This is an optimization exercise on Yosys and OpenROAD, whose aim is small area, not a production implementation. RTL that was checked went through simulation tests only; none was proved equivalent to the original. Not every run is shown, and edits may drop behaviour that the tests do not exercise. Only the layout flow was run in runs 3 to 5; the RTL was not checked for function there. Power figures rest on the tool's default switching activity, not on a simulated workload. The clock port is modelled as an ideal driver; clocking choices that lean on that would not hold on a real chip.

`flow/constraint.sdc`:
```
create_clock -name core_clock -period 12.0 [get_ports {clk}]
set_input_delay 2.4000 -clock core_clock [delete_from_list [all_inputs] [get_ports {clk}]]
set_output_delay 2.4000 -clock core_clock [all_outputs]
set_load 0.01 [all_outputs]
```
`flow/run.sh`:
```
#!/bin/bash
# synth_recipe.tcl (not shown) runs the flow's synth.tcl, then flattens the netlist and writes it again
# the make line also repeats each setting of config.mk as NAME=value (left out here)
make -C /OpenROAD-flow-scripts/flow DESIGN_CONFIG=/design/flow/config.mk WORK_HOME=/design/flow/orfs CLKGATE_MAP_FILE= SYNTH_SCRIPT=/design/flow/synth_recipe.tcl finish
```
`flow/design.v`:
```
module ia_loader #(
    parameter int unsigned DATA_WIDTH = 16,
    parameter int unsigned SIZE = 16,
    parameter int unsigned BUS_WIDTH = 32,
    parameter int unsigned REG_WIDTH = 32
) (
    input  logic                        clk,
    input  logic                        rst_n,
    input  logic                        init_cfg,
    output logic                        load_ia_req,
    input  logic                        load_ia_granted,
    input  logic                        send_ia_trigger,
    input  logic [REG_WIDTH-1:0]        k,
    input  logic [REG_WIDTH-1:0]        n,
    input  logic [REG_WIDTH-1:0]        m,
    input  logic signed [REG_WIDTH-1:0] lhs_zp,
    input  logic [REG_WIDTH-1:0]        lhs_row_stride_b,
    input  logic [REG_WIDTH-1:0]        lhs_base,
    input  logic                        use_16bits,
    output logic                        icb_cmd_valid,
    input  logic                        icb_cmd_ready,
    output logic                        icb_cmd_read,
    output logic [REG_WIDTH-1:0]        icb_cmd_addr,
    output logic [3:0]                  icb_cmd_len,
    input  logic                        icb_rsp_valid,
    output logic                        icb_rsp_ready,
    input  logic [BUS_WIDTH-1:0]        icb_rsp_rdata,
    input  logic                        icb_rsp_err,
    output logic                        ia_sending_done,
    output logic                        ia_row_valid,
    output logic                        ia_is_init_data,
    output logic                        ia_calc_done,
    output logic [SIZE-1:0][DATA_WIDTH-1:0] ia_out,
    output logic                        ia_data_valid
);
    localparam logic [1:0] IDLE = 2'b00, INIT = 2'b11, LOAD = 2'b01, SEND = 2'b10;
    logic [1:0] state;
    logic [15:0] cfg_zp;
    logic [31:0] cfg_stride;
    logic        cfg_16;
    logic [5:0]  k_hi, n_hi, m_hi;    
    logic [3:0]  k_lo;                
    logic [3:1]  n_lo;                
    logic [5:0]  tc, tr, lp;
    logic [31:0] row_base;
    logic [4:0]  rd_row;
    logic [31:0] cmd_addr;
    logic [2:0]  bc;
    logic [3:0]  rc;
    logic [4:0]  idx;
    wire [9:0] km1 = k[9:0] - 10'd1;
    wire [9:0] nm1 = n[9:0] - 10'd1;
    wire [9:0] mm1 = m[9:0] - 10'd1;
    wire last_col  = (tc == n_hi);
    wire last_row  = (tr == k_hi);
    wire last_loop = (lp == m_hi);
    wire last_tile = last_col & last_loop & last_row;
    wire [3:0] rows_m1  = last_row ? k_lo : 4'd15;
    wire [2:0] beats_m1 = cfg_16 ? (last_col ? n_lo[3:1] : 3'd7)
                                 : (last_col ? {1'b0, n_lo[3:2]} : 3'd3);
    wire cmd_hs = icb_cmd_valid & icb_cmd_ready;
    wire rsp_hs = icb_rsp_valid & icb_rsp_ready & (state == LOAD);
    wire beat_last = (bc == beats_m1);
    wire row_last  = (rc == rows_m1);
    wire all_issued = (rd_row == {1'b0, rows_m1} + 5'd1);
    always_ff @(posedge clk or negedge rst_n) begin
        if (!rst_n) begin
            state <= IDLE;
        end else begin
            case (state)
                IDLE: if (init_cfg) state <= INIT;
                INIT: if (load_ia_granted) state <= LOAD;
                LOAD: if (ia_data_valid) state <= SEND;
                default: begin
                    if (ia_sending_done && last_tile) state <= IDLE;
                    else if (load_ia_granted) state <= LOAD;
                end
            endcase
        end
    end
    always_ff @(posedge clk) begin
        if (state == IDLE && init_cfg) begin
            cfg_zp     <= lhs_zp[15:0];
            cfg_stride <= lhs_row_stride_b;
            cfg_16     <= use_16bits;
            k_hi       <= km1[9:4];
            k_lo       <= km1[3:0];
            n_hi       <= nm1[9:4];
            n_lo       <= nm1[3:1];
            m_hi       <= mm1[9:4];
        end
    end
    always_ff @(posedge clk) begin
        if (state == IDLE && init_cfg) begin
            tc <= '0;
            tr <= '0;
            lp <= '0;
            row_base <= lhs_base;
        end else if (state == SEND && ia_sending_done) begin
            if (last_col) begin
                tc <= '0;
                if (last_loop) begin
                    lp <= '0;
                    tr <= tr + 6'd1;
                    row_base <= row_base + {cfg_stride[27:0], 4'b0};
                end else begin
                    lp <= lp + 6'd1;
                end
            end else begin
                tc <= tc + 6'd1;
            end
        end
    end
    always_ff @(posedge clk or negedge rst_n) begin
        if (!rst_n)
            load_ia_req <= 1'b0;
        else if (load_ia_granted)
            load_ia_req <= 1'b0;
        else if (state == INIT || (state == SEND && ia_sending_done && !last_tile))
            load_ia_req <= 1'b1;
    end
    wire [31:0] tile_addr = row_base + (cfg_16 ? {21'b0, tc, 5'b0} : {22'b0, tc, 4'b0});
    always_ff @(posedge clk or negedge rst_n) begin
        if (!rst_n) begin
            rd_row <= '0;
            icb_cmd_valid <= 1'b0;
        end else if (state == LOAD) begin
            if (!all_issued) begin
                if (!icb_cmd_valid || icb_cmd_ready) begin
                    icb_cmd_valid <= 1'b1;
                    rd_row <= rd_row + 5'd1;
                end
            end else begin
                icb_cmd_valid <= 1'b0;
            end
        end else begin
            rd_row <= '0;
            icb_cmd_valid <= 1'b0;
        end
    end
    always_ff @(posedge clk) begin
        if (state == LOAD && !all_issued && (!icb_cmd_valid || icb_cmd_ready))
            cmd_addr <= (rd_row == 5'd0) ? tile_addr : cmd_addr + cfg_stride;
    end
    assign icb_cmd_addr = cmd_addr;
    assign icb_cmd_read = icb_cmd_valid;
    assign icb_cmd_len  = {1'b0, beats_m1};
    always_ff @(posedge clk or negedge rst_n) begin
        if (!rst_n) begin
            icb_rsp_ready <= 1'b0;
            bc <= '0;
            rc <= '0;
        end else begin
            icb_rsp_ready <= (state == LOAD);
            if (state != LOAD) begin
                bc <= '0;
                rc <= '0;
            end else if (rsp_hs) begin
                if (beat_last) begin
                    bc <= '0;
                    rc <= row_last ? 4'd0 : rc + 4'd1;
                end else begin
                    bc <= bc + 3'd1;
                end
            end
        end
    end
    always_ff @(posedge clk or negedge rst_n) begin
        if (!rst_n)
            ia_data_valid <= 1'b0;
        else if (state == LOAD) begin
            if (rsp_hs && beat_last && row_last)
                ia_data_valid <= 1'b1;
        end else if (state == SEND) begin
            if (send_ia_trigger || idx != 5'd0)
                ia_data_valid <= 1'b0;
        end else
            ia_data_valid <= 1'b0;
    end
    always_ff @(posedge clk or negedge rst_n) begin
        if (!rst_n) begin
            idx <= '0;
            ia_sending_done <= 1'b0;
        end else if (state == SEND) begin
            if (send_ia_trigger || idx != 5'd0) begin
                if (idx == {1'b0, rows_m1} + 5'd1) begin
                    ia_sending_done <= 1'b1;
                    idx <= '0;
                end else begin
                    idx <= idx + 5'd1;
                    ia_sending_done <= 1'b0;
                end
            end else begin
                ia_sending_done <= 1'b0;
            end
        end else begin
            idx <= '0;
            ia_sending_done <= 1'b0;
        end
    end
    assign ia_row_valid    = (idx != 5'd0);
    assign ia_is_init_data = (tc == 6'd0);
    assign ia_calc_done    = last_col & last_loop;
    wire [3:0] gap = 4'd15 - rows_m1;
    logic [1:0] align;
    logic [5:0] psel;
    always_comb begin
        case (gap)
            4'd0:  begin align = 2'd0; psel = 6'b000001; end
            4'd1:  begin align = 2'd1; psel = 6'b000001; end
            4'd2:  begin align = 2'd2; psel = 6'b000001; end
            4'd3:  begin align = 2'd0; psel = 6'b000010; end
            4'd4:  begin align = 2'd1; psel = 6'b000010; end
            4'd5:  begin align = 2'd2; psel = 6'b000010; end
            4'd6:  begin align = 2'd0; psel = 6'b000100; end
            4'd7:  begin align = 2'd1; psel = 6'b000100; end
            4'd8:  begin align = 2'd2; psel = 6'b000100; end
            4'd9:  begin align = 2'd0; psel = 6'b001000; end
            4'd10: begin align = 2'd1; psel = 6'b001000; end
            4'd11: begin align = 2'd2; psel = 6'b001000; end
            4'd12: begin align = 2'd0; psel = 6'b010000; end
            4'd13: begin align = 2'd1; psel = 6'b010000; end
            4'd14: begin align = 2'd2; psel = 6'b010000; end
            default: begin align = 2'd0; psel = 6'b100000; end
        endcase
    end
    wire shift = (rsp_hs && bc == 3'd0 && rc != 4'd0)
               || (state == LOAD && ia_data_valid && align != 2'd0)
               || (state == SEND && icb_rsp_ready && align == 2'd2)
               || (state == SEND && idx != 5'd0);
    wire [15:0] lane0 = (cfg_16 ? icb_rsp_rdata[15:0]  : {{8{icb_rsp_rdata[7]}},  icb_rsp_rdata[7:0]})   + cfg_zp;
    wire [15:0] lane1 = (cfg_16 ? icb_rsp_rdata[31:16] : {{8{icb_rsp_rdata[15]}}, icb_rsp_rdata[15:8]})  + cfg_zp;
    wire [15:0] lane2 = {{8{icb_rsp_rdata[23]}}, icb_rsp_rdata[23:16]} + cfg_zp;
    wire [15:0] lane3 = {{8{icb_rsp_rdata[31]}}, icb_rsp_rdata[31:24]} + cfg_zp;
    wire [15:0] wd [4];
    assign wd[0] = lane0;
    assign wd[1] = lane1;
    assign wd[2] = cfg_16 ? lane0 : lane2;
    assign wd[3] = cfg_16 ? lane1 : lane3;
    logic [15:0] fifo [16][16];    
    always_ff @(posedge clk) begin
        if (shift) begin
            for (int p = 0; p < 15; p++)
                for (int c = 0; c < 16; c++)
                    fifo[p][c] <= fifo[p+1][c];
        end
    end
    always_ff @(posedge clk) begin
        for (int c = 0; c < 16; c++) begin
            if (rsp_hs && (cfg_16 ? (bc == 3'(c >> 1)) : (bc[1:0] == 2'(c >> 2))))
                fifo[15][c] <= wd[c % 4];
        end
    end
    generate
        for (genvar c = 0; c < 16; c++) begin : gen_out
            assign ia_out[c] = ({16{psel[0]}} & fifo[0][c])
                             | ({16{psel[1]}} & fifo[3][c])
                             | ({16{psel[2]}} & fifo[6][c])
                             | ({16{psel[3]}} & fifo[9][c])
                             | ({16{psel[4]}} & fifo[12][c])
                             | ({16{psel[5]}} & fifo[15][c]);
        end
    endgenerate
endmodule
module ia_loader_top (
    input  wire         clk,
    input  wire         rst_n,
    input  wire         init_cfg,
    output wire         load_ia_req,
    input  wire         load_ia_granted,
    input  wire         send_ia_trigger,
    input  wire [31:0]  k,
    input  wire [31:0]  n,
    input  wire [31:0]  m,
    input  wire [31:0]  lhs_zp,
    input  wire [31:0]  lhs_row_stride_b,
    input  wire [31:0]  lhs_base,
    input  wire         use_16bits,
    output wire         icb_cmd_valid,
    input  wire         icb_cmd_ready,
    output wire         icb_cmd_read,
    output wire [31:0]  icb_cmd_addr,
    output wire [3:0]   icb_cmd_len,
    input  wire         icb_rsp_valid,
    output wire         icb_rsp_ready,
    input  wire [31:0]  icb_rsp_rdata,
    input  wire         icb_rsp_err,
    output wire         ia_sending_done,
    output wire         ia_row_valid,
    output wire         ia_is_init_data,
    output wire         ia_calc_done,
    output wire [255:0] ia_out_flat,
    output wire         ia_data_valid
);
    ia_loader #(
        .DATA_WIDTH(16),
        .SIZE(16),
        .BUS_WIDTH(32),
        .REG_WIDTH(32)
    ) u_ia_loader (
        .clk              (clk),
        .rst_n            (rst_n),
        .init_cfg         (init_cfg),
        .load_ia_req      (load_ia_req),
        .load_ia_granted  (load_ia_granted),
        .send_ia_trigger  (send_ia_trigger),
        .k                (k),
        .n                (n),
        .m                (m),
        .lhs_zp           (lhs_zp),
        .lhs_row_stride_b (lhs_row_stride_b),
        .lhs_base         (lhs_base),
        .use_16bits       (use_16bits),
        .icb_cmd_valid    (icb_cmd_valid),
        .icb_cmd_ready    (icb_cmd_ready),
        .icb_cmd_read     (icb_cmd_read),
        .icb_cmd_addr     (icb_cmd_addr),
        .icb_cmd_len      (icb_cmd_len),
        .icb_rsp_valid    (icb_rsp_valid),
        .icb_rsp_ready    (icb_rsp_ready),
        .icb_rsp_rdata    (icb_rsp_rdata),
        .icb_rsp_err      (icb_rsp_err),
        .ia_sending_done  (ia_sending_done),
        .ia_row_valid     (ia_row_valid),
        .ia_is_init_data  (ia_is_init_data),
        .ia_calc_done     (ia_calc_done),
        .ia_out           (ia_out_flat),
        .ia_data_valid    (ia_data_valid)
    );
endmodule
```
`flow/config.mk`:
```
export PLATFORM = sky130hd
export DESIGN_NAME = ia_loader_top
export DESIGN_NICKNAME = ia_loader_top
export VERILOG_FILES = /design/flow/design.v
export SDC_FILE = /design/flow/constraint.sdc
export NUM_CORES = 4
export LEC_CHECK = 0
export CAP_MARGIN = 20
export CELL_PAD_IN_SITES_DETAIL_PLACEMENT = 2
export CELL_PAD_IN_SITES_GLOBAL_PLACEMENT = 2
export CORE_MARGIN = 2
export CORE_UTILIZATION = 25
export PLACE_DENSITY = 0.45
export SLEW_MARGIN = 20
```
==> notes.md, run 1 <==
- Power Density: ~200 mW/mm^2
- Combinational power share: 0.099
- Worst R2R Path Depth: 11
- Syn Nets: roughly 7,300
- Post-synth EDFFs: between 4,000 and 5,000
- Synth async-reset ratio: 0.005613
- Worst EP arrival: 5890 ps
- Placer Congestion: approximately 0.75
- CP Data Required Time: 9600 ps
- Slew margin rel.: 0.2243
- VDD IR max: ~140 uV
- Max Cap Viol: 0
- Setup violators final: 0
- Synthesized area per cell: 20.99 sq um
- Die area: around 0.6 sq mm
- Fin. max-slew vios: 0
- H-tree levels: 5
- CTS tree: built
- Share of cells above drive strength 1: 0.1043
- Vias per Instance: ~4.3
- Synth unique cells: 85
- CP max stage delay: a little under 800 ps
- Clk slew on worst S/H paths: about 60 ps
- Worst hold path type: reg -> reg
- Ports: approximately 530
- Crit Path Max Fanout: 40
- Setup TNS: 0 ps
- Largest net degree at the start of global routing: approximately 210
- Fin crit share: 0.6905
- CTS root buf: clkbuf_16
- Sw frac: 0.2509
- Max Freq: 120.7 MHz
- DR iter-0 viols: ~6,700
- Nets: 8,134
- Worst-path cell with the longest stage delay: buf_4
- Commonest non-fill, non-tap cell in the layout: edfxtp_1
- 1st-pass router iterations: 6
- Initial antenna violation count: between 80 and 90
- Clock Path Buffers: 4
- Delay-heaviest family, CP: buffers and inverters
- Register area share after synthesis: 0.8822
- Cell mode on critical path: buf_4
- Placed insts: 15,000
- Syn Inst Count: between 6,000 and 7,000
- Antenna Violating Nets Remaining: 0
- Port Buffer Count: 449
- Yosys warnings: 2
- Synth-to-Final Area Change: 20.57%
- Crit end category: output port
- Crit path cell chain: xnor2_1 -> nand2_1 -> or2_1 -> nor2_1 -> inv_1 -> ha_1 -> mux2i_1 -> nor2_4 -> buf_4 -> buf_4 -> a222oi_1 -> nand3_1 -> clkdlybuf4s50_1
- Sink Count: between 4,000 and 5,000
- Critical Path Start Type: flop
- Vias in the first global route: 73,893
- Critical path depth in cells: 13
- CTS buffer count: roughly 470
- Setup CP Type: reg -> out
- Initial core utilization: 0.2512
- Number of setup buffers added after CTS: 0
- Worst-Margin Slew: between 1000 and 1500 ps
- Post-CTS Hold Buffers: 0
- Post-synth top flop: edfxtp_1
- Worst Path Buf+Inv: 4
- Highest-count cells in the layout ignoring fill and taps: 4,234 x edfxtp_1, 468 x clkbuf_16, 449 x clkdlybuf4s50_1
- Fin. Hold Viols: 0
- Grt total ovfl: 0
- Post-route minimum period: about 8300 ps
- First-pass GRT wire length: around 560,000 um
- Status: finished clean
- Post-DP HPWL: 228,200 um
- Switching power: roughly 0.009 W
- Int Power: 0.02676 W
- Leakage: ~54 nW
- Hold WS: around 350 ps
- RSZ-0062 raised after global routing: false
- Synthesis-stage register bit count: 4,276
- Cts repair resizes: 0
- DRC: 0
- Post-synthesis cell area: 0.1452 sq mm
- Final Non-Filler Cells: between 15,000 and 20,000
- Flop pwr share: 0.509
- Worst Hold Path Cells: 0
==> run 1: stage by stage <==
step	setup WS, ps	power [W]	cell area [sq um]
2_1_floorplan	-17770	0.02122	145200
3_3_place_gp	4548	0.02205	160000
4_1_cts	3433	0.03651	174900
6_report	3714	0.03573	175100
3_5_place_dp	4541	0.02220	160100
5_1_grt	3290	0.03728	175000
==> run 1: registers in the layout, summed over array words and instances (netlist names), 2 cells and up <==
register,flops
u_ia_loader.cfg_stride,32
u_ia_loader.k_hi,6
u_ia_loader.n_lo,3
u_ia_loader.bc,3
u_ia_loader.m_hi,6
u_ia_loader.lp,6
u_ia_loader.row_base,32
u_ia_loader.cfg_zp,16
u_ia_loader.state,2
u_ia_loader.rc,4
u_ia_loader.tr,6
u_ia_loader.n_hi,6
u_ia_loader.k_lo,4
u_ia_loader.idx,5
u_ia_loader.tc,6
u_ia_loader.rd_row,5
u_ia_loader.fifo,4096
u_ia_loader.cmd_addr,32
==> run 1: synth_stat cells, types with 18 or more instances <==
master / instances / share of area
buf_1: 21 / 0.00054
a21o_1: 34 / 0.0018
nand2b_1: 22 / 0.00095
ha_1: 149 / 0.013
nand2_1: 429 / 0.011
o21ai_0: 92 / 0.0032
a222oi_1: 257 / 0.018
dfxtp_1: 18 / 0.0025
a21oi_1: 134 / 0.0046
and3_1: 24 / 0.0010
mux2_2: 19 / 0.0015
xnor2_1: 94 / 0.0057
nor3_1: 33 / 0.0011
clkbuf_1: 159 / 0.0041
nor2_1: 139 / 0.0036
nand3_1: 298 / 0.010
buf_2: 31 / 0.0011
inv_1: 75 / 0.0019
edfxtp_1: 4234 / 0.88
a22oi_1: 261 / 0.013
xor2_1: 103 / 0.0062
dfrtp_1: 24 / 0.0041
==> run 1: layer usage <==
metal,up-vias,global-route usage,share of wire
met5,-,0,0.00045
met4,26,0.03547,0.026
met3,574,0.02789,0.052
met2,1505,0.2074,0.47
met1,36744,0.1746,0.45
li1,29701,-,-
==> run 1: path summary, 6_finish.rpt <==
check                                            end  slack (ps)                     start
setup / recovery                    ia_out_flat[206]        3710       u_ia_loader.k_hi[3]
hold / removal               u_ia_loader.fifo[98][0]         350  u_ia_loader.fifo[114][0]
setup reg to reg           u_ia_loader.fifo[243][15]        7040        u_ia_loader.cfg_16
hold reg to reg              u_ia_loader.fifo[98][0]         350  u_ia_loader.fifo[114][0]
max in group asynchronous      u_ia_loader.rd_row[4]        9890                     rst_n
min in group asynchronous          u_ia_loader.rc[0]        1810                     rst_n
==> run 1: kinds of logic after synthesis <==
kind of cell    Yosys count  synth area share
fa+ha+maj               156           0.01380
mux                      35          0.002576
simple gates           1045           0.03290
xor+xnor                197           0.01188
flops                  4276            0.8822
buf+inv                 291          0.007996
compound gates          918           0.04862
other cells               1        0.00002582
==> run 1: area by class of cell <==
class | instances | area (sq um)
Timing Repair Buffer | 573 | 5853
Fill cell | 58191 | 403000
Inverter | 75 | 286.5
Sequential cell | 4276 | 128100
Antenna cell | 25 | 62.56
Clock inverter | 249 | 2609
Tap cell | 7727 | 9668
Clock buffer | 588 | 12190
Multi-Input combinational cell | 2352 | 16310
==> run 1: worst register-to-register path, delay by kind of cell (launching register included) <==
kind | cells | cell delay, ps
mux | 1 | 420
compound gates | 5 | 1710
flops | 1 | 330
fa+ha+maj | 1 | 340
simple gates | 1 | 360
xor+xnor | 1 | 350
buf+inv | 2 | 1090
==> run 1: power groups by stage <==
stage / Clock (W) / Combinational [W] / Sequential [W]
floorplan: 0 / 0.00181 / 0.0194
global route: 0.0151 / 0.00393 / 0.0183
global placement: 0 / 0.00361 / 0.0184
CTS: 0.0146 / 0.00373 / 0.0182
detailed placement: 0 / 0.00371 / 0.0185
finish: 0.0140 / 0.00355 / 0.0182
Run 1, PDN straps and rails:
Pins as bars on the die edge.
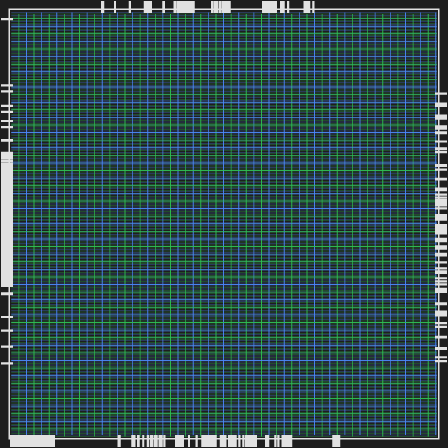
VDD: drawn in blue. VSS: drawn in green.
55 straps on met5. The core has 279 rows. 534 signal pins sit on the boundary. 280 met1 rails follow the rows.
Die Ht: 766.1 um
Die X: 766.1 um

Run 1, cell classes on the final placement:
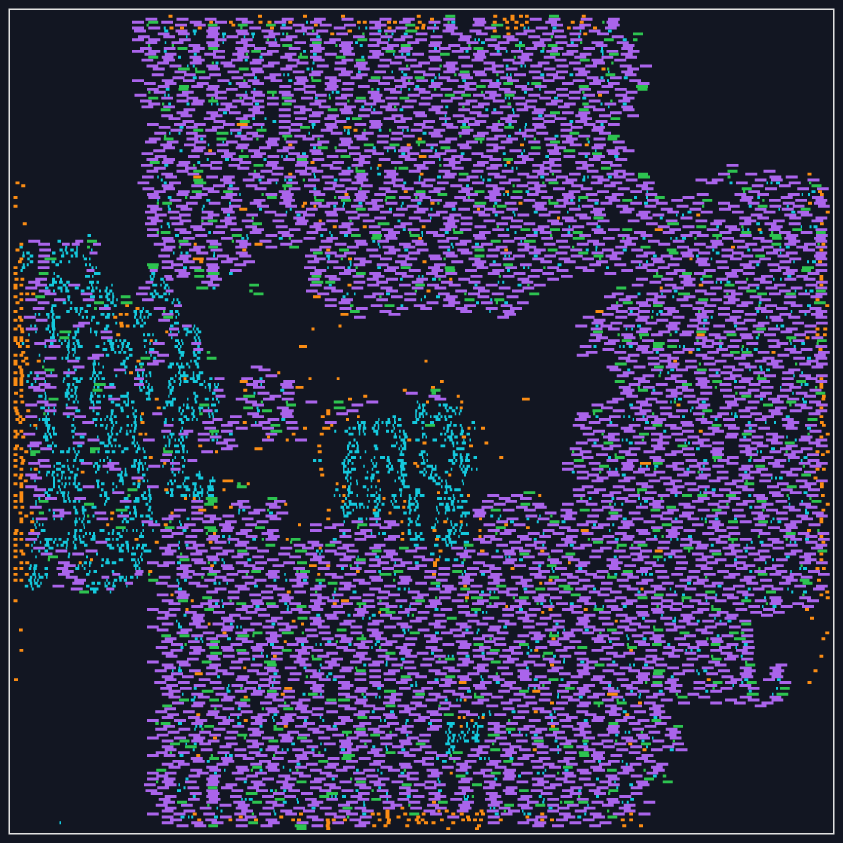
other buffers and delay cells: drawn in orange, cells 573. clock drivers and dummy loads: drawn in green, cells 837. flip-flops: drawn in purple, cells 4,276. all other logic: drawn in cyan, cells 2,427.
FP Rows: 279
Final Core Density: 0.3029
design area: 0.1751 sq mm
core area: 0.5781 sq mm

Run 1, clock network drawn from the DEF:
Bar = 200 um.
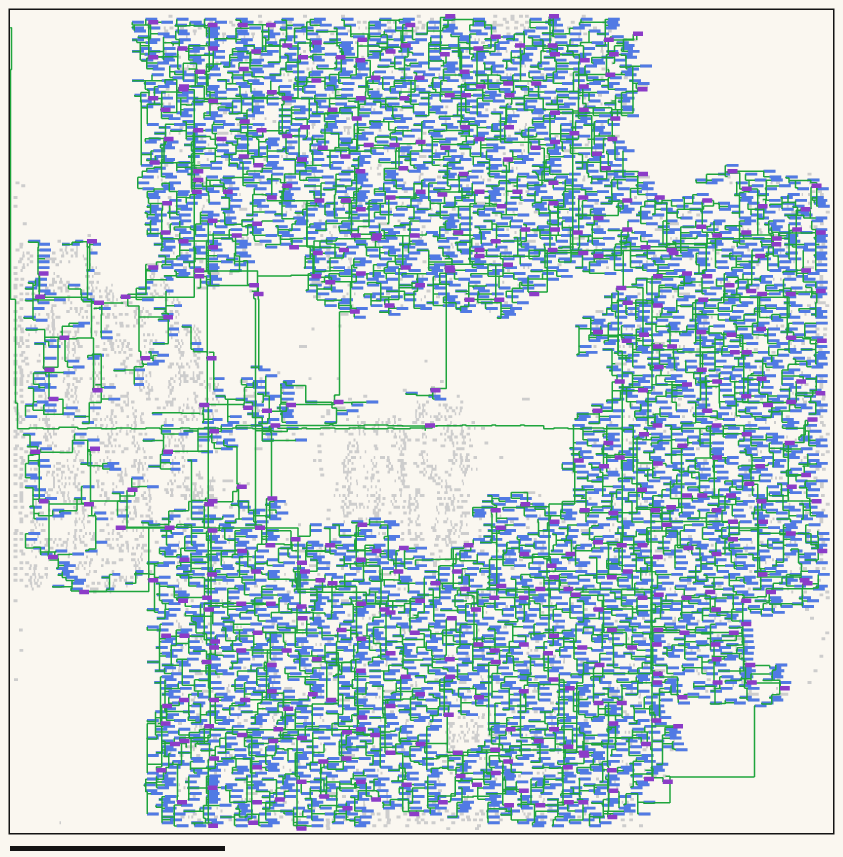
clock wires: drawn in green, length 60.6 mm. cells driving clock nets: drawn in purple, count 467. flip-flops: drawn in blue, count 4,276.
Position of the flops: widely spread. There are 468 routed clock nets.
clock latency on the worst-skew pair: 1030 ps
clock network fraction of design power: 0.391
Worst Skew: 128.7 ps
clock group power: 0.0140 W

Run 1, metal layers overlaid:
Bar = 200 um. Two of the layers only.
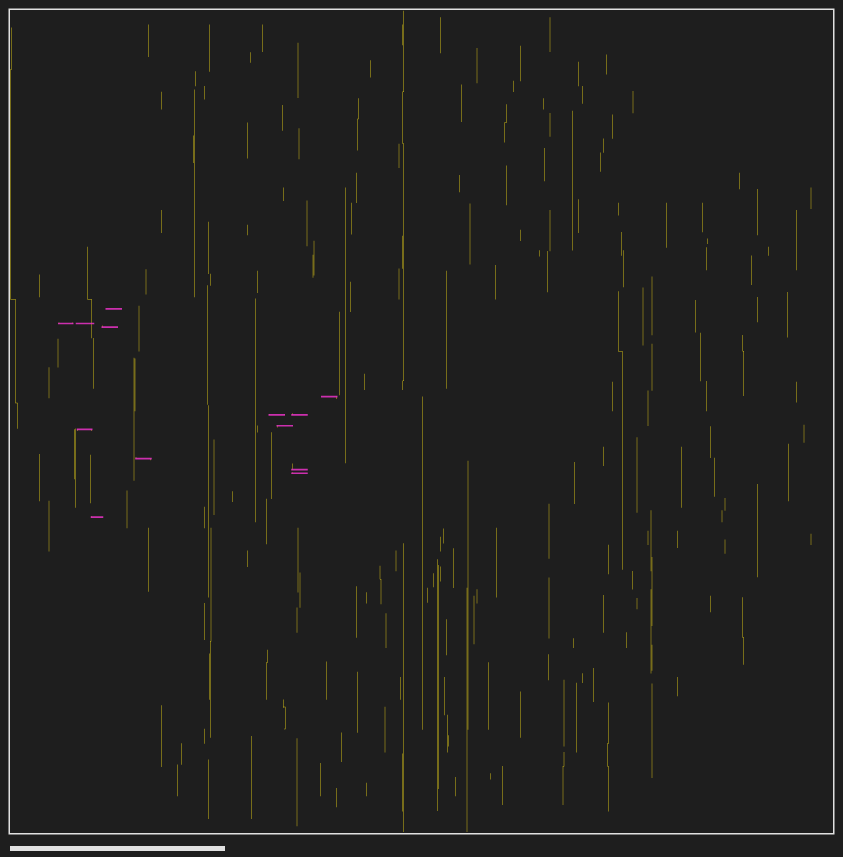
met5: drawn in magenta, wire length 176 um. met4: drawn in yellow, wire length 10,200 um.
routed len/inst: 24.47 um
vias post-DR: 68,550
Routed WL: 388,100 um
gr usage total: 0.1284

==> inputs of run 2 (changes only) <==
--- a/flow/config.mk
+++ b/flow/config.mk
@@ -10,5 +10,5 @@
 export CELL_PAD_IN_SITES_GLOBAL_PLACEMENT = 2
 export CORE_MARGIN = 2
-export CORE_UTILIZATION = 25
-export PLACE_DENSITY = 0.45
+export CORE_UTILIZATION = 60
+export PLACE_DENSITY = 0.7
 export SLEW_MARGIN = 20
==> run 2 against run 1 <==
- the flow now stops in detailed placement
- synthesized cell count did not move
- synthesized area did not move
==> notes.md, run 2 <==
- Largest area contributor in the netlist: edfxtp_1
- Syn Nets: 7,308 (unchanged)
- FP Rows: 180 (-35%)
- Status: aborted with a tool error
- Post-DP HPWL: 396,300 um (+74%)
- Synth unique cells: 85 (unchanged)
- Port Buffer Count: 449 (unchanged)
- Post-synth top flop: edfxtp_1
- Most common cell in the netlist: edfxtp_1
- Die X: 496.0 um (-35%)
- Stopping stage: detailed placement
- Yosys warnings: 2 (unchanged)
- Top cells by area, synth: edfxtp_1 88%, a222oi_1 1.8%, a22oi_1 1.3%
- First Err: [ERROR DPL-0033] detailed placement checks failed during check placement.
- Ports: 534 (unchanged)
- Placer Congestion: 0.8073 (+7.2%)
- Die Ht: 496.0 um (-35%)
- Register area share after synthesis: 0.8822 (unchanged)
- Initial core utilization: 0.6037 (+0.3525)
- Synth top cells by count: 4,234 x edfxtp_1, 429 x nand2_1, 298 x nand3_1, 261 x a22oi_1, 257 x a222oi_1
- Post-synth EDFFs: 4,234 (unchanged)
- Synthesis-stage register bit count: 4,276 (unchanged)
- Synthesized area per cell: 20.99 sq um (unchanged)
- Synth top area share: 0.8756 (unchanged)
- Post-synthesis cell area: 0.1452 sq mm (unchanged)
- Synth async-reset ratio: 0.005613 (unchanged)
- Syn Inst Count: 6,919 (unchanged)
run 2: cell counts after synthesis:
Identical to the previous run, type by type.
run 2: metrics by stage:
| step | instance area, sq um | power (W) | setup slack [ps] | hold slack (ps) | cells |
|---|---|---|---|---|---|
| after global placement | 154000 | 0.02158 | 4467 | 400.3 | 10430 |
| after floorplan | 145200 | 0.02122 | -17770 | 400.3 | 6919 |
run 2: worst max path at each step:
stage / start / slack [ps] / depth (start not counted) / endpoint
after floorplan: icb_rsp_valid / -17770 / 3 / u_ia_loader.fifo[0][0]
after global placement: u_ia_loader.k_hi[3] / 4470 / 13 / ia_out_flat[161]
run 2: cell families after synthesis:
family | count (synthesis) | synth area share
flops | 4276 | 0.8822
mux | 35 | 0.002576
xor+xnor | 197 | 0.01188
fa+ha+maj | 156 | 0.01380
other cells | 1 | 0.00002582
buf+inv | 291 | 0.007996
compound gates | 918 | 0.04862
simple gates | 1045 | 0.03290
run 2: power by group through the flow:
| stage | Sequential [W] | Combinational (W) | Clock, W |
|---|---|---|---|
| 2_1_floorplan | 0.0194 | 0.00181 | 0 |
| 3_3_place_gp | 0.0184 | 0.00319 | 0 |
==> inputs of run 3 (changes only) <==
--- a/flow/design.v
+++ b/flow/design.v
@@ -202,31 +202,67 @@
     assign ia_is_init_data = (tc == 6'd0);
     assign ia_calc_done    = last_col & last_loop;
-    wire [3:0] gap = 4'd15 - rows_m1;
-    logic [1:0] align;
-    logic [5:0] psel;
+    logic [1:0] b1;
+    logic [2:0] b2;
     always_comb begin
-        case (gap)
-            4'd0:  begin align = 2'd0; psel = 6'b000001; end
-            4'd1:  begin align = 2'd1; psel = 6'b000001; end
-            4'd2:  begin align = 2'd2; psel = 6'b000001; end
-            4'd3:  begin align = 2'd0; psel = 6'b000010; end
-            4'd4:  begin align = 2'd1; psel = 6'b000010; end
-            4'd5:  begin align = 2'd2; psel = 6'b000010; end
-            4'd6:  begin align = 2'd0; psel = 6'b000100; end
-            4'd7:  begin align = 2'd1; psel = 6'b000100; end
-            4'd8:  begin align = 2'd2; psel = 6'b000100; end
-            4'd9:  begin align = 2'd0; psel = 6'b001000; end
-            4'd10: begin align = 2'd1; psel = 6'b001000; end
-            4'd11: begin align = 2'd2; psel = 6'b001000; end
-            4'd12: begin align = 2'd0; psel = 6'b010000; end
-            4'd13: begin align = 2'd1; psel = 6'b010000; end
-            4'd14: begin align = 2'd2; psel = 6'b010000; end
-            default: begin align = 2'd0; psel = 6'b100000; end
+        case (rows_m1)
+            4'd0:  begin b1 = 2'd1; b2 = 3'd1; end
+            4'd1:  begin b1 = 2'd2; b2 = 3'd2; end
+            4'd2:  begin b1 = 2'd0; b2 = 3'd3; end
+            4'd3:  begin b1 = 2'd0; b2 = 3'd4; end
+            4'd4:  begin b1 = 2'd0; b2 = 3'd5; end
+            4'd5:  begin b1 = 2'd1; b2 = 3'd6; end
+            4'd6:  begin b1 = 2'd0; b2 = 3'd0; end
+            4'd7:  begin b1 = 2'd0; b2 = 3'd0; end
+            4'd8:  begin b1 = 2'd0; b2 = 3'd0; end
+            4'd9:  begin b1 = 2'd0; b2 = 3'd1; end
+            4'd10: begin b1 = 2'd0; b2 = 3'd2; end
+            4'd11: begin b1 = 2'd0; b2 = 3'd3; end
+            4'd12: begin b1 = 2'd0; b2 = 3'd4; end
+            4'd13: begin b1 = 2'd0; b2 = 3'd5; end
+            4'd14: begin b1 = 2'd1; b2 = 3'd6; end
+            default: begin b1 = 2'd2; b2 = 3'd7; end
         endcase
     end
-    wire shift = (rsp_hs && bc == 3'd0 && rc != 4'd0)
-               || (state == LOAD && ia_data_valid && align != 2'd0)
-               || (state == SEND && icb_rsp_ready && align == 2'd2)
-               || (state == SEND && idx != 5'd0);
+    wire wA = ({2'b0, rc} < {4'b0, b1});
+    wire wB = !wA && ({1'b0, rc} < {2'b0, b2});
+    wire wC = !wA && !wB;
+    wire first_beat = rsp_hs && bc == 3'd0;
+    wire pushA = first_beat && wA && rc != 4'd0;
+    wire pushB = first_beat && wB && rc != {2'b0, b1};
+    wire pushC = first_beat && wC && rc != {1'b0, b2};
+    wire sending = (idx != 5'd0);
+    wire loaded = ia_data_valid || sending;
+    wire doneA = loaded || (state == LOAD && !wA);
+    wire doneB = loaded || (state == LOAD && wC);
+    wire doneC = loaded;
+    wire [4:0] idx_d = (state == SEND && (send_ia_trigger || idx != 5'd0) && idx != {1'b0, rows_m1} + 5'd1)
+                       ? idx + 5'd1 : 5'd0;
+    logic sA, sB, sC;
+    always_ff @(posedge clk) begin
+        sA <= (idx_d <= {3'b0, b1});
+        sB <= (idx_d > {3'b0, b1}) && (idx_d <= {2'b0, b2});
+        sC <= (idx_d > {2'b0, b2});
+    end
+    logic [0:0] cntA;
+    logic [2:0] cntB;
+    logic [3:0] cntC;
+    wire alA = doneA && cntA != 1'd0;
+    wire alB = doneB && cntB != 3'd0;
+    wire alC = doneC && cntC != 4'd0;
+    wire tile_start = state == INIT || (state == SEND && ia_sending_done);
+    always_ff @(posedge clk) begin
+        if (tile_start) begin
+            cntA <= 1'd1;
+            cntB <= 3'd4;
+            cntC <= 4'd8;
+        end else begin
+            if (pushA || alA) cntA <= cntA - 1'd1;
+            if (pushB || alB) cntB <= cntB - 3'd1;
+            if (pushC || alC) cntC <= cntC - 4'd1;
+        end
+    end
+    wire shA = pushA || alA || (sending && sA);
+    wire shB = pushB || alB || (sending && sB);
+    wire shC = pushC || alC || (sending && sC);
     wire [15:0] lane0 = (cfg_16 ? icb_rsp_rdata[15:0]  : {{8{icb_rsp_rdata[7]}},  icb_rsp_rdata[7:0]})   + cfg_zp;
     wire [15:0] lane1 = (cfg_16 ? icb_rsp_rdata[31:16] : {{8{icb_rsp_rdata[15]}}, icb_rsp_rdata[15:8]})  + cfg_zp;
@@ -238,26 +274,28 @@
     assign wd[2] = cfg_16 ? lane0 : lane2;
     assign wd[3] = cfg_16 ? lane1 : lane3;
-    logic [15:0] fifo [16][16];    
+    logic [15:0] col_we;
+    always_comb
+        for (int c = 0; c < 16; c++)
+            col_we[c] = rsp_hs && (cfg_16 ? (bc == 3'(c >> 1)) : (bc[1:0] == 2'(c >> 2)));
+    logic [15:0] segA [2][16];
+    logic [15:0] segB [5][16];
+    logic [15:0] segC [9][16];
     always_ff @(posedge clk) begin
-        if (shift) begin
-            for (int p = 0; p < 15; p++)
-                for (int c = 0; c < 16; c++)
-                    fifo[p][c] <= fifo[p+1][c];
-        end
+        if (shA) for (int p = 0; p < 1; p++) for (int c = 0; c < 16; c++) segA[p][c] <= segA[p+1][c];
+        if (shB) for (int p = 0; p < 4; p++) for (int c = 0; c < 16; c++) segB[p][c] <= segB[p+1][c];
+        if (shC) for (int p = 0; p < 8; p++) for (int c = 0; c < 16; c++) segC[p][c] <= segC[p+1][c];
     end
     always_ff @(posedge clk) begin
         for (int c = 0; c < 16; c++) begin
-            if (rsp_hs && (cfg_16 ? (bc == 3'(c >> 1)) : (bc[1:0] == 2'(c >> 2))))
-                fifo[15][c] <= wd[c % 4];
+            if (col_we[c] && wA) segA[1][c] <= ~wd[c % 4];
+            if (col_we[c] && wB) segB[4][c] <= ~wd[c % 4];
+            if (col_we[c] && wC) segC[8][c] <= ~wd[c % 4];
         end
     end
     generate
         for (genvar c = 0; c < 16; c++) begin : gen_out
-            assign ia_out[c] = ({16{psel[0]}} & fifo[0][c])
-                             | ({16{psel[1]}} & fifo[3][c])
-                             | ({16{psel[2]}} & fifo[6][c])
-                             | ({16{psel[3]}} & fifo[9][c])
-                             | ({16{psel[4]}} & fifo[12][c])
-                             | ({16{psel[5]}} & fifo[15][c]);
+            assign ia_out[c] = ~(({16{sA}} & segA[0][c])
+                               | ({16{sB}} & segB[0][c])
+                               | ({16{sC}} & segC[0][c]));
         end
     endgenerate
--- a/flow/config.mk
+++ b/flow/config.mk
@@ -10,5 +10,7 @@
 export CELL_PAD_IN_SITES_GLOBAL_PLACEMENT = 2
 export CORE_MARGIN = 2
-export CORE_UTILIZATION = 60
-export PLACE_DENSITY = 0.7
+export CORE_UTILIZATION = 25
+export CTS_CLUSTER_DIAMETER = 80
+export CTS_CLUSTER_SIZE = 30
+export PLACE_DENSITY = 0.45
 export SLEW_MARGIN = 20
Run 3, cell classes on the final placement:
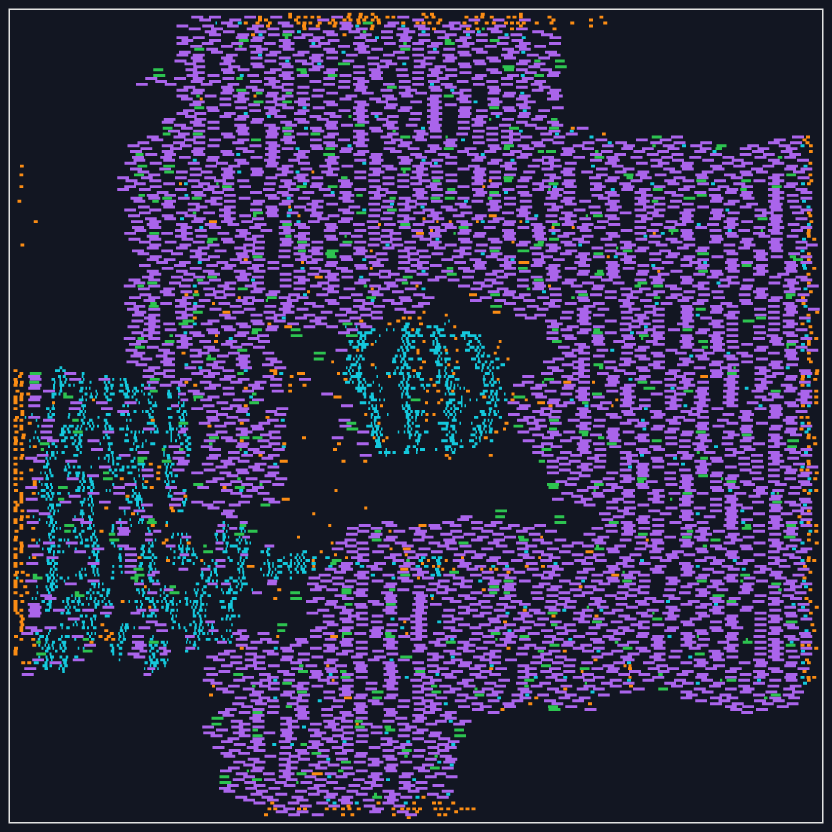
other buffers and delay cells: drawn in orange, cells 598. clock drivers and dummy loads: drawn in green, cells 444. all other logic: drawn in cyan, cells 1,731. flip-flops: drawn in purple, cells 4,287.
Final Core Density: 0.2941
FP Rows: 276

==> run 3 against run 2 <==
- the run now finishes clean
- synthesized area is 2.6% lower
- synthesized cell count shrank 11%
==> notes.md, run 3 <==
- Number of setup buffers added after CTS: 0
- Post-synthesis cell area: 0.1414 sq mm (-2.6%)
- Synth-to-Final Area Change: 17.40%
- Vias per Instance: roughly 4.1
- Pre-CTS setup slack: roughly 4500 ps
- Port Buffer Count: 449 (unchanged)
- Synth unique cells: 84 (-1.2%)
- Ports: 534 (unchanged)
- Placer Congestion: 0.7592 (-6.0%)
- Clk slew on worst S/H paths: approximately 100 ps
- Setup violators final: 0
- Most common cell in the netlist: edfxtp_1
- Die X: 756.0 um (+52%)
- Top cells by area, synth: edfxtp_1 90%, a222oi_1 1.8%, ha_1 1.4%
- Status: finished clean
- Worst EP arrival: 7810 ps
- Synth top area share: 0.8993 (+0.02370)
- Setup TNS: 0 ps
- Synthesized area per cell: 22.97 sq um (+9.5%)
- Register area share after synthesis: 0.9076 (+0.02543)
- Post-synth EDFFs: 4,234 (unchanged)
- Largest regs: u_ia_loader.segC (2304), u_ia_loader.segB (1280), u_ia_loader.segA (512)
- Syn Nets: 6,555 (-10%)
- Hold WS: 334.6 ps
- Syn Inst Count: 6,154 (-11%)
- Vias in the first global route: roughly 66,000
- Crit path cell chain: xnor2_1 -> nand4_1 -> nor2_1 -> nand2_1 -> ha_1 -> mux2i_1 -> ha_1 -> inv_1 -> o21ai_4 -> nand2_1 -> inv_1 -> a32oi_1 -> nand2_8 -> buf_4 -> buf_12
- Worst-path cell with the longest stage delay: buf_4
- Fin. max-slew vios: 0
- Vias post-DR: approximately 60,000
- Synthesis-stage register bit count: 4,287 (+0.26%)
- Largest area contributor in the netlist: edfxtp_1
- Clock Path Buffers: 4
- Synth async-reset ratio: 0.005598 (-0.00001440)
- Leakage: between 50 and 60 nW
- Share of cells above drive strength 1: 0.1000
- Yosys warnings: 4 (+2)
- CTS root buf: clkbuf_16
- Initial core utilization: 0.2506 (-0.3531)
- Synth top cells by count: 4,234 x edfxtp_1, 256 x a222oi_1, 190 x nand2_1, 161 x ha_1, 154 x nor2_1
- First-pass GRT wire length: between 500,000 and 600,000 um
- Nets: slightly above 7,000
- Setup CP Type: reg -> reg
- Max Freq: 139.4 MHz
- Post-DP HPWL: 224,300 um (-43%)
- Post-synth top flop: edfxtp_1
- Die Ht: 756.0 um (+52%)
- Largest net degree at the start of global routing: around 180
Run 3, clock network drawn from the DEF:
Bar = 200 um.
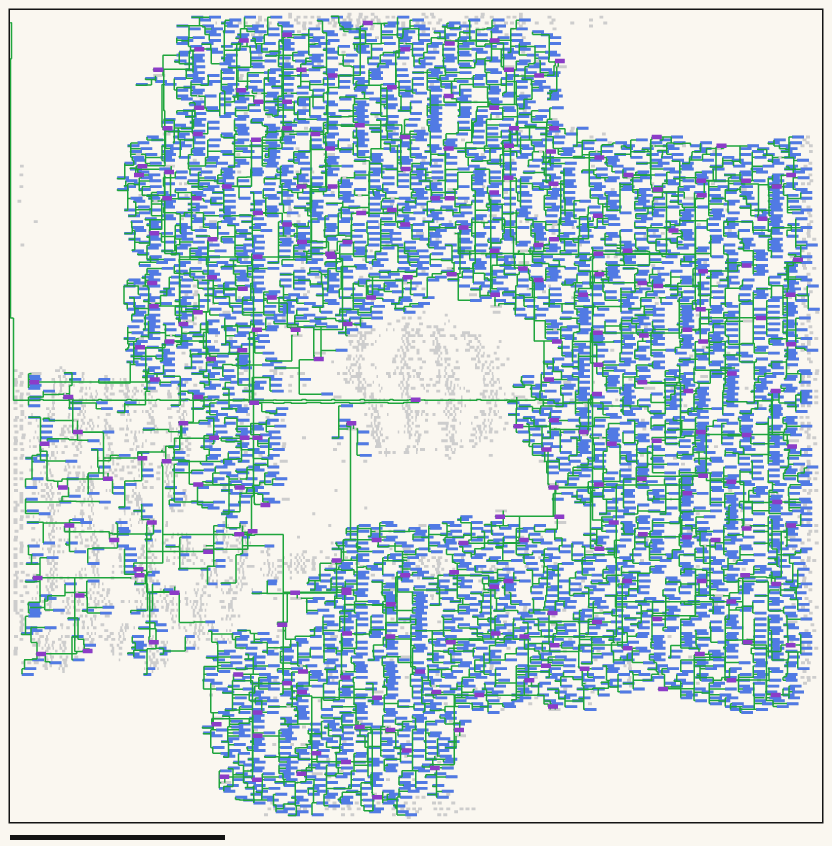
clock wires: drawn in green, length 51.0 mm. cells driving clock nets: drawn in purple, count 242. flip-flops: drawn in blue, count 4,287.
Position of the flops: widely spread.
Worst Skew: 106.2 ps
clock network fraction of design power: 0.259
clock latency on the worst-skew pair: 1020 ps
clock group power: 0.0101 W

-- run 3: cell types whose count changed after synthesis, moves of 13 or more --
cell      delta
a22oi_1    -259
nand3_1    -259
nand2_1    -239
clkbuf_1    -45
buf_2       -29
o21ai_0     +27
a21oi_1     -23
o21a_1      +22
nor2_1      +15
xor2_1      -14
xnor2_1     +13
-- run 3: power breakdown --
group	total (W)	internal, W	switching, W
Sequential	0.0217	0.0208	0.000892
Combinational	0.00709	0.00205	0.00504
Clock	0.0101	0.00438	0.00568
-- run 3: per-stage QoR --
stage               total power [W]  cells
finish                      0.03880  14587
global route                0.04065  14570
CTS                         0.03975  14565
detailed placement          0.02952  14121
global placement            0.02904  14111
floorplan                   0.02612   6154
-- run 3: layer usage --
| layer | part of all wire | vias to the layer above | track usage |
|---|---|---|---|
| met5 | 0.00065 | - | 0 |
| met4 | 0.025 | 40 | 0.03053 |
| met3 | 0.065 | 410 | 0.02991 |
| met2 | 0.49 | 1273 | 0.2136 |
| met1 | 0.42 | 32151 | 0.1621 |
| li1 | - | 26376 | - |
-- run 3: cell type report --
cell class | count | area, sq um
Fill cell | 57181 | 398300
Sequential cell | 4287 | 128300
Multi-Input combinational cell | 1659 | 12850
Tap cell | 7506 | 9392
Clock buffer | 254 | 6121
Timing Repair Buffer | 598 | 5946
Clock inverter | 190 | 3004
Inverter | 72 | 272.8
Antenna cell | 21 | 52.55
-- run 3: critical path, delay by kind of cell (launching register included) --
kind / cells / cell delay (ps)
mux: 1 / 280
compound gates: 2 / 1030
flops: 1 / 460
buf+inv: 4 / 1810
fa+ha+maj: 2 / 440
simple gates: 5 / 2360
xor+xnor: 1 / 150
-- run 3: cells by family after synthesis --
group	count (synthesis)	share of synthesized area
buffers and inverters	208	0.005708
and+or+nand+nor	572	0.01917
other	1	0.00002652
adders and majority gates	168	0.01524
DFF	4287	0.9076
muxes	31	0.002345
AOI/OAI and AO/OA	691	0.03774
xor gates and xnor gates	196	0.01214
-- run 3: how the worst min path moves through the flow --
| stage | cells past startpoint | endpoint | slack (ps) | from |
|---|---|---|---|---|
| finish | 0 | u_ia_loader.segC[52][0] | 330 | u_ia_loader.segC[68][0] |
| global route | 0 | u_ia_loader.segC[52][0] | 340 | u_ia_loader.segC[68][0] |
| CTS | 0 | u_ia_loader.segC[52][0] | 320 | u_ia_loader.segC[68][0] |
| detailed placement | 0 | u_ia_loader.segC[122][9] | 410 | u_ia_loader.segC[138][9] |
| global placement | 0 | u_ia_loader.segB[54][7] | 400 | u_ia_loader.segB[70][7] |
| floorplan | 0 | u_ia_loader.segA[0][0] | 400 | u_ia_loader.segA[16][0] |
Run 3, PDN straps and rails:
Pins as bars on the die edge.
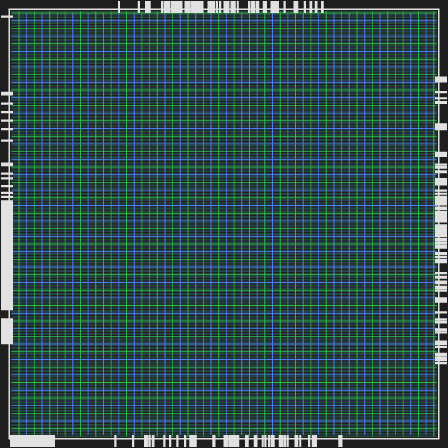

==> inputs of run 4 (changes only) <==
==> flow/config.mk (replaced) <==
export PLATFORM = sky130hd
export DESIGN_NAME = ia_loader_top
export DESIGN_NICKNAME = ia_loader_top
export VERILOG_FILES = /design/flow/design.v
export SDC_FILE = /design/flow/constraint.sdc
export NUM_CORES = 4
export LEC_CHECK = 0
export CAP_MARGIN = 20
export CELL_PAD_IN_SITES_DETAIL_PLACEMENT = 1
export CELL_PAD_IN_SITES_GLOBAL_PLACEMENT = 1
export CORE_MARGIN = 2
export CORE_UTILIZATION = 45
export CTS_CLUSTER_DIAMETER = 60
export CTS_CLUSTER_SIZE = 30
export PLACE_DENSITY = 0.6
export SLEW_MARGIN = 20
Run 4, PDN straps and rails:
Pins as bars on the die edge.
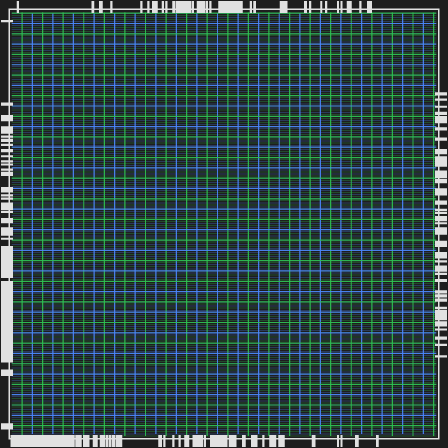
VDD: drawn in blue. VSS: drawn in green.
534 signal pins sit on the boundary. 41 straps on met4. 206 met1 rails follow the rows. The core has 205 rows.
Die X: 564.5 um
VDD IR max: 183.2 uV

Run 4, clock wiring as the flow saved it:
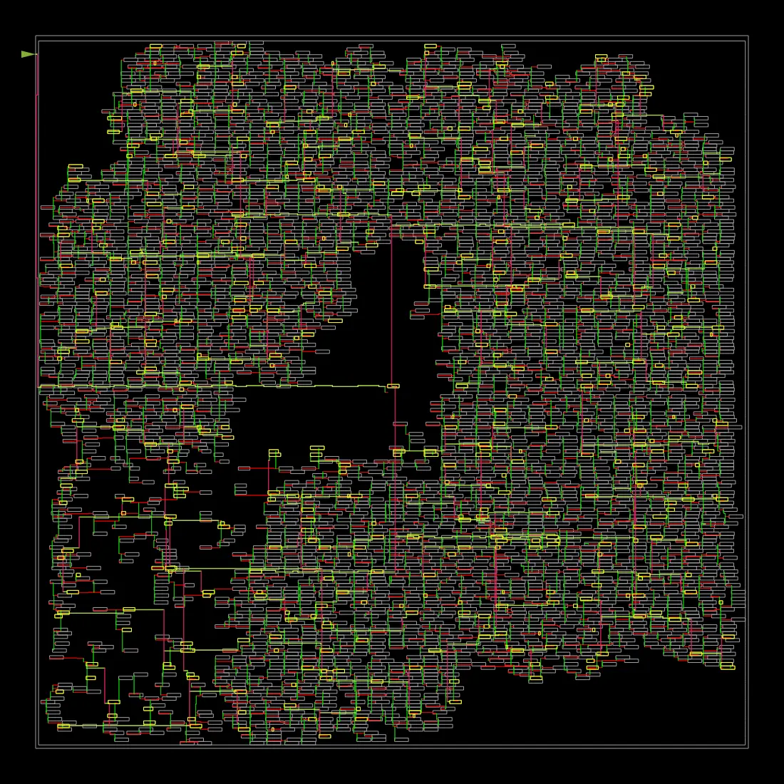
Worst Skew: 52.62 ps
CTS buffer count: 270
clock buffers: 284

==> run 4 against run 3 <==
- largest cell class unchanged
- count of clock-buffer cells in the layout rose by 30
- combinational power decreased by 7.6%
- synthesized cell count did not move
- highest routed layer unchanged
- still clean on timing, DRC and antenna
- largest power group unchanged
- final cell count is 23% lower
==> notes.md, run 4 <==
- Synth top cells by count: 4,234 x edfxtp_1, 256 x a222oi_1, 190 x nand2_1, 161 x ha_1, 154 x nor2_1
- Routed len/inst: 26.36 um
- Cts repair resizes: 0
- Synth async-reset ratio: 0.005598 (unchanged)
- Setup violators final: 0 (unchanged)
- Status: finished clean
- Ports: 534 (unchanged)
- Uppermost layer routed: met5
- Synthesized area per cell: 22.97 sq um (unchanged)
- Crit path cell chain: buf_4 -> buf_4 -> a222oi_1 -> clkdlybuf4s50_1
- Worst EP arrival: 4440 ps (-3370 ps)
- Largest net degree at the start of global routing: 183 (+1.1%)
- Leakage: 51.54 nW (+0.43%)
- Largest area contributor in the netlist: edfxtp_1
- DRC: 0
- CP max stage delay: 1020 ps
- Setup CP Type: reg -> out
- Post-synth top flop: edfxtp_1
- Crit Path Max Fanout: 56
- Clock latency on the worst-skew pair: 920 ps (-100 ps)
- Met2 wire len: 147,300 um (-18%)
- Critical path depth in cells: 4 (-11)
- Crit path to: ia_out_flat[86]
- Post-DP HPWL: 174,500 um (-22%)
- Post-synth EDFFs: 4,234 (unchanged)
- Filler cells: 26,914 (-53%)
- Worst hold path type: reg -> reg
- Nets: 7,271 (+0.14%)
- Reg2reg end: u_ia_loader.segC[16][12]
- Synthesis-stage register bit count: 4,287 (unchanged)
- Post-synthesis cell area: 0.1414 sq mm (unchanged)
- Synth unique cells: 84 (unchanged)
- Initial core utilization: 0.4529 (+0.2024)
- Synth top area share: 0.8993 (unchanged)
- Max Freq: 146.1 MHz (+4.8%)
- Largest regs: u_ia_loader.segC (2304), u_ia_loader.segB (1280), u_ia_loader.segA (512)
- Number of setup buffers added after CTS: 0 (unchanged)
- Syn Inst Count: 6,154 (unchanged)
- Vias post-DR: 59,383 (-1.4%)
- FP Rows: 205 (-26%)
- Clock Path Buffers: 4 (unchanged)
- Yosys warnings: 4 (unchanged)
- CTS root buf: clkbuf_16
- Fin. max-slew vios: 0 (unchanged)
- Worst-path cell with the longest stage delay: dfxtp_4
- Setup TNS: 0 ps (unchanged)
- Delay-heaviest family, CP: buffers and inverters
- 1st-pass router iterations: 10
- Pre-CTS setup slack: 4465 ps (-34.88 ps)
- Syn Nets: 6,555 (unchanged)
- Top cells by area, synth: edfxtp_1 90%, a222oi_1 1.8%, ha_1 1.4%
- Port Buffer Count: 449 (unchanged)
- Grt total ovfl: 0
- Metal3 WL: 14,430 um (-40%)
- Vias per Instance: 5.284 (+28%)
- Most common cell in the netlist: edfxtp_1
- Reg2reg start: u_ia_loader.tr[0]
- Share of cells above drive strength 1: 0.1028 (+0.002821)
- Clk slew on worst S/H paths: 100 ps (about the same)
- RSZ-0062 raised after global routing: false
- Register area share after synthesis: 0.9076 (unchanged)
- Worst-Margin Slew: roughly 1300 ps
- Vias in the first global route: 61,371 (-6.7%)
- Placer Congestion: 0.8020 (+5.6%)
- Met1 WL: 126,400 um (-20%)
- Worst Path Buf+Inv: 3 (-1)
- First-pass GRT wire length: 421,500 um (-18%)
## run 4: changes by cell type in the layout (fill, tap and decap cells not counted), sizes merged
cell,delta
clkbuf,+32
buf,-19
clkinvlp,+7
clkinv,-5
inv,+16
clkdlybuf4s50,-1
diode,-12
## run 4: per-stage QoR
step	util	hold WS (ps)	std cells	cell area (sq um)	total power (W)
after floorplan	-	400.3	6154	141400	0.02612
after global placement	0.4874	400.0	10728	152100	0.02825
after detailed placement	0.4875	405.2	10736	152200	0.02865
after CTS	0.5189	392.3	11228	162000	0.03895
after global routing	0.5192	403.3	11235	162100	0.04001
final	0.5192	389.2	11239	162100	0.03841
## run 4: kinds of logic (layout without fill, tap and decap cells)
kind of cell               after synthesis  count (layout)  share of synthesized area
and+or+nand+nor                        572             572                    0.01917
buffers and inverters                  208            1144                   0.005708
other                                    1              10                 0.00002652
adders and majority gates              168             168                    0.01524
muxes                                   31              31                   0.002345
xor gates and xnor gates               196             196                    0.01214
DFF                                   4287            4287                     0.9076
AOI/OAI and AO/OA                      691             691                    0.03774
## run 4: where the power goes
| group | switching [W] | internal (W) | total [W] |
|---|---|---|---|
| sequential | 0.000802 | 0.0208 | 0.0216 |
| combinational | 0.00459 | 0.00197 | 0.00655 |
| clock | 0.00543 | 0.00487 | 0.0103 |
## run 4: how the worst min path moves through the flow
stage,from,to,slack (ps),depth (start not counted)
finish,u_ia_loader.segC[16][12],u_ia_loader.segC[0][12],390,0
global route,u_ia_loader.segB[50][7],u_ia_loader.segB[34][7],400,0
CTS,u_ia_loader.segC[112][13],u_ia_loader.segC[96][13],390,0
detailed placement,u_ia_loader.segA[26][11],u_ia_loader.segA[10][11],410,0
global placement,u_ia_loader.segB[32][4],u_ia_loader.segB[16][4],400,0
floorplan,u_ia_loader.segA[16][0],u_ia_loader.segA[0][0],400,0
## run 4: area by class of cell
class	instances	area, sq um	share of cell area
flip-flops and latches	4287	128300	0.7918
multi-input cells	1659	12800	0.07897
clock buffers	284	6968	0.04299
repair buffers	580	5648	0.03485
well taps	4140	5180	0.03196
clock inverters	208	2848	0.01757
inverters	72	272.8	0.001683
diodes	9	22.52	0.0001390
## run 4: per-layer routing
layer | track usage | up-vias
li1 | - | 26422
met1 | 0.2470 | 30962
met2 | 0.3108 | 1564
met3 | 0.02657 | 415
met4 | 0.05034 | 20
met5 | 0 | -
## run 4: worst register-to-register path, delay by kind of cell, from the launching register on
kind | cells | cell delay, ps
xor gates and xnor gates | 1 | 150
DFF | 1 | 450
buffers and inverters | 5 | 2340
adders and majority gates | 2 | 410
and+or+nand+nor | 5 | 2250
AOI/OAI and AO/OA | 2 | 510
muxes | 1 | 210
Run 4, clock network drawn from the DEF:
Bar = 200 um.
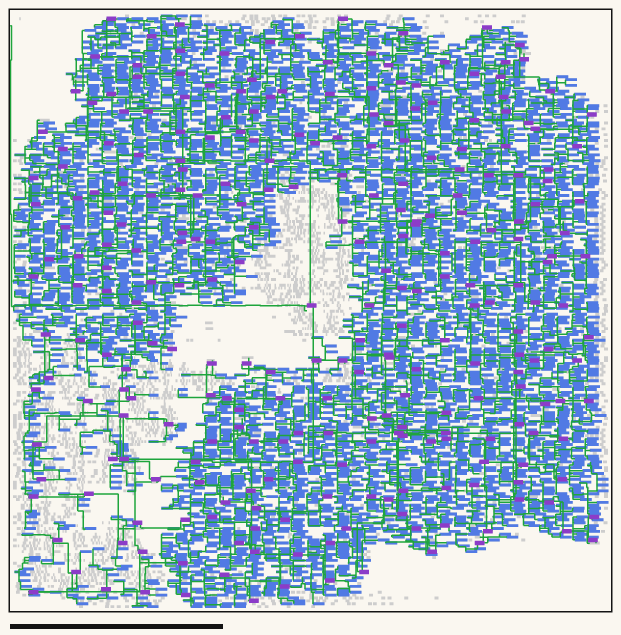

==> inputs of run 5 (changes only) <==
--- a/flow/design.v
+++ b/flow/design.v
@@ -39,19 +39,21 @@
     logic [31:0] cfg_stride;
     logic        cfg_16;
-    logic [5:0]  k_hi, n_hi, m_hi;    
+    logic [5:0]  n_hi, m_hi;          
     logic [3:0]  k_lo;                
     logic [3:1]  n_lo;                
-    logic [5:0]  tc, tr, lp;
+    logic [5:0]  tc, lp;
+    logic [5:0]  tr_left;             
     logic [31:0] row_base;
-    logic [4:0]  rd_row;
+    logic [3:0]  rd_row;
+    logic        issued;
     logic [31:0] cmd_addr;
     logic [2:0]  bc;
     logic [3:0]  rc;
-    logic [4:0]  idx;
+    logic [3:0]  sr;
     wire [9:0] km1 = k[9:0] - 10'd1;
     wire [9:0] nm1 = n[9:0] - 10'd1;
     wire [9:0] mm1 = m[9:0] - 10'd1;
     wire last_col  = (tc == n_hi);
-    wire last_row  = (tr == k_hi);
+    wire last_row  = (tr_left == 6'd0);
     wire last_loop = (lp == m_hi);
     wire last_tile = last_col & last_loop & last_row;
@@ -63,5 +65,4 @@
     wire beat_last = (bc == beats_m1);
     wire row_last  = (rc == rows_m1);
-    wire all_issued = (rd_row == {1'b0, rows_m1} + 5'd1);
     always_ff @(posedge clk or negedge rst_n) begin
         if (!rst_n) begin
@@ -84,5 +85,4 @@
             cfg_stride <= lhs_row_stride_b;
             cfg_16     <= use_16bits;
-            k_hi       <= km1[9:4];
             k_lo       <= km1[3:0];
             n_hi       <= nm1[9:4];
@@ -94,5 +94,5 @@
         if (state == IDLE && init_cfg) begin
             tc <= '0;
-            tr <= '0;
+            tr_left <= km1[9:4];
             lp <= '0;
             row_base <= lhs_base;
@@ -102,6 +102,6 @@
                 if (last_loop) begin
                     lp <= '0;
-                    tr <= tr + 6'd1;
-                    row_base <= row_base + {cfg_stride[27:0], 4'b0};
+                    tr_left <= tr_left - 6'd1;
+                    row_base <= asum;
                 end else begin
                     lp <= lp + 6'd1;
@@ -120,26 +120,48 @@
             load_ia_req <= 1'b1;
     end
-    wire [31:0] tile_addr = row_base + (cfg_16 ? {21'b0, tc, 5'b0} : {22'b0, tc, 4'b0});
+    wire first_cmd = (state != LOAD) || (rd_row == 4'd0);
+    wire [31:0] aa = first_cmd ? row_base : cmd_addr;
+    wire [31:0] ab = (state != LOAD) ? {cfg_stride[27:0], 4'b0}
+                   : (rd_row != 4'd0) ? cfg_stride
+                   : (cfg_16 ? {21'b0, tc, 5'b0} : {22'b0, tc, 4'b0});
+    logic [31:0] asum;
+    logic [16:0] cl;
+    logic [15:0] h0, h1;
+    logic [16:0] c0, c1;
+    always_comb begin
+        cl[0] = 1'b0;
+        c0[0] = 1'b0;
+        c1[0] = 1'b1;
+        for (int i = 0; i < 16; i++) begin
+            asum[i] = aa[i] ^ ab[i] ^ cl[i];
+            cl[i+1] = (aa[i] & ab[i]) | (cl[i] & (aa[i] ^ ab[i]));
+            h0[i] = aa[i+16] ^ ab[i+16] ^ c0[i];
+            c0[i+1] = (aa[i+16] & ab[i+16]) | (c0[i] & (aa[i+16] ^ ab[i+16]));
+            h1[i] = aa[i+16] ^ ab[i+16] ^ c1[i];
+            c1[i+1] = (aa[i+16] & ab[i+16]) | (c1[i] & (aa[i+16] ^ ab[i+16]));
+        end
+        asum[31:16] = cl[16] ? h1 : h0;
+    end
+    wire issue = state == LOAD && !issued && (!icb_cmd_valid || icb_cmd_ready);
     always_ff @(posedge clk or negedge rst_n) begin
-        if (!rst_n) begin
-            rd_row <= '0;
+        if (!rst_n)
             icb_cmd_valid <= 1'b0;
-        end else if (state == LOAD) begin
-            if (!all_issued) begin
-                if (!icb_cmd_valid || icb_cmd_ready) begin
-                    icb_cmd_valid <= 1'b1;
-                    rd_row <= rd_row + 5'd1;
-                end
-            end else begin
-                icb_cmd_valid <= 1'b0;
-            end
-        end else begin
-            rd_row <= '0;
+        else if (state == LOAD)
+            icb_cmd_valid <= !issued;
+        else
             icb_cmd_valid <= 1'b0;
+    end
+    always_ff @(posedge clk) begin
+        if (state != LOAD) begin
+            rd_row <= '0;
+            issued <= 1'b0;
+        end else if (issue) begin
+            rd_row <= rd_row + 4'd1;
+            issued <= (rd_row == rows_m1);
         end
     end
     always_ff @(posedge clk) begin
-        if (state == LOAD && !all_issued && (!icb_cmd_valid || icb_cmd_ready))
-            cmd_addr <= (rd_row == 5'd0) ? tile_addr : cmd_addr + cfg_stride;
+        if (issue)
+            cmd_addr <= asum;
     end
     assign icb_cmd_addr = cmd_addr;
@@ -147,10 +169,11 @@
     assign icb_cmd_len  = {1'b0, beats_m1};
     always_ff @(posedge clk or negedge rst_n) begin
-        if (!rst_n) begin
+        if (!rst_n)
             icb_rsp_ready <= 1'b0;
-            bc <= '0;
-            rc <= '0;
-        end else begin
+        else
             icb_rsp_ready <= (state == LOAD);
+    end
+    always_ff @(posedge clk) begin
+        begin
             if (state != LOAD) begin
                 bc <= '0;
@@ -173,5 +196,5 @@
                 ia_data_valid <= 1'b1;
         end else if (state == SEND) begin
-            if (send_ia_trigger || idx != 5'd0)
+            if (send_ia_trigger || ia_row_valid)
                 ia_data_valid <= 1'b0;
         end else
@@ -180,24 +203,17 @@
     always_ff @(posedge clk or negedge rst_n) begin
         if (!rst_n) begin
-            idx <= '0;
+            ia_row_valid <= 1'b0;
             ia_sending_done <= 1'b0;
-        end else if (state == SEND) begin
-            if (send_ia_trigger || idx != 5'd0) begin
-                if (idx == {1'b0, rows_m1} + 5'd1) begin
-                    ia_sending_done <= 1'b1;
-                    idx <= '0;
-                end else begin
-                    idx <= idx + 5'd1;
-                    ia_sending_done <= 1'b0;
-                end
-            end else begin
-                ia_sending_done <= 1'b0;
-            end
+        end else if (state == SEND && ia_row_valid) begin
+            ia_row_valid <= (sr != rows_m1);
+            ia_sending_done <= (sr == rows_m1);
         end else begin
-            idx <= '0;
+            ia_row_valid <= (state == SEND && send_ia_trigger);
             ia_sending_done <= 1'b0;
         end
     end
-    assign ia_row_valid    = (idx != 5'd0);
+    wire [3:0] sr_d = ia_row_valid ? sr + 4'd1 : 4'd0;
+    always_ff @(posedge clk)
+        sr <= sr_d;
     assign ia_is_init_data = (tc == 6'd0);
     assign ia_calc_done    = last_col & last_loop;
@@ -231,16 +247,14 @@
     wire pushB = first_beat && wB && rc != {2'b0, b1};
     wire pushC = first_beat && wC && rc != {1'b0, b2};
-    wire sending = (idx != 5'd0);
+    wire sending = ia_row_valid;
     wire loaded = ia_data_valid || sending;
     wire doneA = loaded || (state == LOAD && !wA);
     wire doneB = loaded || (state == LOAD && wC);
     wire doneC = loaded;
-    wire [4:0] idx_d = (state == SEND && (send_ia_trigger || idx != 5'd0) && idx != {1'b0, rows_m1} + 5'd1)
-                       ? idx + 5'd1 : 5'd0;
     logic sA, sB, sC;
     always_ff @(posedge clk) begin
-        sA <= (idx_d <= {3'b0, b1});
-        sB <= (idx_d > {3'b0, b1}) && (idx_d <= {2'b0, b2});
-        sC <= (idx_d > {2'b0, b2});
+        sA <= ({1'b0, sr_d} < {3'b0, b1});
+        sB <= ({1'b0, sr_d} >= {3'b0, b1}) && ({1'b0, sr_d} < {2'b0, b2});
+        sC <= ({1'b0, sr_d} >= {2'b0, b2});
     end
     logic [0:0] cntA;
==> flow/flow/run.sh (new file) <==
#!/bin/bash
# The standard layout (standard.sh), with two changes:
#  - clock tree synthesis inserts no dummy loads and builds larger sink
#    clusters (fewer, fuller leaf buffers);
#  - port buffers use the smallest buffer cell.
# make's output goes to standard.log; each ORFS step logs under orfs/logs.
export CTS_ARGS="-sink_clustering_enable -repair_clock_nets -dont_use_dummy_load -sink_clustering_size 35 -sink_clustering_max_diameter 60"
export BUFFER_PORTS_ARGS="-buffer_cell sky130_fd_sc_hd__buf_1"
bash standard.sh finish > standard.log 2>&1
==> flow/standard.sh (new file) <==
#!/bin/bash
# synth_recipe.tcl (not shown) runs the flow's synth.tcl, then flattens the netlist and writes it again
# the make line also repeats each setting of config.mk as NAME=value (left out here)
make -C /OpenROAD-flow-scripts/flow DESIGN_CONFIG=/design/flow/config.mk WORK_HOME=/design/flow/orfs CLKGATE_MAP_FILE= SYNTH_SCRIPT=/design/flow/synth_recipe.tcl "${@:-finish}"
--- a/flow/config.mk
+++ b/flow/config.mk
@@ -11,6 +11,4 @@
 export CORE_MARGIN = 2
 export CORE_UTILIZATION = 45
-export CTS_CLUSTER_DIAMETER = 60
-export CTS_CLUSTER_SIZE = 30
 export PLACE_DENSITY = 0.6
 export SLEW_MARGIN = 20
removed: flow/run.sh
Run 5, clock network drawn from the DEF:
Bar = 200 um.
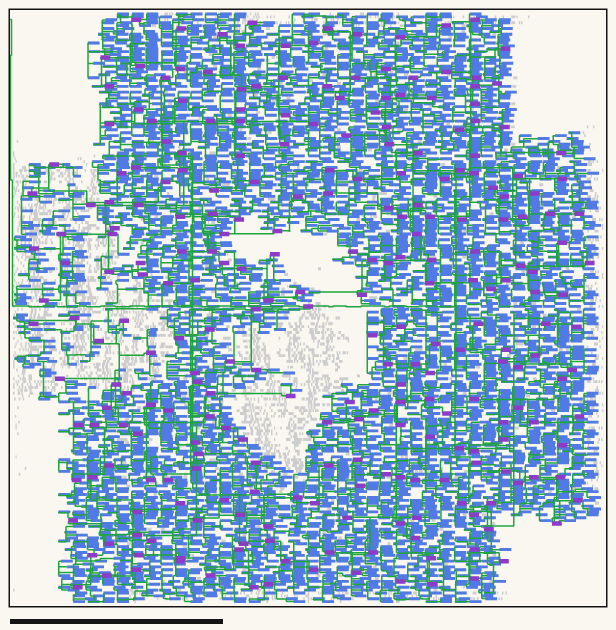
flip-flops: drawn in blue, count 4,281. clock wires: drawn in green, length 40.8 mm. cells driving clock nets: drawn in purple, count 263.
There are 264 routed clock nets.
clock network fraction of design power: 0.246
Worst Skew: 105.2 ps
clock group power: 0.00820 W

Run 5, clock tree branches:
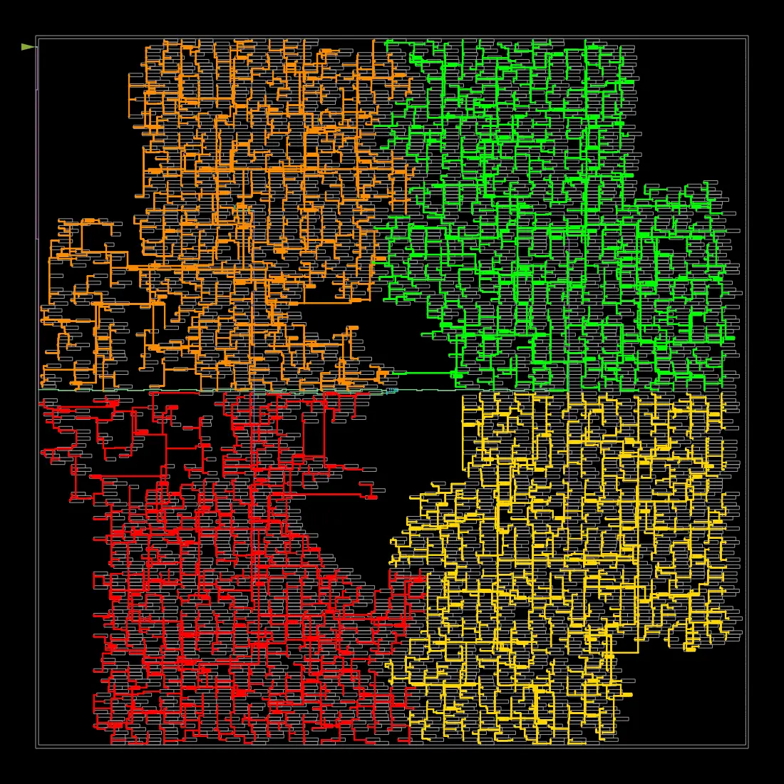
H-tree levels: 5
Seq cells: 4,281

==> run 5 against run 4 <==
- worst hold slack worse by 60 ps
- combinational power is 27% lower
- synthesized area is 1.6% lower
- power is 13% lower
- via count is 5.1% lower
- die area is 1.6% lower
- non-clock buffer count is 27 higher
- still clean on timing, DRC and antenna
- sequential cell count is 6 lower
- sequential share of layout area is 3.9 points higher
- register-to-register slack worse by 5100 ps
- synthesized cell count is 5.2% lower
- worst setup slack worse by 5100 ps
==> notes.md, run 5 <==
- Vias post-DR: 56,358 (-5.1%)
- Tot Pwr: 0.03331 W (-13%)
- Yosys warnings: 4 (unchanged)
- Syn Inst Count: 5,831 (-5.2%)
- Post-synth top flop: edfxtp_1
- DRC: 0 (unchanged)
- Clock Path Buffers: 4 (unchanged)
- Synth top area share: 0.9140 (+0.01469)
- Grt met2 use: 0.3032 (-0.007680)
- Share of cells above drive strength 1: 0.08794 (-0.01488)
- First-pass GRT wire length: 406,600 um (-3.5%)
- Max Freq: 84.00 MHz (-43%)
- FP Rows: 204 (-0.49%)
- Most Crowded Layer GR: met2
- Worst-Margin Slew: 1157 ps (-106.8 ps)
- Routed len/inst: 26.79 um (+1.6%)
- Largest regs: u_ia_loader.segC (2304), u_ia_loader.segB (1280), u_ia_loader.segA (512)
- Critical Path Start Type: flop
- DP Area: 0.1473 sq mm (-3.2%)
- Largest area contributor in the netlist: edfxtp_1
- Post-synthesis cell area: 0.1391 sq mm (-1.6%)
- Synthesis-stage register bit count: 4,281 (-0.14%)
- Top cells by area, synth: edfxtp_1 91%, a222oi_1 1.8%, ha_1 0.91%
- Status: finished clean
- Port Buffer Count: 449 (unchanged)
- Fin crit share: 0.9920
- Synth-to-Final Area Change: 10.85%
- Nets: 6,930 (-4.7%)
- Syn Nets: 6,198 (-5.4%)
- 1st-pass router iterations: 7 (-3)
- Pre-CTS setup slack: -1347 ps (-5812 ps)
- CP Data Required Time: ~13,000 ps
- Worst hold path type: reg -> reg
- Most common cell in the netlist: edfxtp_1
- Grt total ovfl: 0 (unchanged)
- Setup CP Type: reg -> reg
- Routed WL: 286,700 um
- FF/Latch Area: 0.1281 sq mm (-0.15%)
- Max Cap Viol: 0
- Synth async-reset ratio: 0.001869 (-0.003730)
- Clk slew on worst S/H paths: 100 ps (about the same)
- Leakage: 47.96 nW (-6.9%)
- Largest net degree at the start of global routing: 206 (+13%)
- Area occupied by multi-input gates: 0.01082 sq mm (-15%)
- Crit Path Max Fanout: 3 (-95%)
- Setup violators final: 0 (unchanged)
- Clock latency on the worst-skew pair: 920 ps (about the same)
- Register area share after synthesis: 0.9210 (+0.01339)
- Synth unique cells: 68 (-19%)
- Initial core utilization: 0.4512 (-0.001758)
- Placer Congestion: 0.8009 (-0.14%)
- Worst-path cell with the longest stage delay: fa_2
- Filler cells: 27,022 (+0.40%)
- Vias in the first global route: 58,695 (-4.4%)
- CP max stage delay: 380 ps (-640 ps)
- Cell mode on critical path: fa_2
- Final worst slack: ~96 ps
- CTS root buf: clkbuf_16
- Fin. max-slew vios: 0 (unchanged)
- Setup TNS: 0 ps (unchanged)
- Met1 GRT Util: 0.2385 (-0.008528)
- Vias per Instance: 5.266 (-0.33%)
- Hold WS: 329.7 ps (-59.52 ps)
- Design area: 0.1542 sq mm (-4.9%)
- Worst EP arrival: 12,540 ps (+8100 ps)
- CTS buffer count: 263 (-2.6%)
- Synth top cells by count: 4,234 x edfxtp_1, 256 x a222oi_1, 144 x nor2_1, 143 x nand2_1, 118 x clkbuf_1
- VDD IR max: 123.5 uV (-33%)
- Post-synth EDFFs: 4,234 (unchanged)
- Synthesized area per cell: 23.86 sq um (+3.8%)
- Sink Count: ~4,300
- Power Density: between 200 and 250 mW/mm^2
- Die X: 560 um (-0.80%)
- Met3 Resource Use GR: 0.02960 (+0.003027)
- RSZ-0062 raised after global routing: true
- Ports: 534 (unchanged)
- Post-DP HPWL: 169,300 um (-3.0%)
[run 5: cell count changes in the layout (fill, tap and decap cells not counted), moves of 40 or more]
cell,change
clkdlybuf4s50_1,-448
ha_1,-63
inv_6,-40
buf_1,+449
nand2_1,-50
[run 5: worst paths after layout]
kind | start | endpoint | slack (ps) | cells past startpoint
max in group asynchronous | rst_n | u_ia_loader.icb_rsp_ready | 10090 | 1
hold reg to reg | u_ia_loader.segC[28][14] | u_ia_loader.segC[12][14] | 330 | 0
setup reg to reg | u_ia_loader.rd_row[0] | u_ia_loader.row_base[31] | 100 | 42
hold / removal | u_ia_loader.segC[28][14] | u_ia_loader.segC[12][14] | 330 | 0
setup / recovery | u_ia_loader.rd_row[0] | u_ia_loader.row_base[31] | 100 | 42
min in group asynchronous | rst_n | u_ia_loader.icb_cmd_valid | 1500 | 1
[run 5: layout make-up]
cell class / count / share of cell area
sequential: 4281 / 0.8309
multi-input combinational: 1323 / 0.07018
clock buffer: 263 / 0.04268
tap: 4120 / 0.03343
timing repair buffer: 607 / 0.02030
inverter: 87 / 0.002126
antenna: 21 / 0.0003408
[run 5: power breakdown]
part / total (W) / internal [W] / leakage, nW / switching [W]
logic: 0.00477 / 0.00118 / 5.78 / 0.00358
clock network: 0.00820 / 0.00390 / 3.24 / 0.00430
registers: 0.0203 / 0.0197 / 38.9 / 0.000623
[run 5: metrics by stage]
stage,util,cells
floorplan,-,5831
global placement,0.4774,10401
detailed placement,0.4777,10410
CTS,0.4993,10675
global route,0.5001,10695
finish,0.5001,10702
[run 5: logic make-up (layout without fill, tap and decap cells)]
| kind of cell | after synthesis | in the layout | synth area share |
|---|---|---|---|
| flops | 4281 | 4281 | 0.9210 |
| compound gates | 572 | 572 | 0.03224 |
| simple gates | 431 | 431 | 0.01403 |
| buf+inv | 227 | 957 | 0.006314 |
| fa+ha+maj | 134 | 134 | 0.01383 |
| xor+xnor | 120 | 120 | 0.007708 |
| mux | 65 | 65 | 0.004830 |
| other cells | 1 | 22 | 0.00002696 |
[run 5: routing by layer]
layer	vias to the layer above	share of wire	routed length [um]
li1	24878	-	-
met1	29610	0.42	121300
met2	1468	0.50	142300
met3	386	0.053	15180
met4	16	0.027	7804
met5	-	0.00037	107
[run 5: worst max-delay path: cells and delay by family (launching register included)]
| family | cells | cell delay, ps |
|---|---|---|
| fa+ha+maj | 31 | 10230 |
| mux | 3 | 570 |
| flops | 1 | 340 |
| simple gates | 2 | 140 |
| buf+inv | 5 | 260 |
| xor+xnor | 1 | 140 |
[run 5: repair_timing]
| item | in CTS | in global routing |
|---|---|---|
| gates resized for setup | 33 | 25 |
| cloned | 0 | 0 |
| hold buffers | 0 | 0 |
| setup endpoints to repair | 10 | 4 |
| pin swaps | 1 | 5 |
| setup buffers | 2 | 2 |
Run 5, cell classes on the final placement:
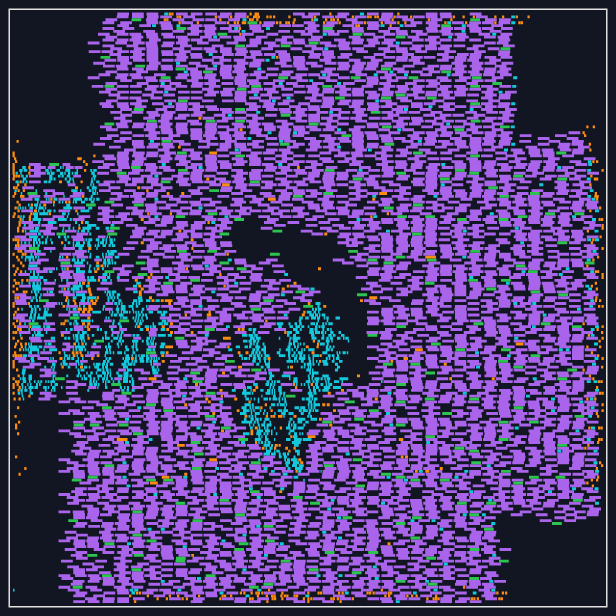

==> inputs of run 6 (changes only) <==
--- a/flow/design.v
+++ b/flow/design.v
@@ -126,20 +126,30 @@
                    : (cfg_16 ? {21'b0, tc, 5'b0} : {22'b0, tc, 4'b0});
     logic [31:0] asum;
-    logic [16:0] cl;
-    logic [15:0] h0, h1;
-    logic [16:0] c0, c1;
+    logic [32:0] cy;
+    logic [23:0] pg_g [4];
+    logic [23:0] pg_p [4];
+    logic c8, c16, c24;
     always_comb begin
-        cl[0] = 1'b0;
-        c0[0] = 1'b0;
-        c1[0] = 1'b1;
-        for (int i = 0; i < 16; i++) begin
-            asum[i] = aa[i] ^ ab[i] ^ cl[i];
-            cl[i+1] = (aa[i] & ab[i]) | (cl[i] & (aa[i] ^ ab[i]));
-            h0[i] = aa[i+16] ^ ab[i+16] ^ c0[i];
-            c0[i+1] = (aa[i+16] & ab[i+16]) | (c0[i] & (aa[i+16] ^ ab[i+16]));
-            h1[i] = aa[i+16] ^ ab[i+16] ^ c1[i];
-            c1[i+1] = (aa[i+16] & ab[i+16]) | (c1[i] & (aa[i+16] ^ ab[i+16]));
+        pg_g[0] = aa[23:0] & ab[23:0];
+        pg_p[0] = aa[23:0] ^ ab[23:0];
+        for (int l = 1; l < 4; l++) begin
+            pg_g[l] = '0;
+            pg_p[l] = '0;
+            for (int j = 0; j < (24 >> l); j++) begin
+                pg_g[l][j] = pg_g[l-1][2*j+1] | (pg_p[l-1][2*j+1] & pg_g[l-1][2*j]);
+                pg_p[l][j] = pg_p[l-1][2*j+1] & pg_p[l-1][2*j];
+            end
+        end
+        c8  = pg_g[3][0];
+        c16 = pg_g[3][1] | (pg_p[3][1] & c8);
+        c24 = pg_g[3][2] | (pg_p[3][2] & c16);
+        cy[0] = 1'b0;
+        for (int i = 0; i < 32; i++) begin
+            asum[i] = aa[i] ^ ab[i] ^ cy[i];
+            cy[i+1] = (aa[i] & ab[i]) | (cy[i] & (aa[i] ^ ab[i]));
+            if (i == 7)  cy[i+1] = c8;
+            if (i == 15) cy[i+1] = c16;
+            if (i == 23) cy[i+1] = c24;
         end
-        asum[31:16] = cl[16] ? h1 : h0;
     end
     wire issue = state == LOAD && !issued && (!icb_cmd_valid || icb_cmd_ready);
==> flow/flow/run.sh (replaced) <==
#!/bin/bash
# The standard layout (standard.sh), with two changes:
#  - clock tree synthesis inserts no dummy loads and builds larger sink
#    clusters (fewer, fuller leaf buffers);
#  - port buffers use the smallest buffer cell.
# make's output goes to standard.log; each ORFS step logs under orfs/logs.
export CTS_ARGS="-sink_clustering_enable -repair_clock_nets -dont_use_dummy_load -sink_clustering_size 40 -sink_clustering_max_diameter 50"
export BUFFER_PORTS_ARGS="-buffer_cell sky130_fd_sc_hd__buf_1"
bash standard.sh finish > standard.log 2>&1
--- a/flow/config.mk
+++ b/flow/config.mk
@@ -6,5 +6,5 @@
 export NUM_CORES = 4
 export LEC_CHECK = 0
-export CAP_MARGIN = 20
+export CAP_MARGIN = 10
 export CELL_PAD_IN_SITES_DETAIL_PLACEMENT = 1
 export CELL_PAD_IN_SITES_GLOBAL_PLACEMENT = 1
@@ -12,3 +12,3 @@
 export CORE_UTILIZATION = 45
 export PLACE_DENSITY = 0.6
-export SLEW_MARGIN = 20
+export SLEW_MARGIN = 10
Run 6, cell classes on the final placement:
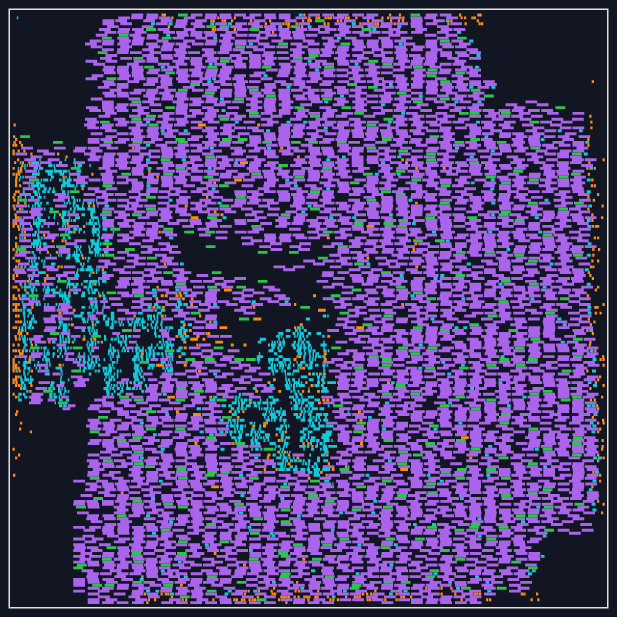
all other logic: drawn in cyan, cells 1,466. cells driving clock nets: drawn in green, cells 387. other buffers and delay cells: drawn in orange, cells 563. flip-flops: drawn in purple, cells 4,281.
FP Rows: 204
Final Core Density: 0.5092

Run 6, PDN straps and rails:
Pins as bars on the die edge.
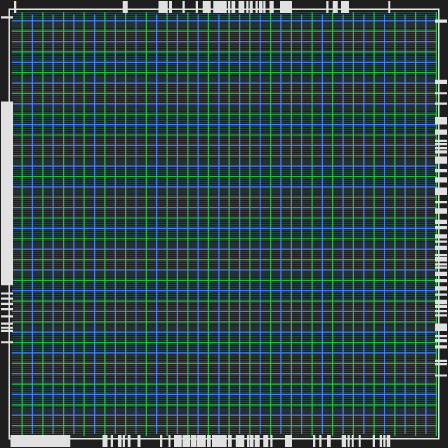
VSS: drawn in green. VDD: drawn in blue.
534 signal pins sit on the boundary. 205 met1 rails follow the rows. The core has 204 rows. 41 straps on met4.
VDD IR max: 156.2 uV
Die X: 560.9 um
Die Ht: 560.9 um
core area: 0.3088 sq mm

==> run 6 against run 5 <==
- fmax grew 60%
- via count grew 2.0%
- final area grew 2.0%
- synthesized area grew 0.34%
- final cell count grew 1.2%
- critical path type unchanged
- critical endpoint is now u_ia_loader.row_base[22]
- highest routed layer unchanged
==> notes.md, run 6 <==
- Status: finished clean
- 1st-pass router iterations: 6 (-1)
- First-pass GRT wire length: 417,000 um (+2.6%)
- Clock latency on the worst-skew pair: 960 ps (+40 ps)
- Initial antenna violation count: 59
- Syn Nets: 6,270 (+1.2%)
- Worst hold path type: reg -> reg
- Post-synth EDFFs: 4,234 (unchanged)
- Clk slew on worst S/H paths: 80 ps (-20 ps)
- Clock Path Buffers: 4 (unchanged)
- Fin crit share: 0.6203 (-0.3717)
- Hold path startpoint: u_ia_loader.segB[26][11]
- Setup CP Type: reg -> reg
- Vias in the first global route: 60,658 (+3.3%)
- Slew margin rel.: 0.1619
- Highest-count cells in the layout ignoring fill and taps: 4,234 x edfxtp_1, 449 x buf_1, 387 x clkbuf_16
- Worst Skew: 117.7 ps (+12.47 ps)
- Sink Count: 4,281 (unchanged)
- Fin. Hold Viols: 0
- Ports: 534 (unchanged)
- Setup TNS: 0 ps (unchanged)
- Vias per Instance: 5.306 (+0.75%)
- Filler cells: 26,766 (-0.95%)
- Yosys warnings: 6 (+2)
- Placer Congestion: 0.7849 (-2.0%)
- Worst EP arrival: 8190 ps (-4350 ps)
- Synthesized area per cell: 23.72 sq um (-0.58%)
- Post-synth top flop: edfxtp_1
- H-tree levels: 5 (unchanged)
- Synth-to-Final Area Change: 12.67%
- Max Cap Viol: 0 (unchanged)
- Commonest non-fill, non-tap cell in the layout: edfxtp_1
- Synth unique cells: 78 (+15%)
- Nets: 7,084 (+2.2%)
- DRC: 0 (unchanged)
- Post-CTS Hold Buffers: 0 (unchanged)
- Crit Path Max Fanout: 31 (+28)
- Synth top area share: 0.9109 (-0.003072)
- Synth async-reset ratio: 0.001869 (unchanged)
- Largest net degree at the start of global routing: 189 (-8.3%)
- Fin. max-slew vios: 0 (unchanged)
- Setup violators final: 0 (unchanged)
- Worst-Margin Slew: 1257 ps (+99.90 ps)
- Gr usage total: 0.1832
- Vias post-DR: 57,462 (+2.0%)
- Syn Inst Count: 5,885 (+0.93%)
- Max reg flops: between 2,000 and 2,500
- Synth top cells by count: 4,234 x edfxtp_1, 256 x a222oi_1, 202 x nand2_1, 129 x nor2_1, 121 x ha_1
- Register area share after synthesis: 0.9179 (-0.003096)
- Reg2reg start: u_ia_loader.rd_row[0]
- Die area: between 0.3 and 0.4 sq mm
- Post-synthesis cell area: 0.1396 sq mm (+0.34%)
- Most common cell in the netlist: edfxtp_1
- Antenna Violating Nets Remaining: 0
- Power Density: 225.6 mW/mm^2 (+4.4%)
- Port Buffer Count: 449 (unchanged)
- Routed len/inst: 27.01 um (+0.85%)
- Post-DP HPWL: 165,500 um (-2.2%)
- Share of cells above drive strength 1: 0.09586 (+0.007920)
- Biggest register: u_ia_loader.segC
- Critical Path Start Type: flop
- CTS tree: built
- Largest area contributor in the netlist: edfxtp_1
- DR iter-0 viols: between 5,000 and 6,000
- Reg2reg end: u_ia_loader.row_base[22]
- Top cells by area, synth: edfxtp_1 91%, a222oi_1 1.8%, ha_1 1.1%
- CTS buffer count: 387 (+47%)
- RSZ-0062 raised after global routing: false
- Worst R2R Path Depth: 24 (-43%)
- R2R setup slack: 4560 ps (+4460 ps)
- Hold path endpoint: u_ia_loader.segB[10][11]
- Cts repair resizes: 0 (-100%)
- Max Freq: 134.3 MHz (+60%)
- Leakage: 49.50 nW (+3.2%)
- CP Data Required Time: 12,740 ps (+100 ps)
- Worst Hold Path Cells: 0 (unchanged)
- Number of setup buffers added after CTS: 0 (-2)
- Grt total ovfl: 0 (unchanged)
- Hold WS: 327.9 ps (-1.724 ps)
- Crit end category: flop
- Initial core utilization: 0.4519 (+0.0007735)
- Largest regs: u_ia_loader.segC (2304), u_ia_loader.segB (1280), u_ia_loader.segA (512)
- Routed WL: 292,600 um (+2.1%)
- Post-route minimum period: 7444 ps
- Synthesis-stage register bit count: 4,281 (unchanged)
- CTS root buf: clkbuf_16
[run 6: changes by cell type in the layout (fill, tap and decap cells not counted), sizes merged, moves of 15 or more]
| cell | before | now |
|---|---|---|
| a21oi | 113 | 94 |
| buf | 604 | 563 |
| clkbuf | 266 | 387 |
| ha | 101 | 121 |
| mux2 | 17 | 45 |
| mux2i | 48 | 19 |
| nand2 | 143 | 202 |
| nor2 | 144 | 129 |
| o21ai | 84 | 63 |
[run 6: layout make-up]
type                    count  area (sq um)  share of cell area
flip-flops and latches   4281        128100              0.8148
multi-input cells        1385         11190             0.07113
clock buffers             387          9684             0.06158
well taps                4120          5155             0.03278
repair buffers            563          2766             0.01759
inverters                  81         305.3            0.001941
diodes                     13         32.53           0.0002069
[run 6: worst max-delay path by stage]
| stage | endpoint | start | slack, ps | depth (start not counted) |
|---|---|---|---|---|
| floorplan | u_ia_loader.segA[0][0] | u_ia_loader.tr_left[0] | -2900 | 14 |
| global placement | u_ia_loader.row_base[22] | u_ia_loader.rd_row[0] | 4650 | 24 |
| detailed placement | u_ia_loader.row_base[22] | u_ia_loader.rd_row[0] | 4560 | 24 |
| CTS | u_ia_loader.row_base[22] | u_ia_loader.rd_row[0] | 4460 | 24 |
| global route | u_ia_loader.row_base[22] | u_ia_loader.rd_row[0] | 4070 | 24 |
| finish | u_ia_loader.row_base[22] | u_ia_loader.rd_row[0] | 4560 | 24 |
[run 6: kinds of logic after synthesis]
kind of cell | after synthesis | share of synthesized area
mux | 64 | 0.005083
compound gates | 544 | 0.03154
buf+inv | 219 | 0.006042
fa+ha+maj | 152 | 0.01529
flops | 4281 | 0.9179
simple gates | 498 | 0.01619
other cells | 1 | 0.00002687
xor+xnor | 126 | 0.007906
[run 6: power by group]
group          total [W]  internal, W  switching (W)
sequential        0.0203       0.0197       0.000583
combinational    0.00485      0.00113        0.00372
clock             0.0103      0.00563        0.00470
total             0.0355       0.0265        0.00900
[run 6: worst max-delay path: stages (launching register included)]
cell and delay (ps):
dfxtp_1 380, inv_1 120, ha_1 170, nand2_1 540, nand2_1 260, buf_4 460
mux2_2 400, ha_1 190, fa_1 400, a21o_1 190, a21o_1 180, a21o_1 190
a21oi_1 140, o21ai_0 250, a21oi_1 210, o21ai_0 130, fa_1 400, fa_1 390
fa_1 390, fa_1 400, fa_1 410, fa_1 380, inv_1 80, fa_1 440
a21oi_1 140
[run 6: metrics by stage]
step                      instance area (sq um)  setup slack, ps  total power, W  std cells
after CTS                                157200             4461         0.03598      10816
after floorplan                          139600            -2902         0.02391       5885
after detailed placement                 147500             4559         0.02565      10429
after global placement                   147500             4654         0.02533      10428
after global routing                     157200             4070         0.03693      10824
final                                    157300             4556         0.03548      10830
[run 6: metal layers]
layer  vias up  GRT usage  routed length, um  share of wire
met5         -          0                 80        0.00027
met1     29998     0.2500             126700           0.43
met2      1714     0.3038             141200           0.48
met3       468    0.03450              17100          0.058
li1      25270          -                  -              -
met4        12    0.04928               7426          0.025
Run 6, metal layers overlaid:
Bar = 200 um. Two of the layers only.
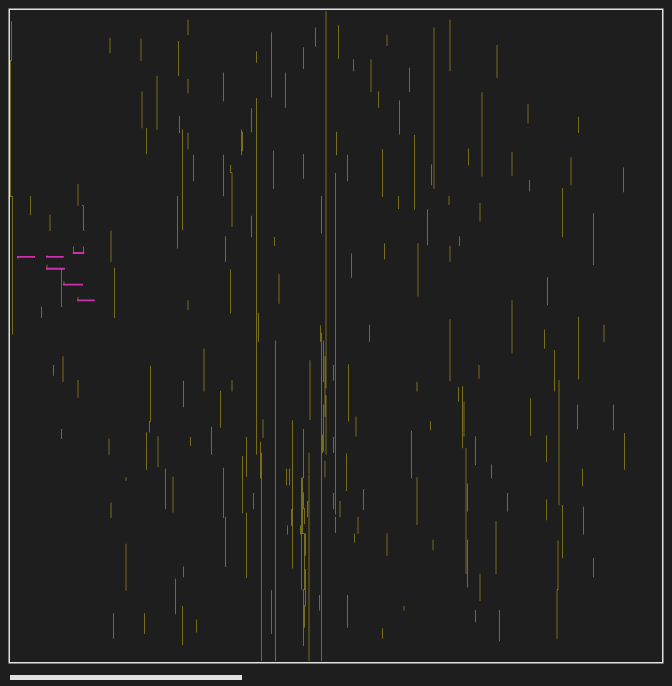

==> inputs of run 7 (changes only) <==
==> flow/flow/run.sh (replaced) <==
#!/bin/bash
# The standard layout (standard.sh), with two changes:
#  - clock tree synthesis inserts no dummy loads and builds larger sink
#    clusters (fewer, fuller leaf buffers);
#  - port buffers use the smallest buffer cell.
# make's output goes to standard.log; each ORFS step logs under orfs/logs.
export CTS_ARGS="-sink_clustering_enable -repair_clock_nets -dont_use_dummy_load -sink_clustering_size 30 -sink_clustering_max_diameter 80"
export BUFFER_PORTS_ARGS="-buffer_cell sky130_fd_sc_hd__buf_1"
bash standard.sh finish > standard.log 2>&1
--- a/flow/config.mk
+++ b/flow/config.mk
@@ -10,5 +10,5 @@
 export CELL_PAD_IN_SITES_GLOBAL_PLACEMENT = 1
 export CORE_MARGIN = 2
-export CORE_UTILIZATION = 45
-export PLACE_DENSITY = 0.6
+export CORE_UTILIZATION = 55
+export PLACE_DENSITY = 0.7
 export SLEW_MARGIN = 10
Run 7, metal layers overlaid:
Bar = 200 um. Two of the layers only.
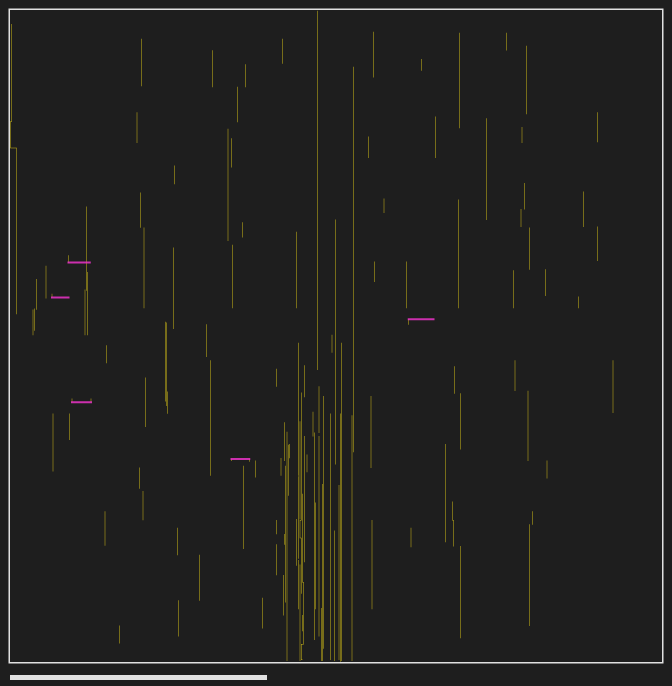
met4: drawn in yellow, wire length 6,930 um. met5: drawn in magenta, wire length 77.3 um.
routed len/inst: 28.05 um
gr usage total: 0.2125
vias post-DR: 56,173
Routed WL: 276,300 um

==> run 7 against run 6 <==
- synthesized cell count unchanged
- final cell count shrank 9.0%
- sequential cell count unchanged
- routed wire length fell by 5.5%
- final area decreased by 4.1%
- critical path type unchanged
- worst hold slack better by 35 ps
==> notes.md, run 7 <==
- Sw frac: 0.2594 (+0.005654)
- Post-DP HPWL: 164,100 um (-0.85%)
- Placed insts: 9,659 (-7.4%)
- Fin. Hold Viols: 0 (unchanged)
- Cts repair resizes: 0 (unchanged)
- Die Ht: 507.8 um (-9.5%)
- Status: finished clean
- Most common cell in the netlist: edfxtp_1
- Worst R2R Path Depth: 24 (unchanged)
- Post-synthesis cell area: 0.1396 sq mm (unchanged)
- Power Density: 209.3 mW/mm^2 (-7.2%)
- Post-CTS Hold Buffers: 0 (unchanged)
- Worst EP arrival: 8150 ps (-40 ps)
- Die area: 0.2578 sq mm (-18%)
- Synth async-reset ratio: 0.001869 (unchanged)
- Clock latency on the worst-skew pair: 880 ps (-80 ps)
- H-tree levels: 4 (-1)
- Biggest register: u_ia_loader.segC
- CTS root buf: clkbuf_16
- Switching power: 0.008192 W (-9.0%)
- 1st-pass router iterations: 9 (+3)
- Vias per Instance: 5.701 (+7.5%)
- Max Cap Viol: 0 (unchanged)
- Initial core utilization: 0.5542 (+0.1023)
- CTS buffer count: 172 (-56%)
- Worst hold path type: reg -> reg
- Largest net degree at the start of global routing: 192 (+1.6%)
- Synth-to-Final Area Change: 8.071%
- Syn Nets: 6,270 (unchanged)
- Sink Count: 4,281 (unchanged)
- Nets: 6,870 (-3.0%)
- First-pass GRT wire length: 392,300 um (-5.9%)
- Flop pwr share: 0.643 (+0.071)
- Crit end category: flop
- Antenna Violating Nets Remaining: 0 (unchanged)
- CP Data Required Time: 12,670 ps (-70 ps)
- Fin. max-slew vios: 0 (unchanged)
- Initial antenna violation count: 48 (-19%)
- Setup violators final: 0 (unchanged)
- DP Area: 0.1465 sq mm (-0.71%)
- Reg2reg end: u_ia_loader.row_base[22]
- VDD IR max: 136.7 uV (-12%)
- Fin crit share: 0.6233 (+0.002952)
- Commonest non-fill, non-tap cell in the layout: edfxtp_1
- Number of setup buffers added after CTS: 0 (unchanged)
- Vias in the first global route: 57,726 (-4.8%)
- Placer Congestion: 0.8071 (+2.8%)
- Area occupied by multi-input gates: 0.01111 sq mm (-0.69%)
- RSZ-0062 raised after global routing: false
- Synth top cells by count: 4,234 x edfxtp_1, 256 x a222oi_1, 202 x nand2_1, 129 x nor2_1, 121 x ha_1
- Hold WS: 363.4 ps (+35.46 ps)
- Largest area contributor in the netlist: edfxtp_1
- Synth top area share: 0.9109 (unchanged)
- Share of cells above drive strength 1: 0.06556 (-0.03031)
- Clk slew on worst S/H paths: 110 ps (+30 ps)
- Syn Inst Count: 5,885 (unchanged)
- Slew margin rel.: 0.1606 (-0.001323)
- Combinational power share: 0.151 (+0.014)
- R2R setup slack: 4520 ps (-40 ps)
- Worst Skew: 124.2 ps (+6.506 ps)
- Ports: 534 (unchanged)
- Clock Path Buffers: 3 (-1)
- Reg2reg start: u_ia_loader.rd_row[0]
Run 7, cell classes on the final placement:
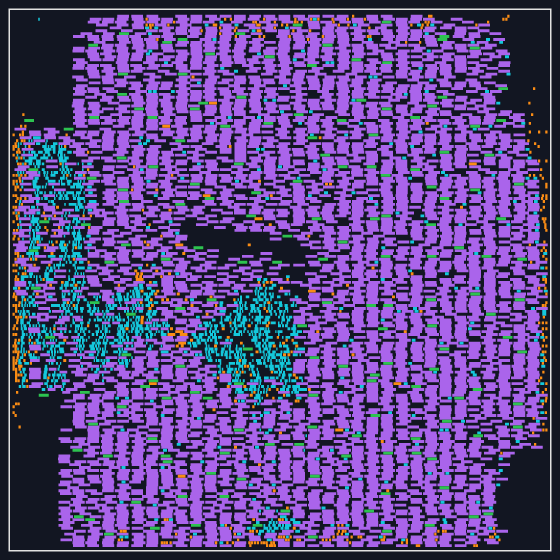
other buffers and delay cells: drawn in orange, cells 564. all other logic: drawn in cyan, cells 1,466. cells driving clock nets: drawn in green, cells 172. flip-flops: drawn in purple, cells 4,281.
core area: 0.2519 sq mm
design area: 0.1508 sq mm
Final Core Density: 0.5989
FP Rows: 184

run 7: changes by cell type in the layout (fill, tap and decap cells not counted), moves of 2 or more:
| cell | change |
|---|---|
| buf_4 | +3 |
| o21ai_4 | -4 |
| buf_12 | -2 |
| xnor2_2 | -2 |
| diode_2 | +9 |
| xnor2_1 | +2 |
| clkbuf_16 | -215 |
| o21ai_2 | +4 |
| mux2i_2 | +2 |
| mux2i_4 | -2 |
run 7: metrics by stage:
stage | setup slack [ps] | util | setup TNS (ps)
floorplan | -2902 | - | -743030
global placement | 4670 | 0.5816 | 0
detailed placement | 4580 | 0.5816 | 0
CTS | 4526 | 0.5987 | 0
global route | 4137 | 0.5989 | 0
finish | 4521 | 0.5989 | 0
run 7: routing by layer:
metal | up-vias | wire [um] | track usage
met5 | - | 77 | 0
met4 | 10 | 6930 | 0.06182
met3 | 305 | 15370 | 0.03267
met1 | 29397 | 116300 | 0.2922
met2 | 1678 | 137600 | 0.3568
li1 | 24783 | - | -
run 7: area by class of cell:
class                      count  area share
inverter                      81    0.002024
antenna                       22   0.0003650
tap                         3348     0.02777
sequential                  4281      0.8494
clock buffer                 172     0.02853
timing repair buffer         564     0.01822
multi-input combinational   1385     0.07364
run 7: worst max-delay path, stage by stage, from the launching register on:
cell and delay, ps:
dfxtp_1 390, inv_1 120, ha_1 170, nand2_1 530
nand2_1 240, buf_4 460, mux2_2 400, ha_1 190
fa_1 420, a21o_1 180, a21o_1 170, a21o_1 170
a21oi_1 160, o21ai_0 290, a21oi_1 220, o21ai_0 120
fa_1 410, fa_1 400, fa_1 390, fa_1 420
fa_1 410, fa_1 370, inv_1 80, fa_1 440
a21oi_1 140
run 7: power by group through the flow:
| stage | registers (W) | clock network [W] | logic (W) |
|---|---|---|---|
| after floorplan | 0.0213 | 0 | 0.00261 |
| after global placement | 0.0204 | 0 | 0.00471 |
| after detailed placement | 0.0207 | 0 | 0.00488 |
| after CTS | 0.0203 | 0.00666 | 0.00490 |
| after global routing | 0.0205 | 0.00705 | 0.00525 |
| final | 0.0203 | 0.00649 | 0.00478 |
run 7: worst min path at each step:
stage | start | to | cells after the start
after detailed placement | u_ia_loader.segB[35][13] | u_ia_loader.segB[19][13] | 0
after CTS | u_ia_loader.segC[98][14] | u_ia_loader.segC[82][14] | 0
after global placement | u_ia_loader.segC[136][8] | u_ia_loader.segC[120][8] | 0
final | u_ia_loader.segB[65][15] | u_ia_loader.segB[49][15] | 0
after floorplan | u_ia_loader.segA[16][0] | u_ia_loader.segA[0][0] | 0
after global routing | u_ia_loader.segC[98][14] | u_ia_loader.segC[82][14] | 0
run 7: kinds of logic (layout without fill, tap and decap cells):
| logic type | count (synthesis) | after routing | synth area share |
|---|---|---|---|
| adder cells (fa/ha/maj) | 152 | 152 | 0.01529 |
| flip-flops | 4281 | 4281 | 0.9179 |
| XOR/XNOR | 126 | 126 | 0.007906 |
| buffers and inverters | 219 | 817 | 0.006042 |
| AND/OR/NAND/NOR | 498 | 498 | 0.01619 |
| other | 1 | 23 | 0.00002687 |
| multiplexers | 64 | 64 | 0.005083 |
| AO/OA/AOI/OAI | 544 | 544 | 0.03154 |
Run 7, clock tree branches:
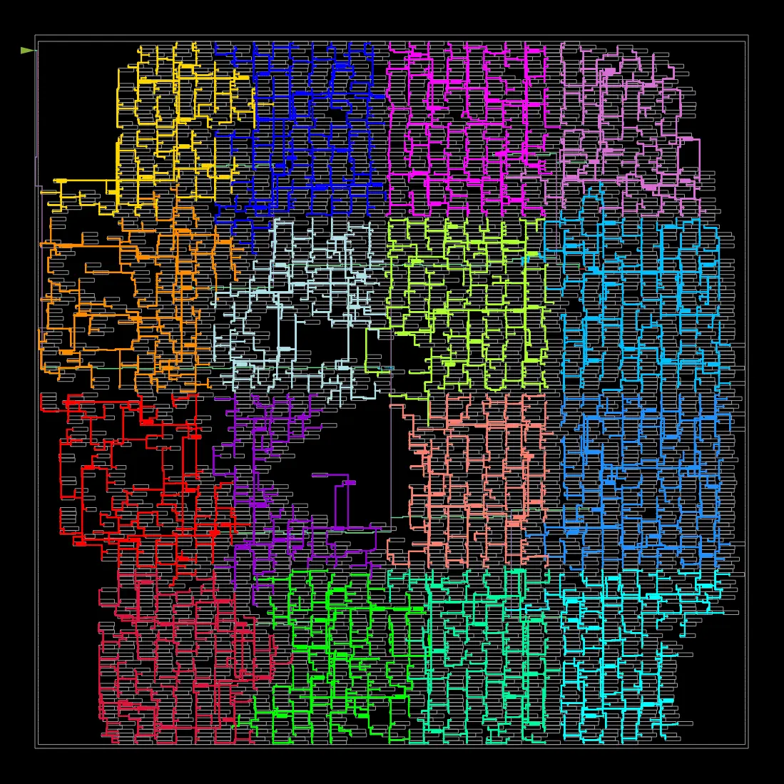

==> inputs of run 8 (changes only) <==
==> flow/config.mk (replaced) <==
export PLATFORM = sky130hd
export DESIGN_NAME = ia_loader_top
export DESIGN_NICKNAME = ia_loader_top
export VERILOG_FILES = /design/flow/design.v
export SDC_FILE = /design/flow/constraint.sdc
export NUM_CORES = 4
export LEC_CHECK = 0
export CAP_MARGIN = 20
export CELL_PAD_IN_SITES_DETAIL_PLACEMENT = 2
export CELL_PAD_IN_SITES_GLOBAL_PLACEMENT = 2
export CORE_MARGIN = 2
export CORE_UTILIZATION = 25
export PLACE_DENSITY = 0.45
export SLEW_MARGIN = 20
Run 8, clock tree branches:
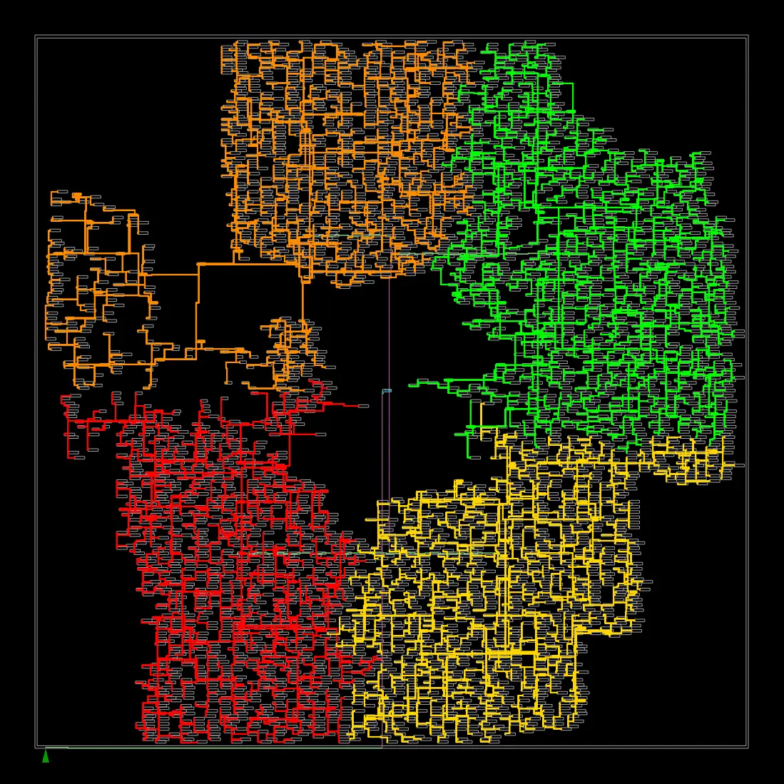
H-tree levels: 4
CTS root buf: clkbuf_16
Sink Count: 4,281
CTS buffer count: 222

==> run 8 against run 7 <==
- fmax is 2.5% lower
- die area is 120% higher
- critical endpoint is now u_ia_loader.row_base[31]
- global-route usage is 9.2 points lower
- combinational power is about 10% higher
- via count is 3.1% higher
- register-to-register slack worse by 190 ps
- sequential power hardly changed
- synthesized cell count stayed put
- power is 5.4% higher
==> notes.md, run 8 <==
- Crit end category: flop
- Initial antenna violation count: 89 (+85%)
- Placed insts: 13,816 (+43%)
- FP Rows: 274 (+49%)
- Worst Skew: 157.7 ps (+33.50 ps)
- Power Density: 210.7 mW/mm^2 (+0.66%)
- Area occupied by multi-input gates: 0.01139 sq mm (+2.5%)
- First-pass GRT wire length: 486,600 um (+24%)
- Clk slew on worst S/H paths: 90 ps (-20 ps)
- RSZ-0062 raised after global routing: false
- Syn Inst Count: 5,885 (unchanged)
- Vias post-DR: 57,906 (+3.1%)
- DP Area: 0.1523 sq mm (+3.9%)
- Post-synthesis cell area: 0.1396 sq mm (unchanged)
- Clock Path Buffers: 4 (+1)
- CP max stage delay: 590 ps (+60 ps)
- Cell mode on critical path: fa_1
- Synth top area share: 0.9109 (unchanged)
- Routed len/inst: 24.95 um (-11%)
- Design area: 0.1579 sq mm (+4.7%)
- Placer Congestion: 0.7287 (-9.7%)
- Share of cells above drive strength 1: 0.08197 (+0.01641)
- Sw frac: 0.2740 (+0.01454)
- Syn Nets: 6,270 (unchanged)
- 1st-pass router iterations: 10 (+1)
- Post-CTS Hold Buffers: 0 (unchanged)
- Die area: 0.5643 sq mm (+120%)
- Fin. Hold Viols: 0 (unchanged)
- Synth-to-Final Area Change: 13.13%
- Biggest register: u_ia_loader.segC
- Vias per Instance: 4.117 (-28%)
- Fin crit share: 0.6389 (+0.01566)
- Combinational power share: 0.158 (+0.007)
- Reg2reg start: u_ia_loader.rd_row[0]
- CP Data Required Time: 12,740 ps (+70 ps)
- Status: finished clean
- Flop pwr share: 0.609 (-0.034)
- Routed WL: 350,900 um (+27%)
- Largest net degree at the start of global routing: 204 (+6.3%)
- R2R setup slack: 4330 ps (-190 ps)
- Switching power: 0.009117 W (+11%)
- Vias in the first global route: 62,808 (+8.8%)
- Largest area contributor in the netlist: edfxtp_1
- Clock latency on the worst-skew pair: 1000 ps (+120 ps)
- Initial core utilization: 0.2509 (-0.3033)
- Worst hold path type: reg -> reg
- Slew margin rel.: 0.1118 (-0.04875)
- Setup violators final: 0 (unchanged)
- Synth top cells by count: 4,234 x edfxtp_1, 256 x a222oi_1, 202 x nand2_1, 129 x nor2_1, 121 x ha_1
- Cts repair resizes: 0 (unchanged)
- Synth async-reset ratio: 0.001869 (unchanged)
- Number of setup buffers added after CTS: 0 (unchanged)
- Nets: 6,975 (+1.5%)
- Worst R2R Path Depth: 25 (+4.2%)
- Most common cell in the netlist: edfxtp_1
- Reg2reg end: u_ia_loader.row_base[31]
- Worst EP arrival: 8410 ps (+260 ps)
- Max Cap Viol: 0 (unchanged)
Run 8, PDN straps and rails:
Pins as bars on the die edge.
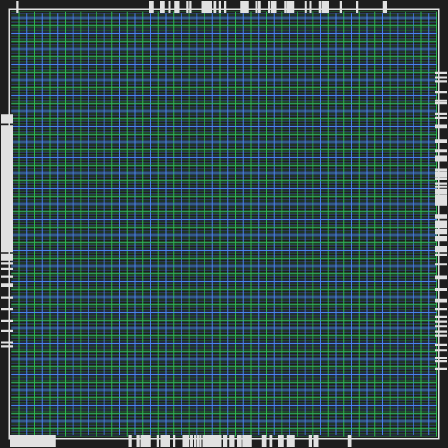
VSS: drawn in green. VDD: drawn in blue.
54 straps on met5. 55 straps on met4. 534 signal pins sit on the boundary.
VDD IR max: 153.2 uV
core area: 0.5564 sq mm
Die X: 751.2 um

[run 8: cell counts after synthesis]
No cell type changed its count.
[run 8: kinds of logic (layout without fill, tap and decap cells)]
family,count (synthesis),after routing,synth area share
buffers and inverters,219,922,0.006042
multiplexers,64,64,0.005083
AO/OA/AOI/OAI,544,544,0.03154
AND/OR/NAND/NOR,498,498,0.01619
adder cells (fa/ha/maj),152,152,0.01529
flip-flops,4281,4281,0.9179
XOR/XNOR,126,126,0.007906
other,1,26,0.00002687
[run 8: stage by stage]
step                        util  setup TNS, ps  setup slack (ps)  total power, W
after floorplan                -        -743030             -2902         0.02391
final                     0.2838              0              4333         0.03328
after CTS                 0.2836              0              4143         0.03411
after detailed placement  0.2737              0              4179         0.02624
after global placement    0.2734              0              4223         0.02589
after global routing      0.2837              0              3813         0.03493
[run 8: metal layers]
metal | share of wire | GRT usage
met1 | 0.44 | 0.1605
met2 | 0.49 | 0.2075
met3 | 0.052 | 0.02114
met4 | 0.019 | 0.02428
met5 | 0.00039 | 0
[run 8: worst min-delay path by stage]
| stage | from | cells past startpoint | endpoint |
|---|---|---|---|
| after floorplan | u_ia_loader.segA[16][0] | 0 | u_ia_loader.segA[0][0] |
| after global placement | u_ia_loader.segB[43][6] | 0 | u_ia_loader.segB[27][6] |
| after detailed placement | u_ia_loader.segB[42][14] | 0 | u_ia_loader.segB[26][14] |
| after CTS | u_ia_loader.segC[82][6] | 0 | u_ia_loader.segC[66][6] |
| after global routing | u_ia_loader.segC[16][15] | 0 | u_ia_loader.segC[0][15] |
| final | u_ia_loader.segC[82][6] | 0 | u_ia_loader.segC[66][6] |
[run 8: cell type report]
class                           instances  share of cell area
Inverter                               81            0.001941
Sequential cell                      4281              0.8114
Antenna cell                           25           0.0003962
Tap cell                             7452             0.05904
Clock buffer                          222             0.03518
Multi-Input combinational cell       1385             0.07213
Timing Repair Buffer                  619             0.01989
[run 8: power groups by stage]
| stage | Clock (W) | Combinational [W] | Sequential, W |
|---|---|---|---|
| after floorplan | 0 | 0.00261 | 0.0213 |
| after global placement | 0 | 0.00542 | 0.0205 |
| after detailed placement | 0 | 0.00560 | 0.0206 |
| after CTS | 0.00819 | 0.00561 | 0.0203 |
| after global routing | 0.00858 | 0.00590 | 0.0205 |
| final | 0.00774 | 0.00527 | 0.0203 |
[run 8: worst max-delay path, delay by kind of cell, from the launching register on]
family	cells	cell delay (ps)
AO/OA/AOI/OAI	6	1310
XOR/XNOR	1	160
adder cells (fa/ha/maj)	9	3040
buffers and inverters	4	750
flip-flops	1	380
multiplexers	2	690
AND/OR/NAND/NOR	3	1080
Run 8, cell classes on the final placement:
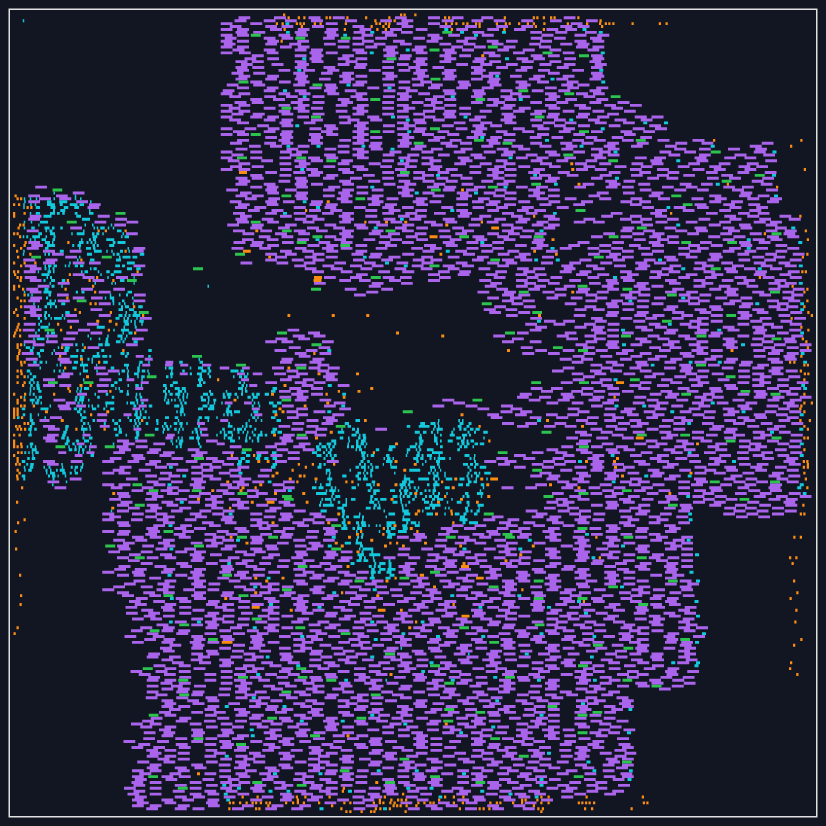

==> inputs of run 9 (changes only) <==
--- a/flow/design.v
+++ b/flow/design.v
@@ -289,13 +289,25 @@
     wire shB = pushB || alB || (sending && sB);
     wire shC = pushC || alC || (sending && sC);
-    wire [15:0] lane0 = (cfg_16 ? icb_rsp_rdata[15:0]  : {{8{icb_rsp_rdata[7]}},  icb_rsp_rdata[7:0]})   + cfg_zp;
-    wire [15:0] lane1 = (cfg_16 ? icb_rsp_rdata[31:16] : {{8{icb_rsp_rdata[15]}}, icb_rsp_rdata[15:8]})  + cfg_zp;
-    wire [15:0] lane2 = {{8{icb_rsp_rdata[23]}}, icb_rsp_rdata[23:16]} + cfg_zp;
-    wire [15:0] lane3 = {{8{icb_rsp_rdata[31]}}, icb_rsp_rdata[31:24]} + cfg_zp;
+    logic [15:0] lin [4];
+    assign lin[0] = cfg_16 ? icb_rsp_rdata[15:0]  : {{8{icb_rsp_rdata[7]}},  icb_rsp_rdata[7:0]};
+    assign lin[1] = cfg_16 ? icb_rsp_rdata[31:16] : {{8{icb_rsp_rdata[15]}}, icb_rsp_rdata[15:8]};
+    assign lin[2] = {{8{icb_rsp_rdata[23]}}, icb_rsp_rdata[23:16]};
+    assign lin[3] = {{8{icb_rsp_rdata[31]}}, icb_rsp_rdata[31:24]};
+    logic [15:0] lane [4];
+    logic [16:0] lcy [4];
+    always_comb begin
+        for (int l = 0; l < 4; l++) begin
+            lcy[l][0] = 1'b0;
+            for (int i = 0; i < 16; i++) begin
+                lane[l][i] = lin[l][i] ^ cfg_zp[i] ^ lcy[l][i];
+                lcy[l][i+1] = (lin[l][i] & cfg_zp[i]) | (lcy[l][i] & (lin[l][i] ^ cfg_zp[i]));
+            end
+        end
+    end
     wire [15:0] wd [4];
-    assign wd[0] = lane0;
-    assign wd[1] = lane1;
-    assign wd[2] = cfg_16 ? lane0 : lane2;
-    assign wd[3] = cfg_16 ? lane1 : lane3;
+    assign wd[0] = lane[0];
+    assign wd[1] = lane[1];
+    assign wd[2] = cfg_16 ? lane[0] : lane[2];
+    assign wd[3] = cfg_16 ? lane[1] : lane[3];
     logic [15:0] col_we;
     always_comb
==> flow/flow/run.sh (replaced) <==
#!/bin/bash
# The standard layout (standard.sh), with two changes:
#  - clock tree synthesis inserts no dummy loads and builds larger sink
#    clusters (fewer, fuller leaf buffers);
#  - port buffers use the smallest buffer cell.
# make's output goes to standard.log; each ORFS step logs under orfs/logs.
export CTS_ARGS="-sink_clustering_enable -repair_clock_nets -dont_use_dummy_load -sink_clustering_size 30 -sink_clustering_max_diameter 100"
export BUFFER_PORTS_ARGS="-buffer_cell sky130_fd_sc_hd__buf_1"
bash standard.sh finish > standard.log 2>&1
==> flow/config.mk (replaced) <==
export PLATFORM = sky130hd
export DESIGN_NAME = ia_loader_top
export DESIGN_NICKNAME = ia_loader_top
export VERILOG_FILES = /design/flow/design.v
export SDC_FILE = /design/flow/constraint.sdc
export NUM_CORES = 4
export LEC_CHECK = 0
export CAP_MARGIN = 5
export CELL_PAD_IN_SITES_DETAIL_PLACEMENT = 1
export CELL_PAD_IN_SITES_GLOBAL_PLACEMENT = 1
export CORE_MARGIN = 2
export CORE_UTILIZATION = 65
export PLACE_DENSITY = 0.8
export SLEW_MARGIN = 5
Run 9, cell classes on the final placement:
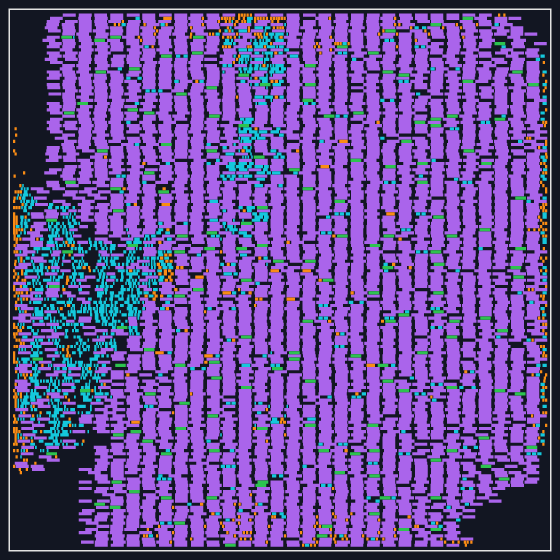
other buffers and delay cells: drawn in orange, cells 544. flip-flops: drawn in purple, cells 4,281. all other logic: drawn in cyan, cells 1,197. cells driving clock nets: drawn in green, cells 162.
design area: 0.1484 sq mm
FP Rows: 169
Seq/total area: 0.8635
core area: 0.2119 sq mm
Final Core Density: 0.7004

Run 9, clock wiring as the flow saved it:
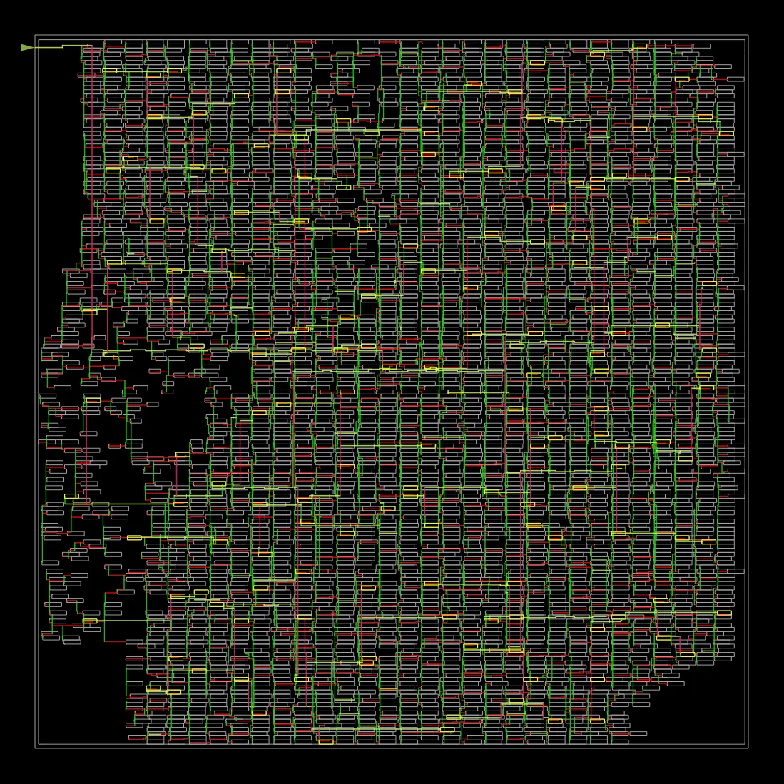
clock group power: 0.00650 W
CTS buffer count: 162
clock buffers: 162
clock latency on the worst-skew pair: 880 ps

==> run 9 against run 8 <==
- still clean on timing, DRC and antenna
- synthesized cell count is 4.6% lower
- utilization is 42 points higher
- worst setup slack worse by 2800 ps
==> notes.md, run 9 <==
- Vias in the first global route: 58,912 (-6.2%)
- Met3 Resource Use GR: 0.03959 (+0.01845)
- CTS root buf: clkbuf_16
- First-pass GRT wire length: 421,000 um (-13%)
- 1st-pass router iterations: 9 (-1)
- Status: finished clean
- Sw frac: 0.2656 (-0.008391)
- Most Crowded Layer GR: met2
- H-tree levels: 4 (unchanged)
- VDD IR max: 193.8 uV (+26%)
- Uppermost layer routed: met5
- Fin crit share: 0.8683 (+0.2293)
- Met1 WL: 112,600 um (-26%)
- Initial antenna violation count: 24 (-73%)
- Vias post-DR: 56,602 (-2.3%)
- Cell mode on critical path: fa_1
- Synth top cells by count: 4,234 x edfxtp_1, 256 x a222oi_1, 129 x inv_1, 116 x nand2_1, 111 x clkbuf_1
- Clk slew on worst S/H paths: 100 ps (about the same)
- Setup violators final: 0 (unchanged)
- Switching power: 0.008436 W (-7.5%)
- Cts repair resizes: 0 (unchanged)
- Met1 GRT Util: 0.3625 (+0.2020)
- Combinational power share: 0.144 (-0.014)
- DP Area: 0.1443 sq mm (-5.2%)
- Largest area contributor in the netlist: edfxtp_1
- Routed len/inst: 33.56 um (+35%)
- Max Cap Viol: 0 (unchanged)
- Largest net degree at the start of global routing: 186 (-8.8%)
- Power Density: 214.1 mW/mm^2 (+1.6%)
- Die X: 465.5 um (-38%)
- Syn Nets: 5,997 (-4.4%)
- Synth async-reset ratio: 0.001869 (unchanged)
- P_comb: 0.00459 W (-13%)
- Placer Congestion: 0.8673 (+19%)
- Nets: 6,567 (-5.8%)
- Delay-heaviest family, CP: adder cells
- RSZ-0062 raised after global routing: false
## run 9: cell types whose count changed after synthesis, sizes merged, moves of 31 or more
cell | before | now
ha | 121 | 65
nand2 | 202 | 117
xor2 | 65 | 28
fa | 31 | 83
inv | 80 | 130
nor2 | 129 | 92
o21ai | 63 | 32
## run 9: per-stage QoR
step	setup TNS (ps)	hold slack (ps)
after global routing	0	375.1
final	0	367.8
after detailed placement	0	405.1
after CTS	0	369.7
after global placement	0	400.1
after floorplan	-989120	400.3
## run 9: layout make-up
cell class                      count  area, sq um
Sequential cell                  4281       128100
Multi-Input combinational cell   1067         9585
Timing Repair Buffer              544         2574
Antenna cell                        9        22.52
Tap cell                         2821         3530
Clock buffer                      162         4054
Inverter                          130        489.2
Fill cell                       15985        63490
## run 9: final timing paths
| check | start | cells after the start | slack (ps) | to |
|---|---|---|---|---|
| max | icb_rsp_rdata[0] | 23 | 1580 | u_ia_loader.segA[18][15] |
| min | u_ia_loader.segB[64][6] | 0 | 370 | u_ia_loader.segB[48][6] |
| max reg2reg | u_ia_loader.cfg_zp[0] | 22 | 2290 | u_ia_loader.segA[18][15] |
| min reg2reg | u_ia_loader.segB[64][6] | 0 | 370 | u_ia_loader.segB[48][6] |
| max in group asynchronous | rst_n | 1 | 10080 | u_ia_loader.ia_sending_done |
| min in group asynchronous | rst_n | 1 | 1510 | u_ia_loader.icb_rsp_ready |
## run 9: kinds of logic (layout without fill, tap and decap cells)
logic type               count (synthesis)  after routing  share of synthesized area
flip-flops                            4281           4281                     0.9255
AO/OA/AOI/OAI                          427            427                    0.02627
XOR/XNOR                                70             70                   0.004592
AND/OR/NAND/NOR                        333            333                    0.01133
buffers and inverters                  268            836                   0.007475
multiplexers                            88             88                   0.006878
other                                    1             10                 0.00002709
adder cells (fa/ha/maj)                148            148                    0.01788

==> screenshots <==
Clock network drawn from the DEF.
image #1
Bar = 200 um.
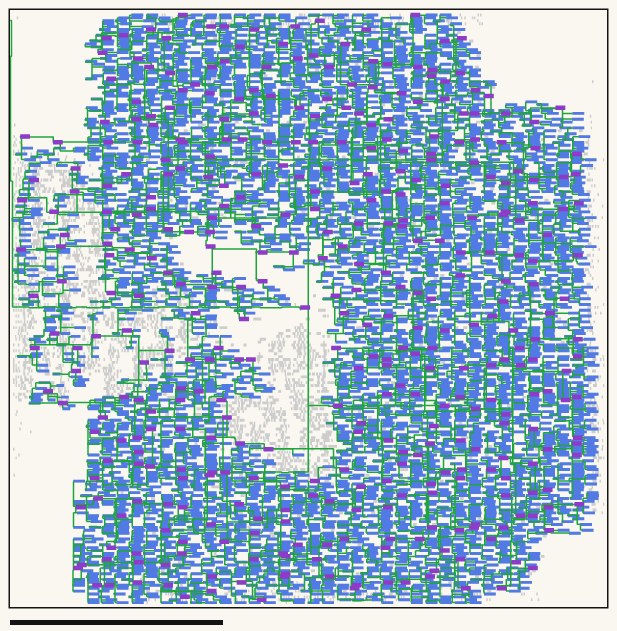
image #2
Bar = 100 um.
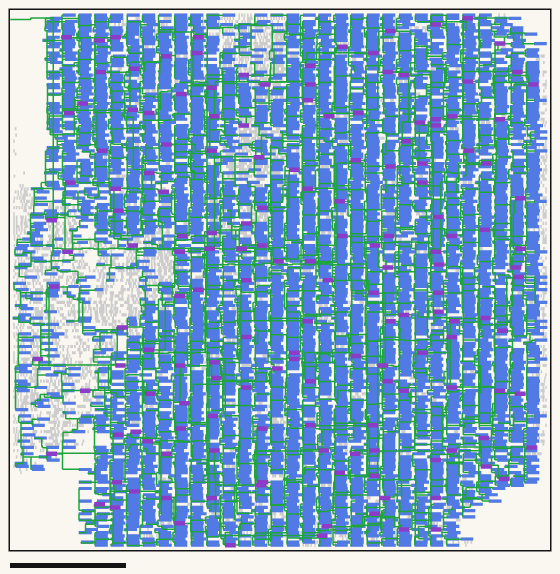
image #3
Bar = 200 um.
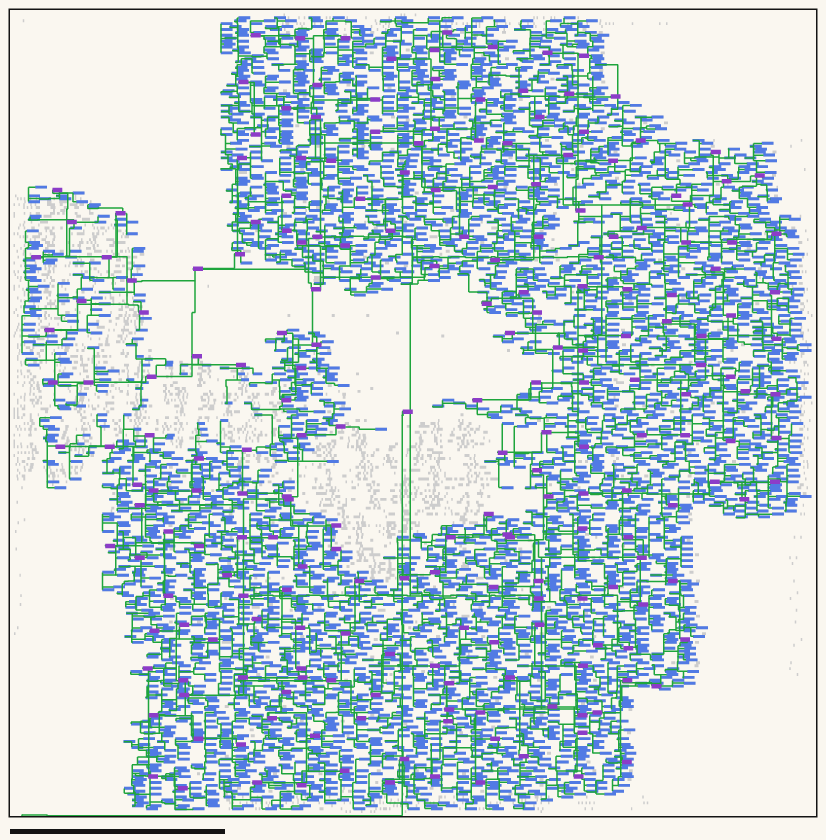
- smallest die: image #2
- largest die: image #3
run 8 -> image #3
run 6 -> image #1
run 9 -> image #2

Key to image #1:
clock wires: drawn in green, length 43.4 mm. cells driving clock nets: drawn in purple, count 387. flip-flops: drawn in blue, count 4,281.
Position of the flops: widely spread. There are 388 routed clock nets.


==> layout pictures side by side <==
Clock tree branches.
(a)
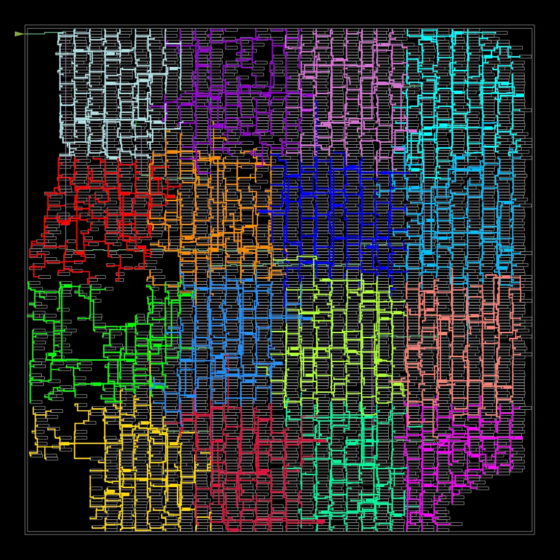
(b)
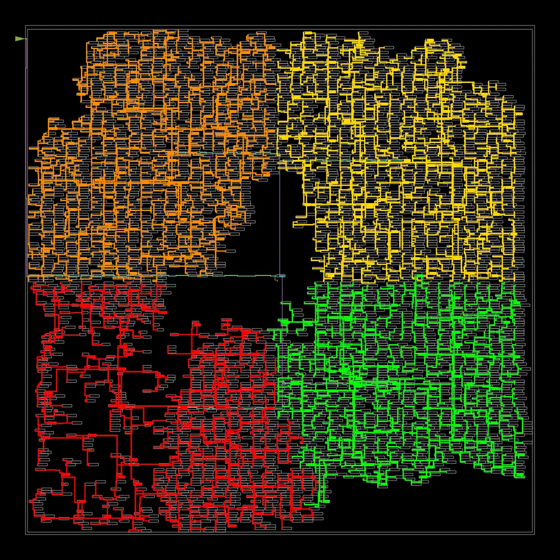
(c)
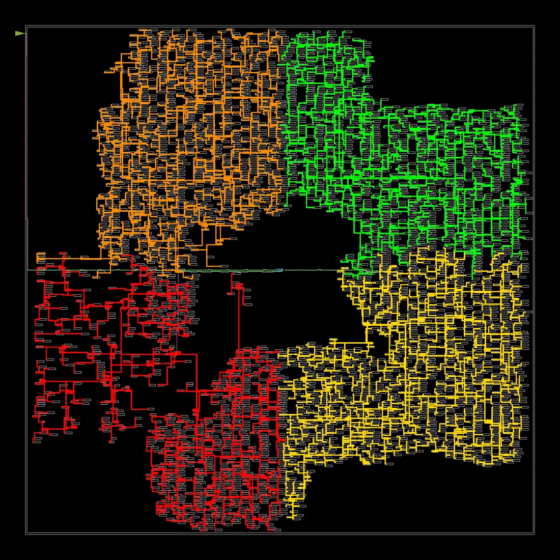
(d)
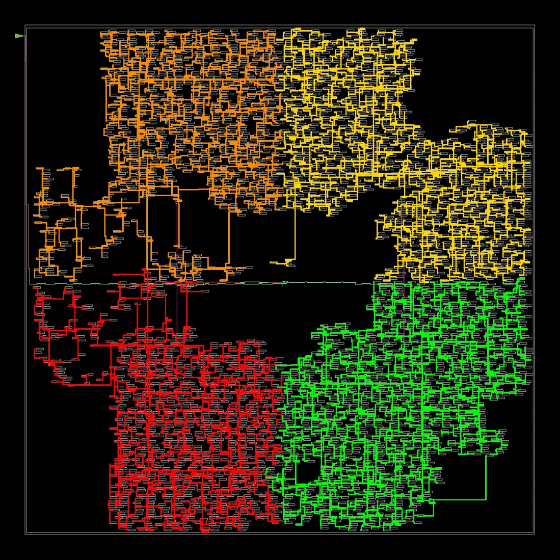
(e)
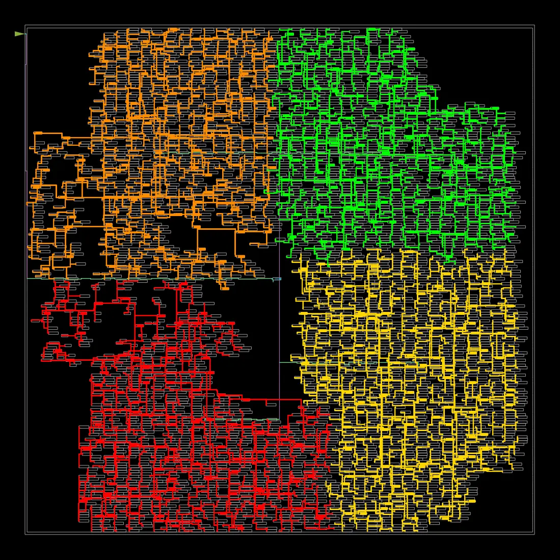
Run 6 is (e).
Run 1 is (d).
Run 9 is (a).
Run 3 is (c).
Run 4 is (b).

Setup slack of run 9, layout unchanged: 1.581 ns with ideal ports, 1.588 ns with driving cells assumed (clock clkbuf_16, inputs buf_2), 0.645 ns with port delays also shifted by the 0.943 ns mid clock arrival.
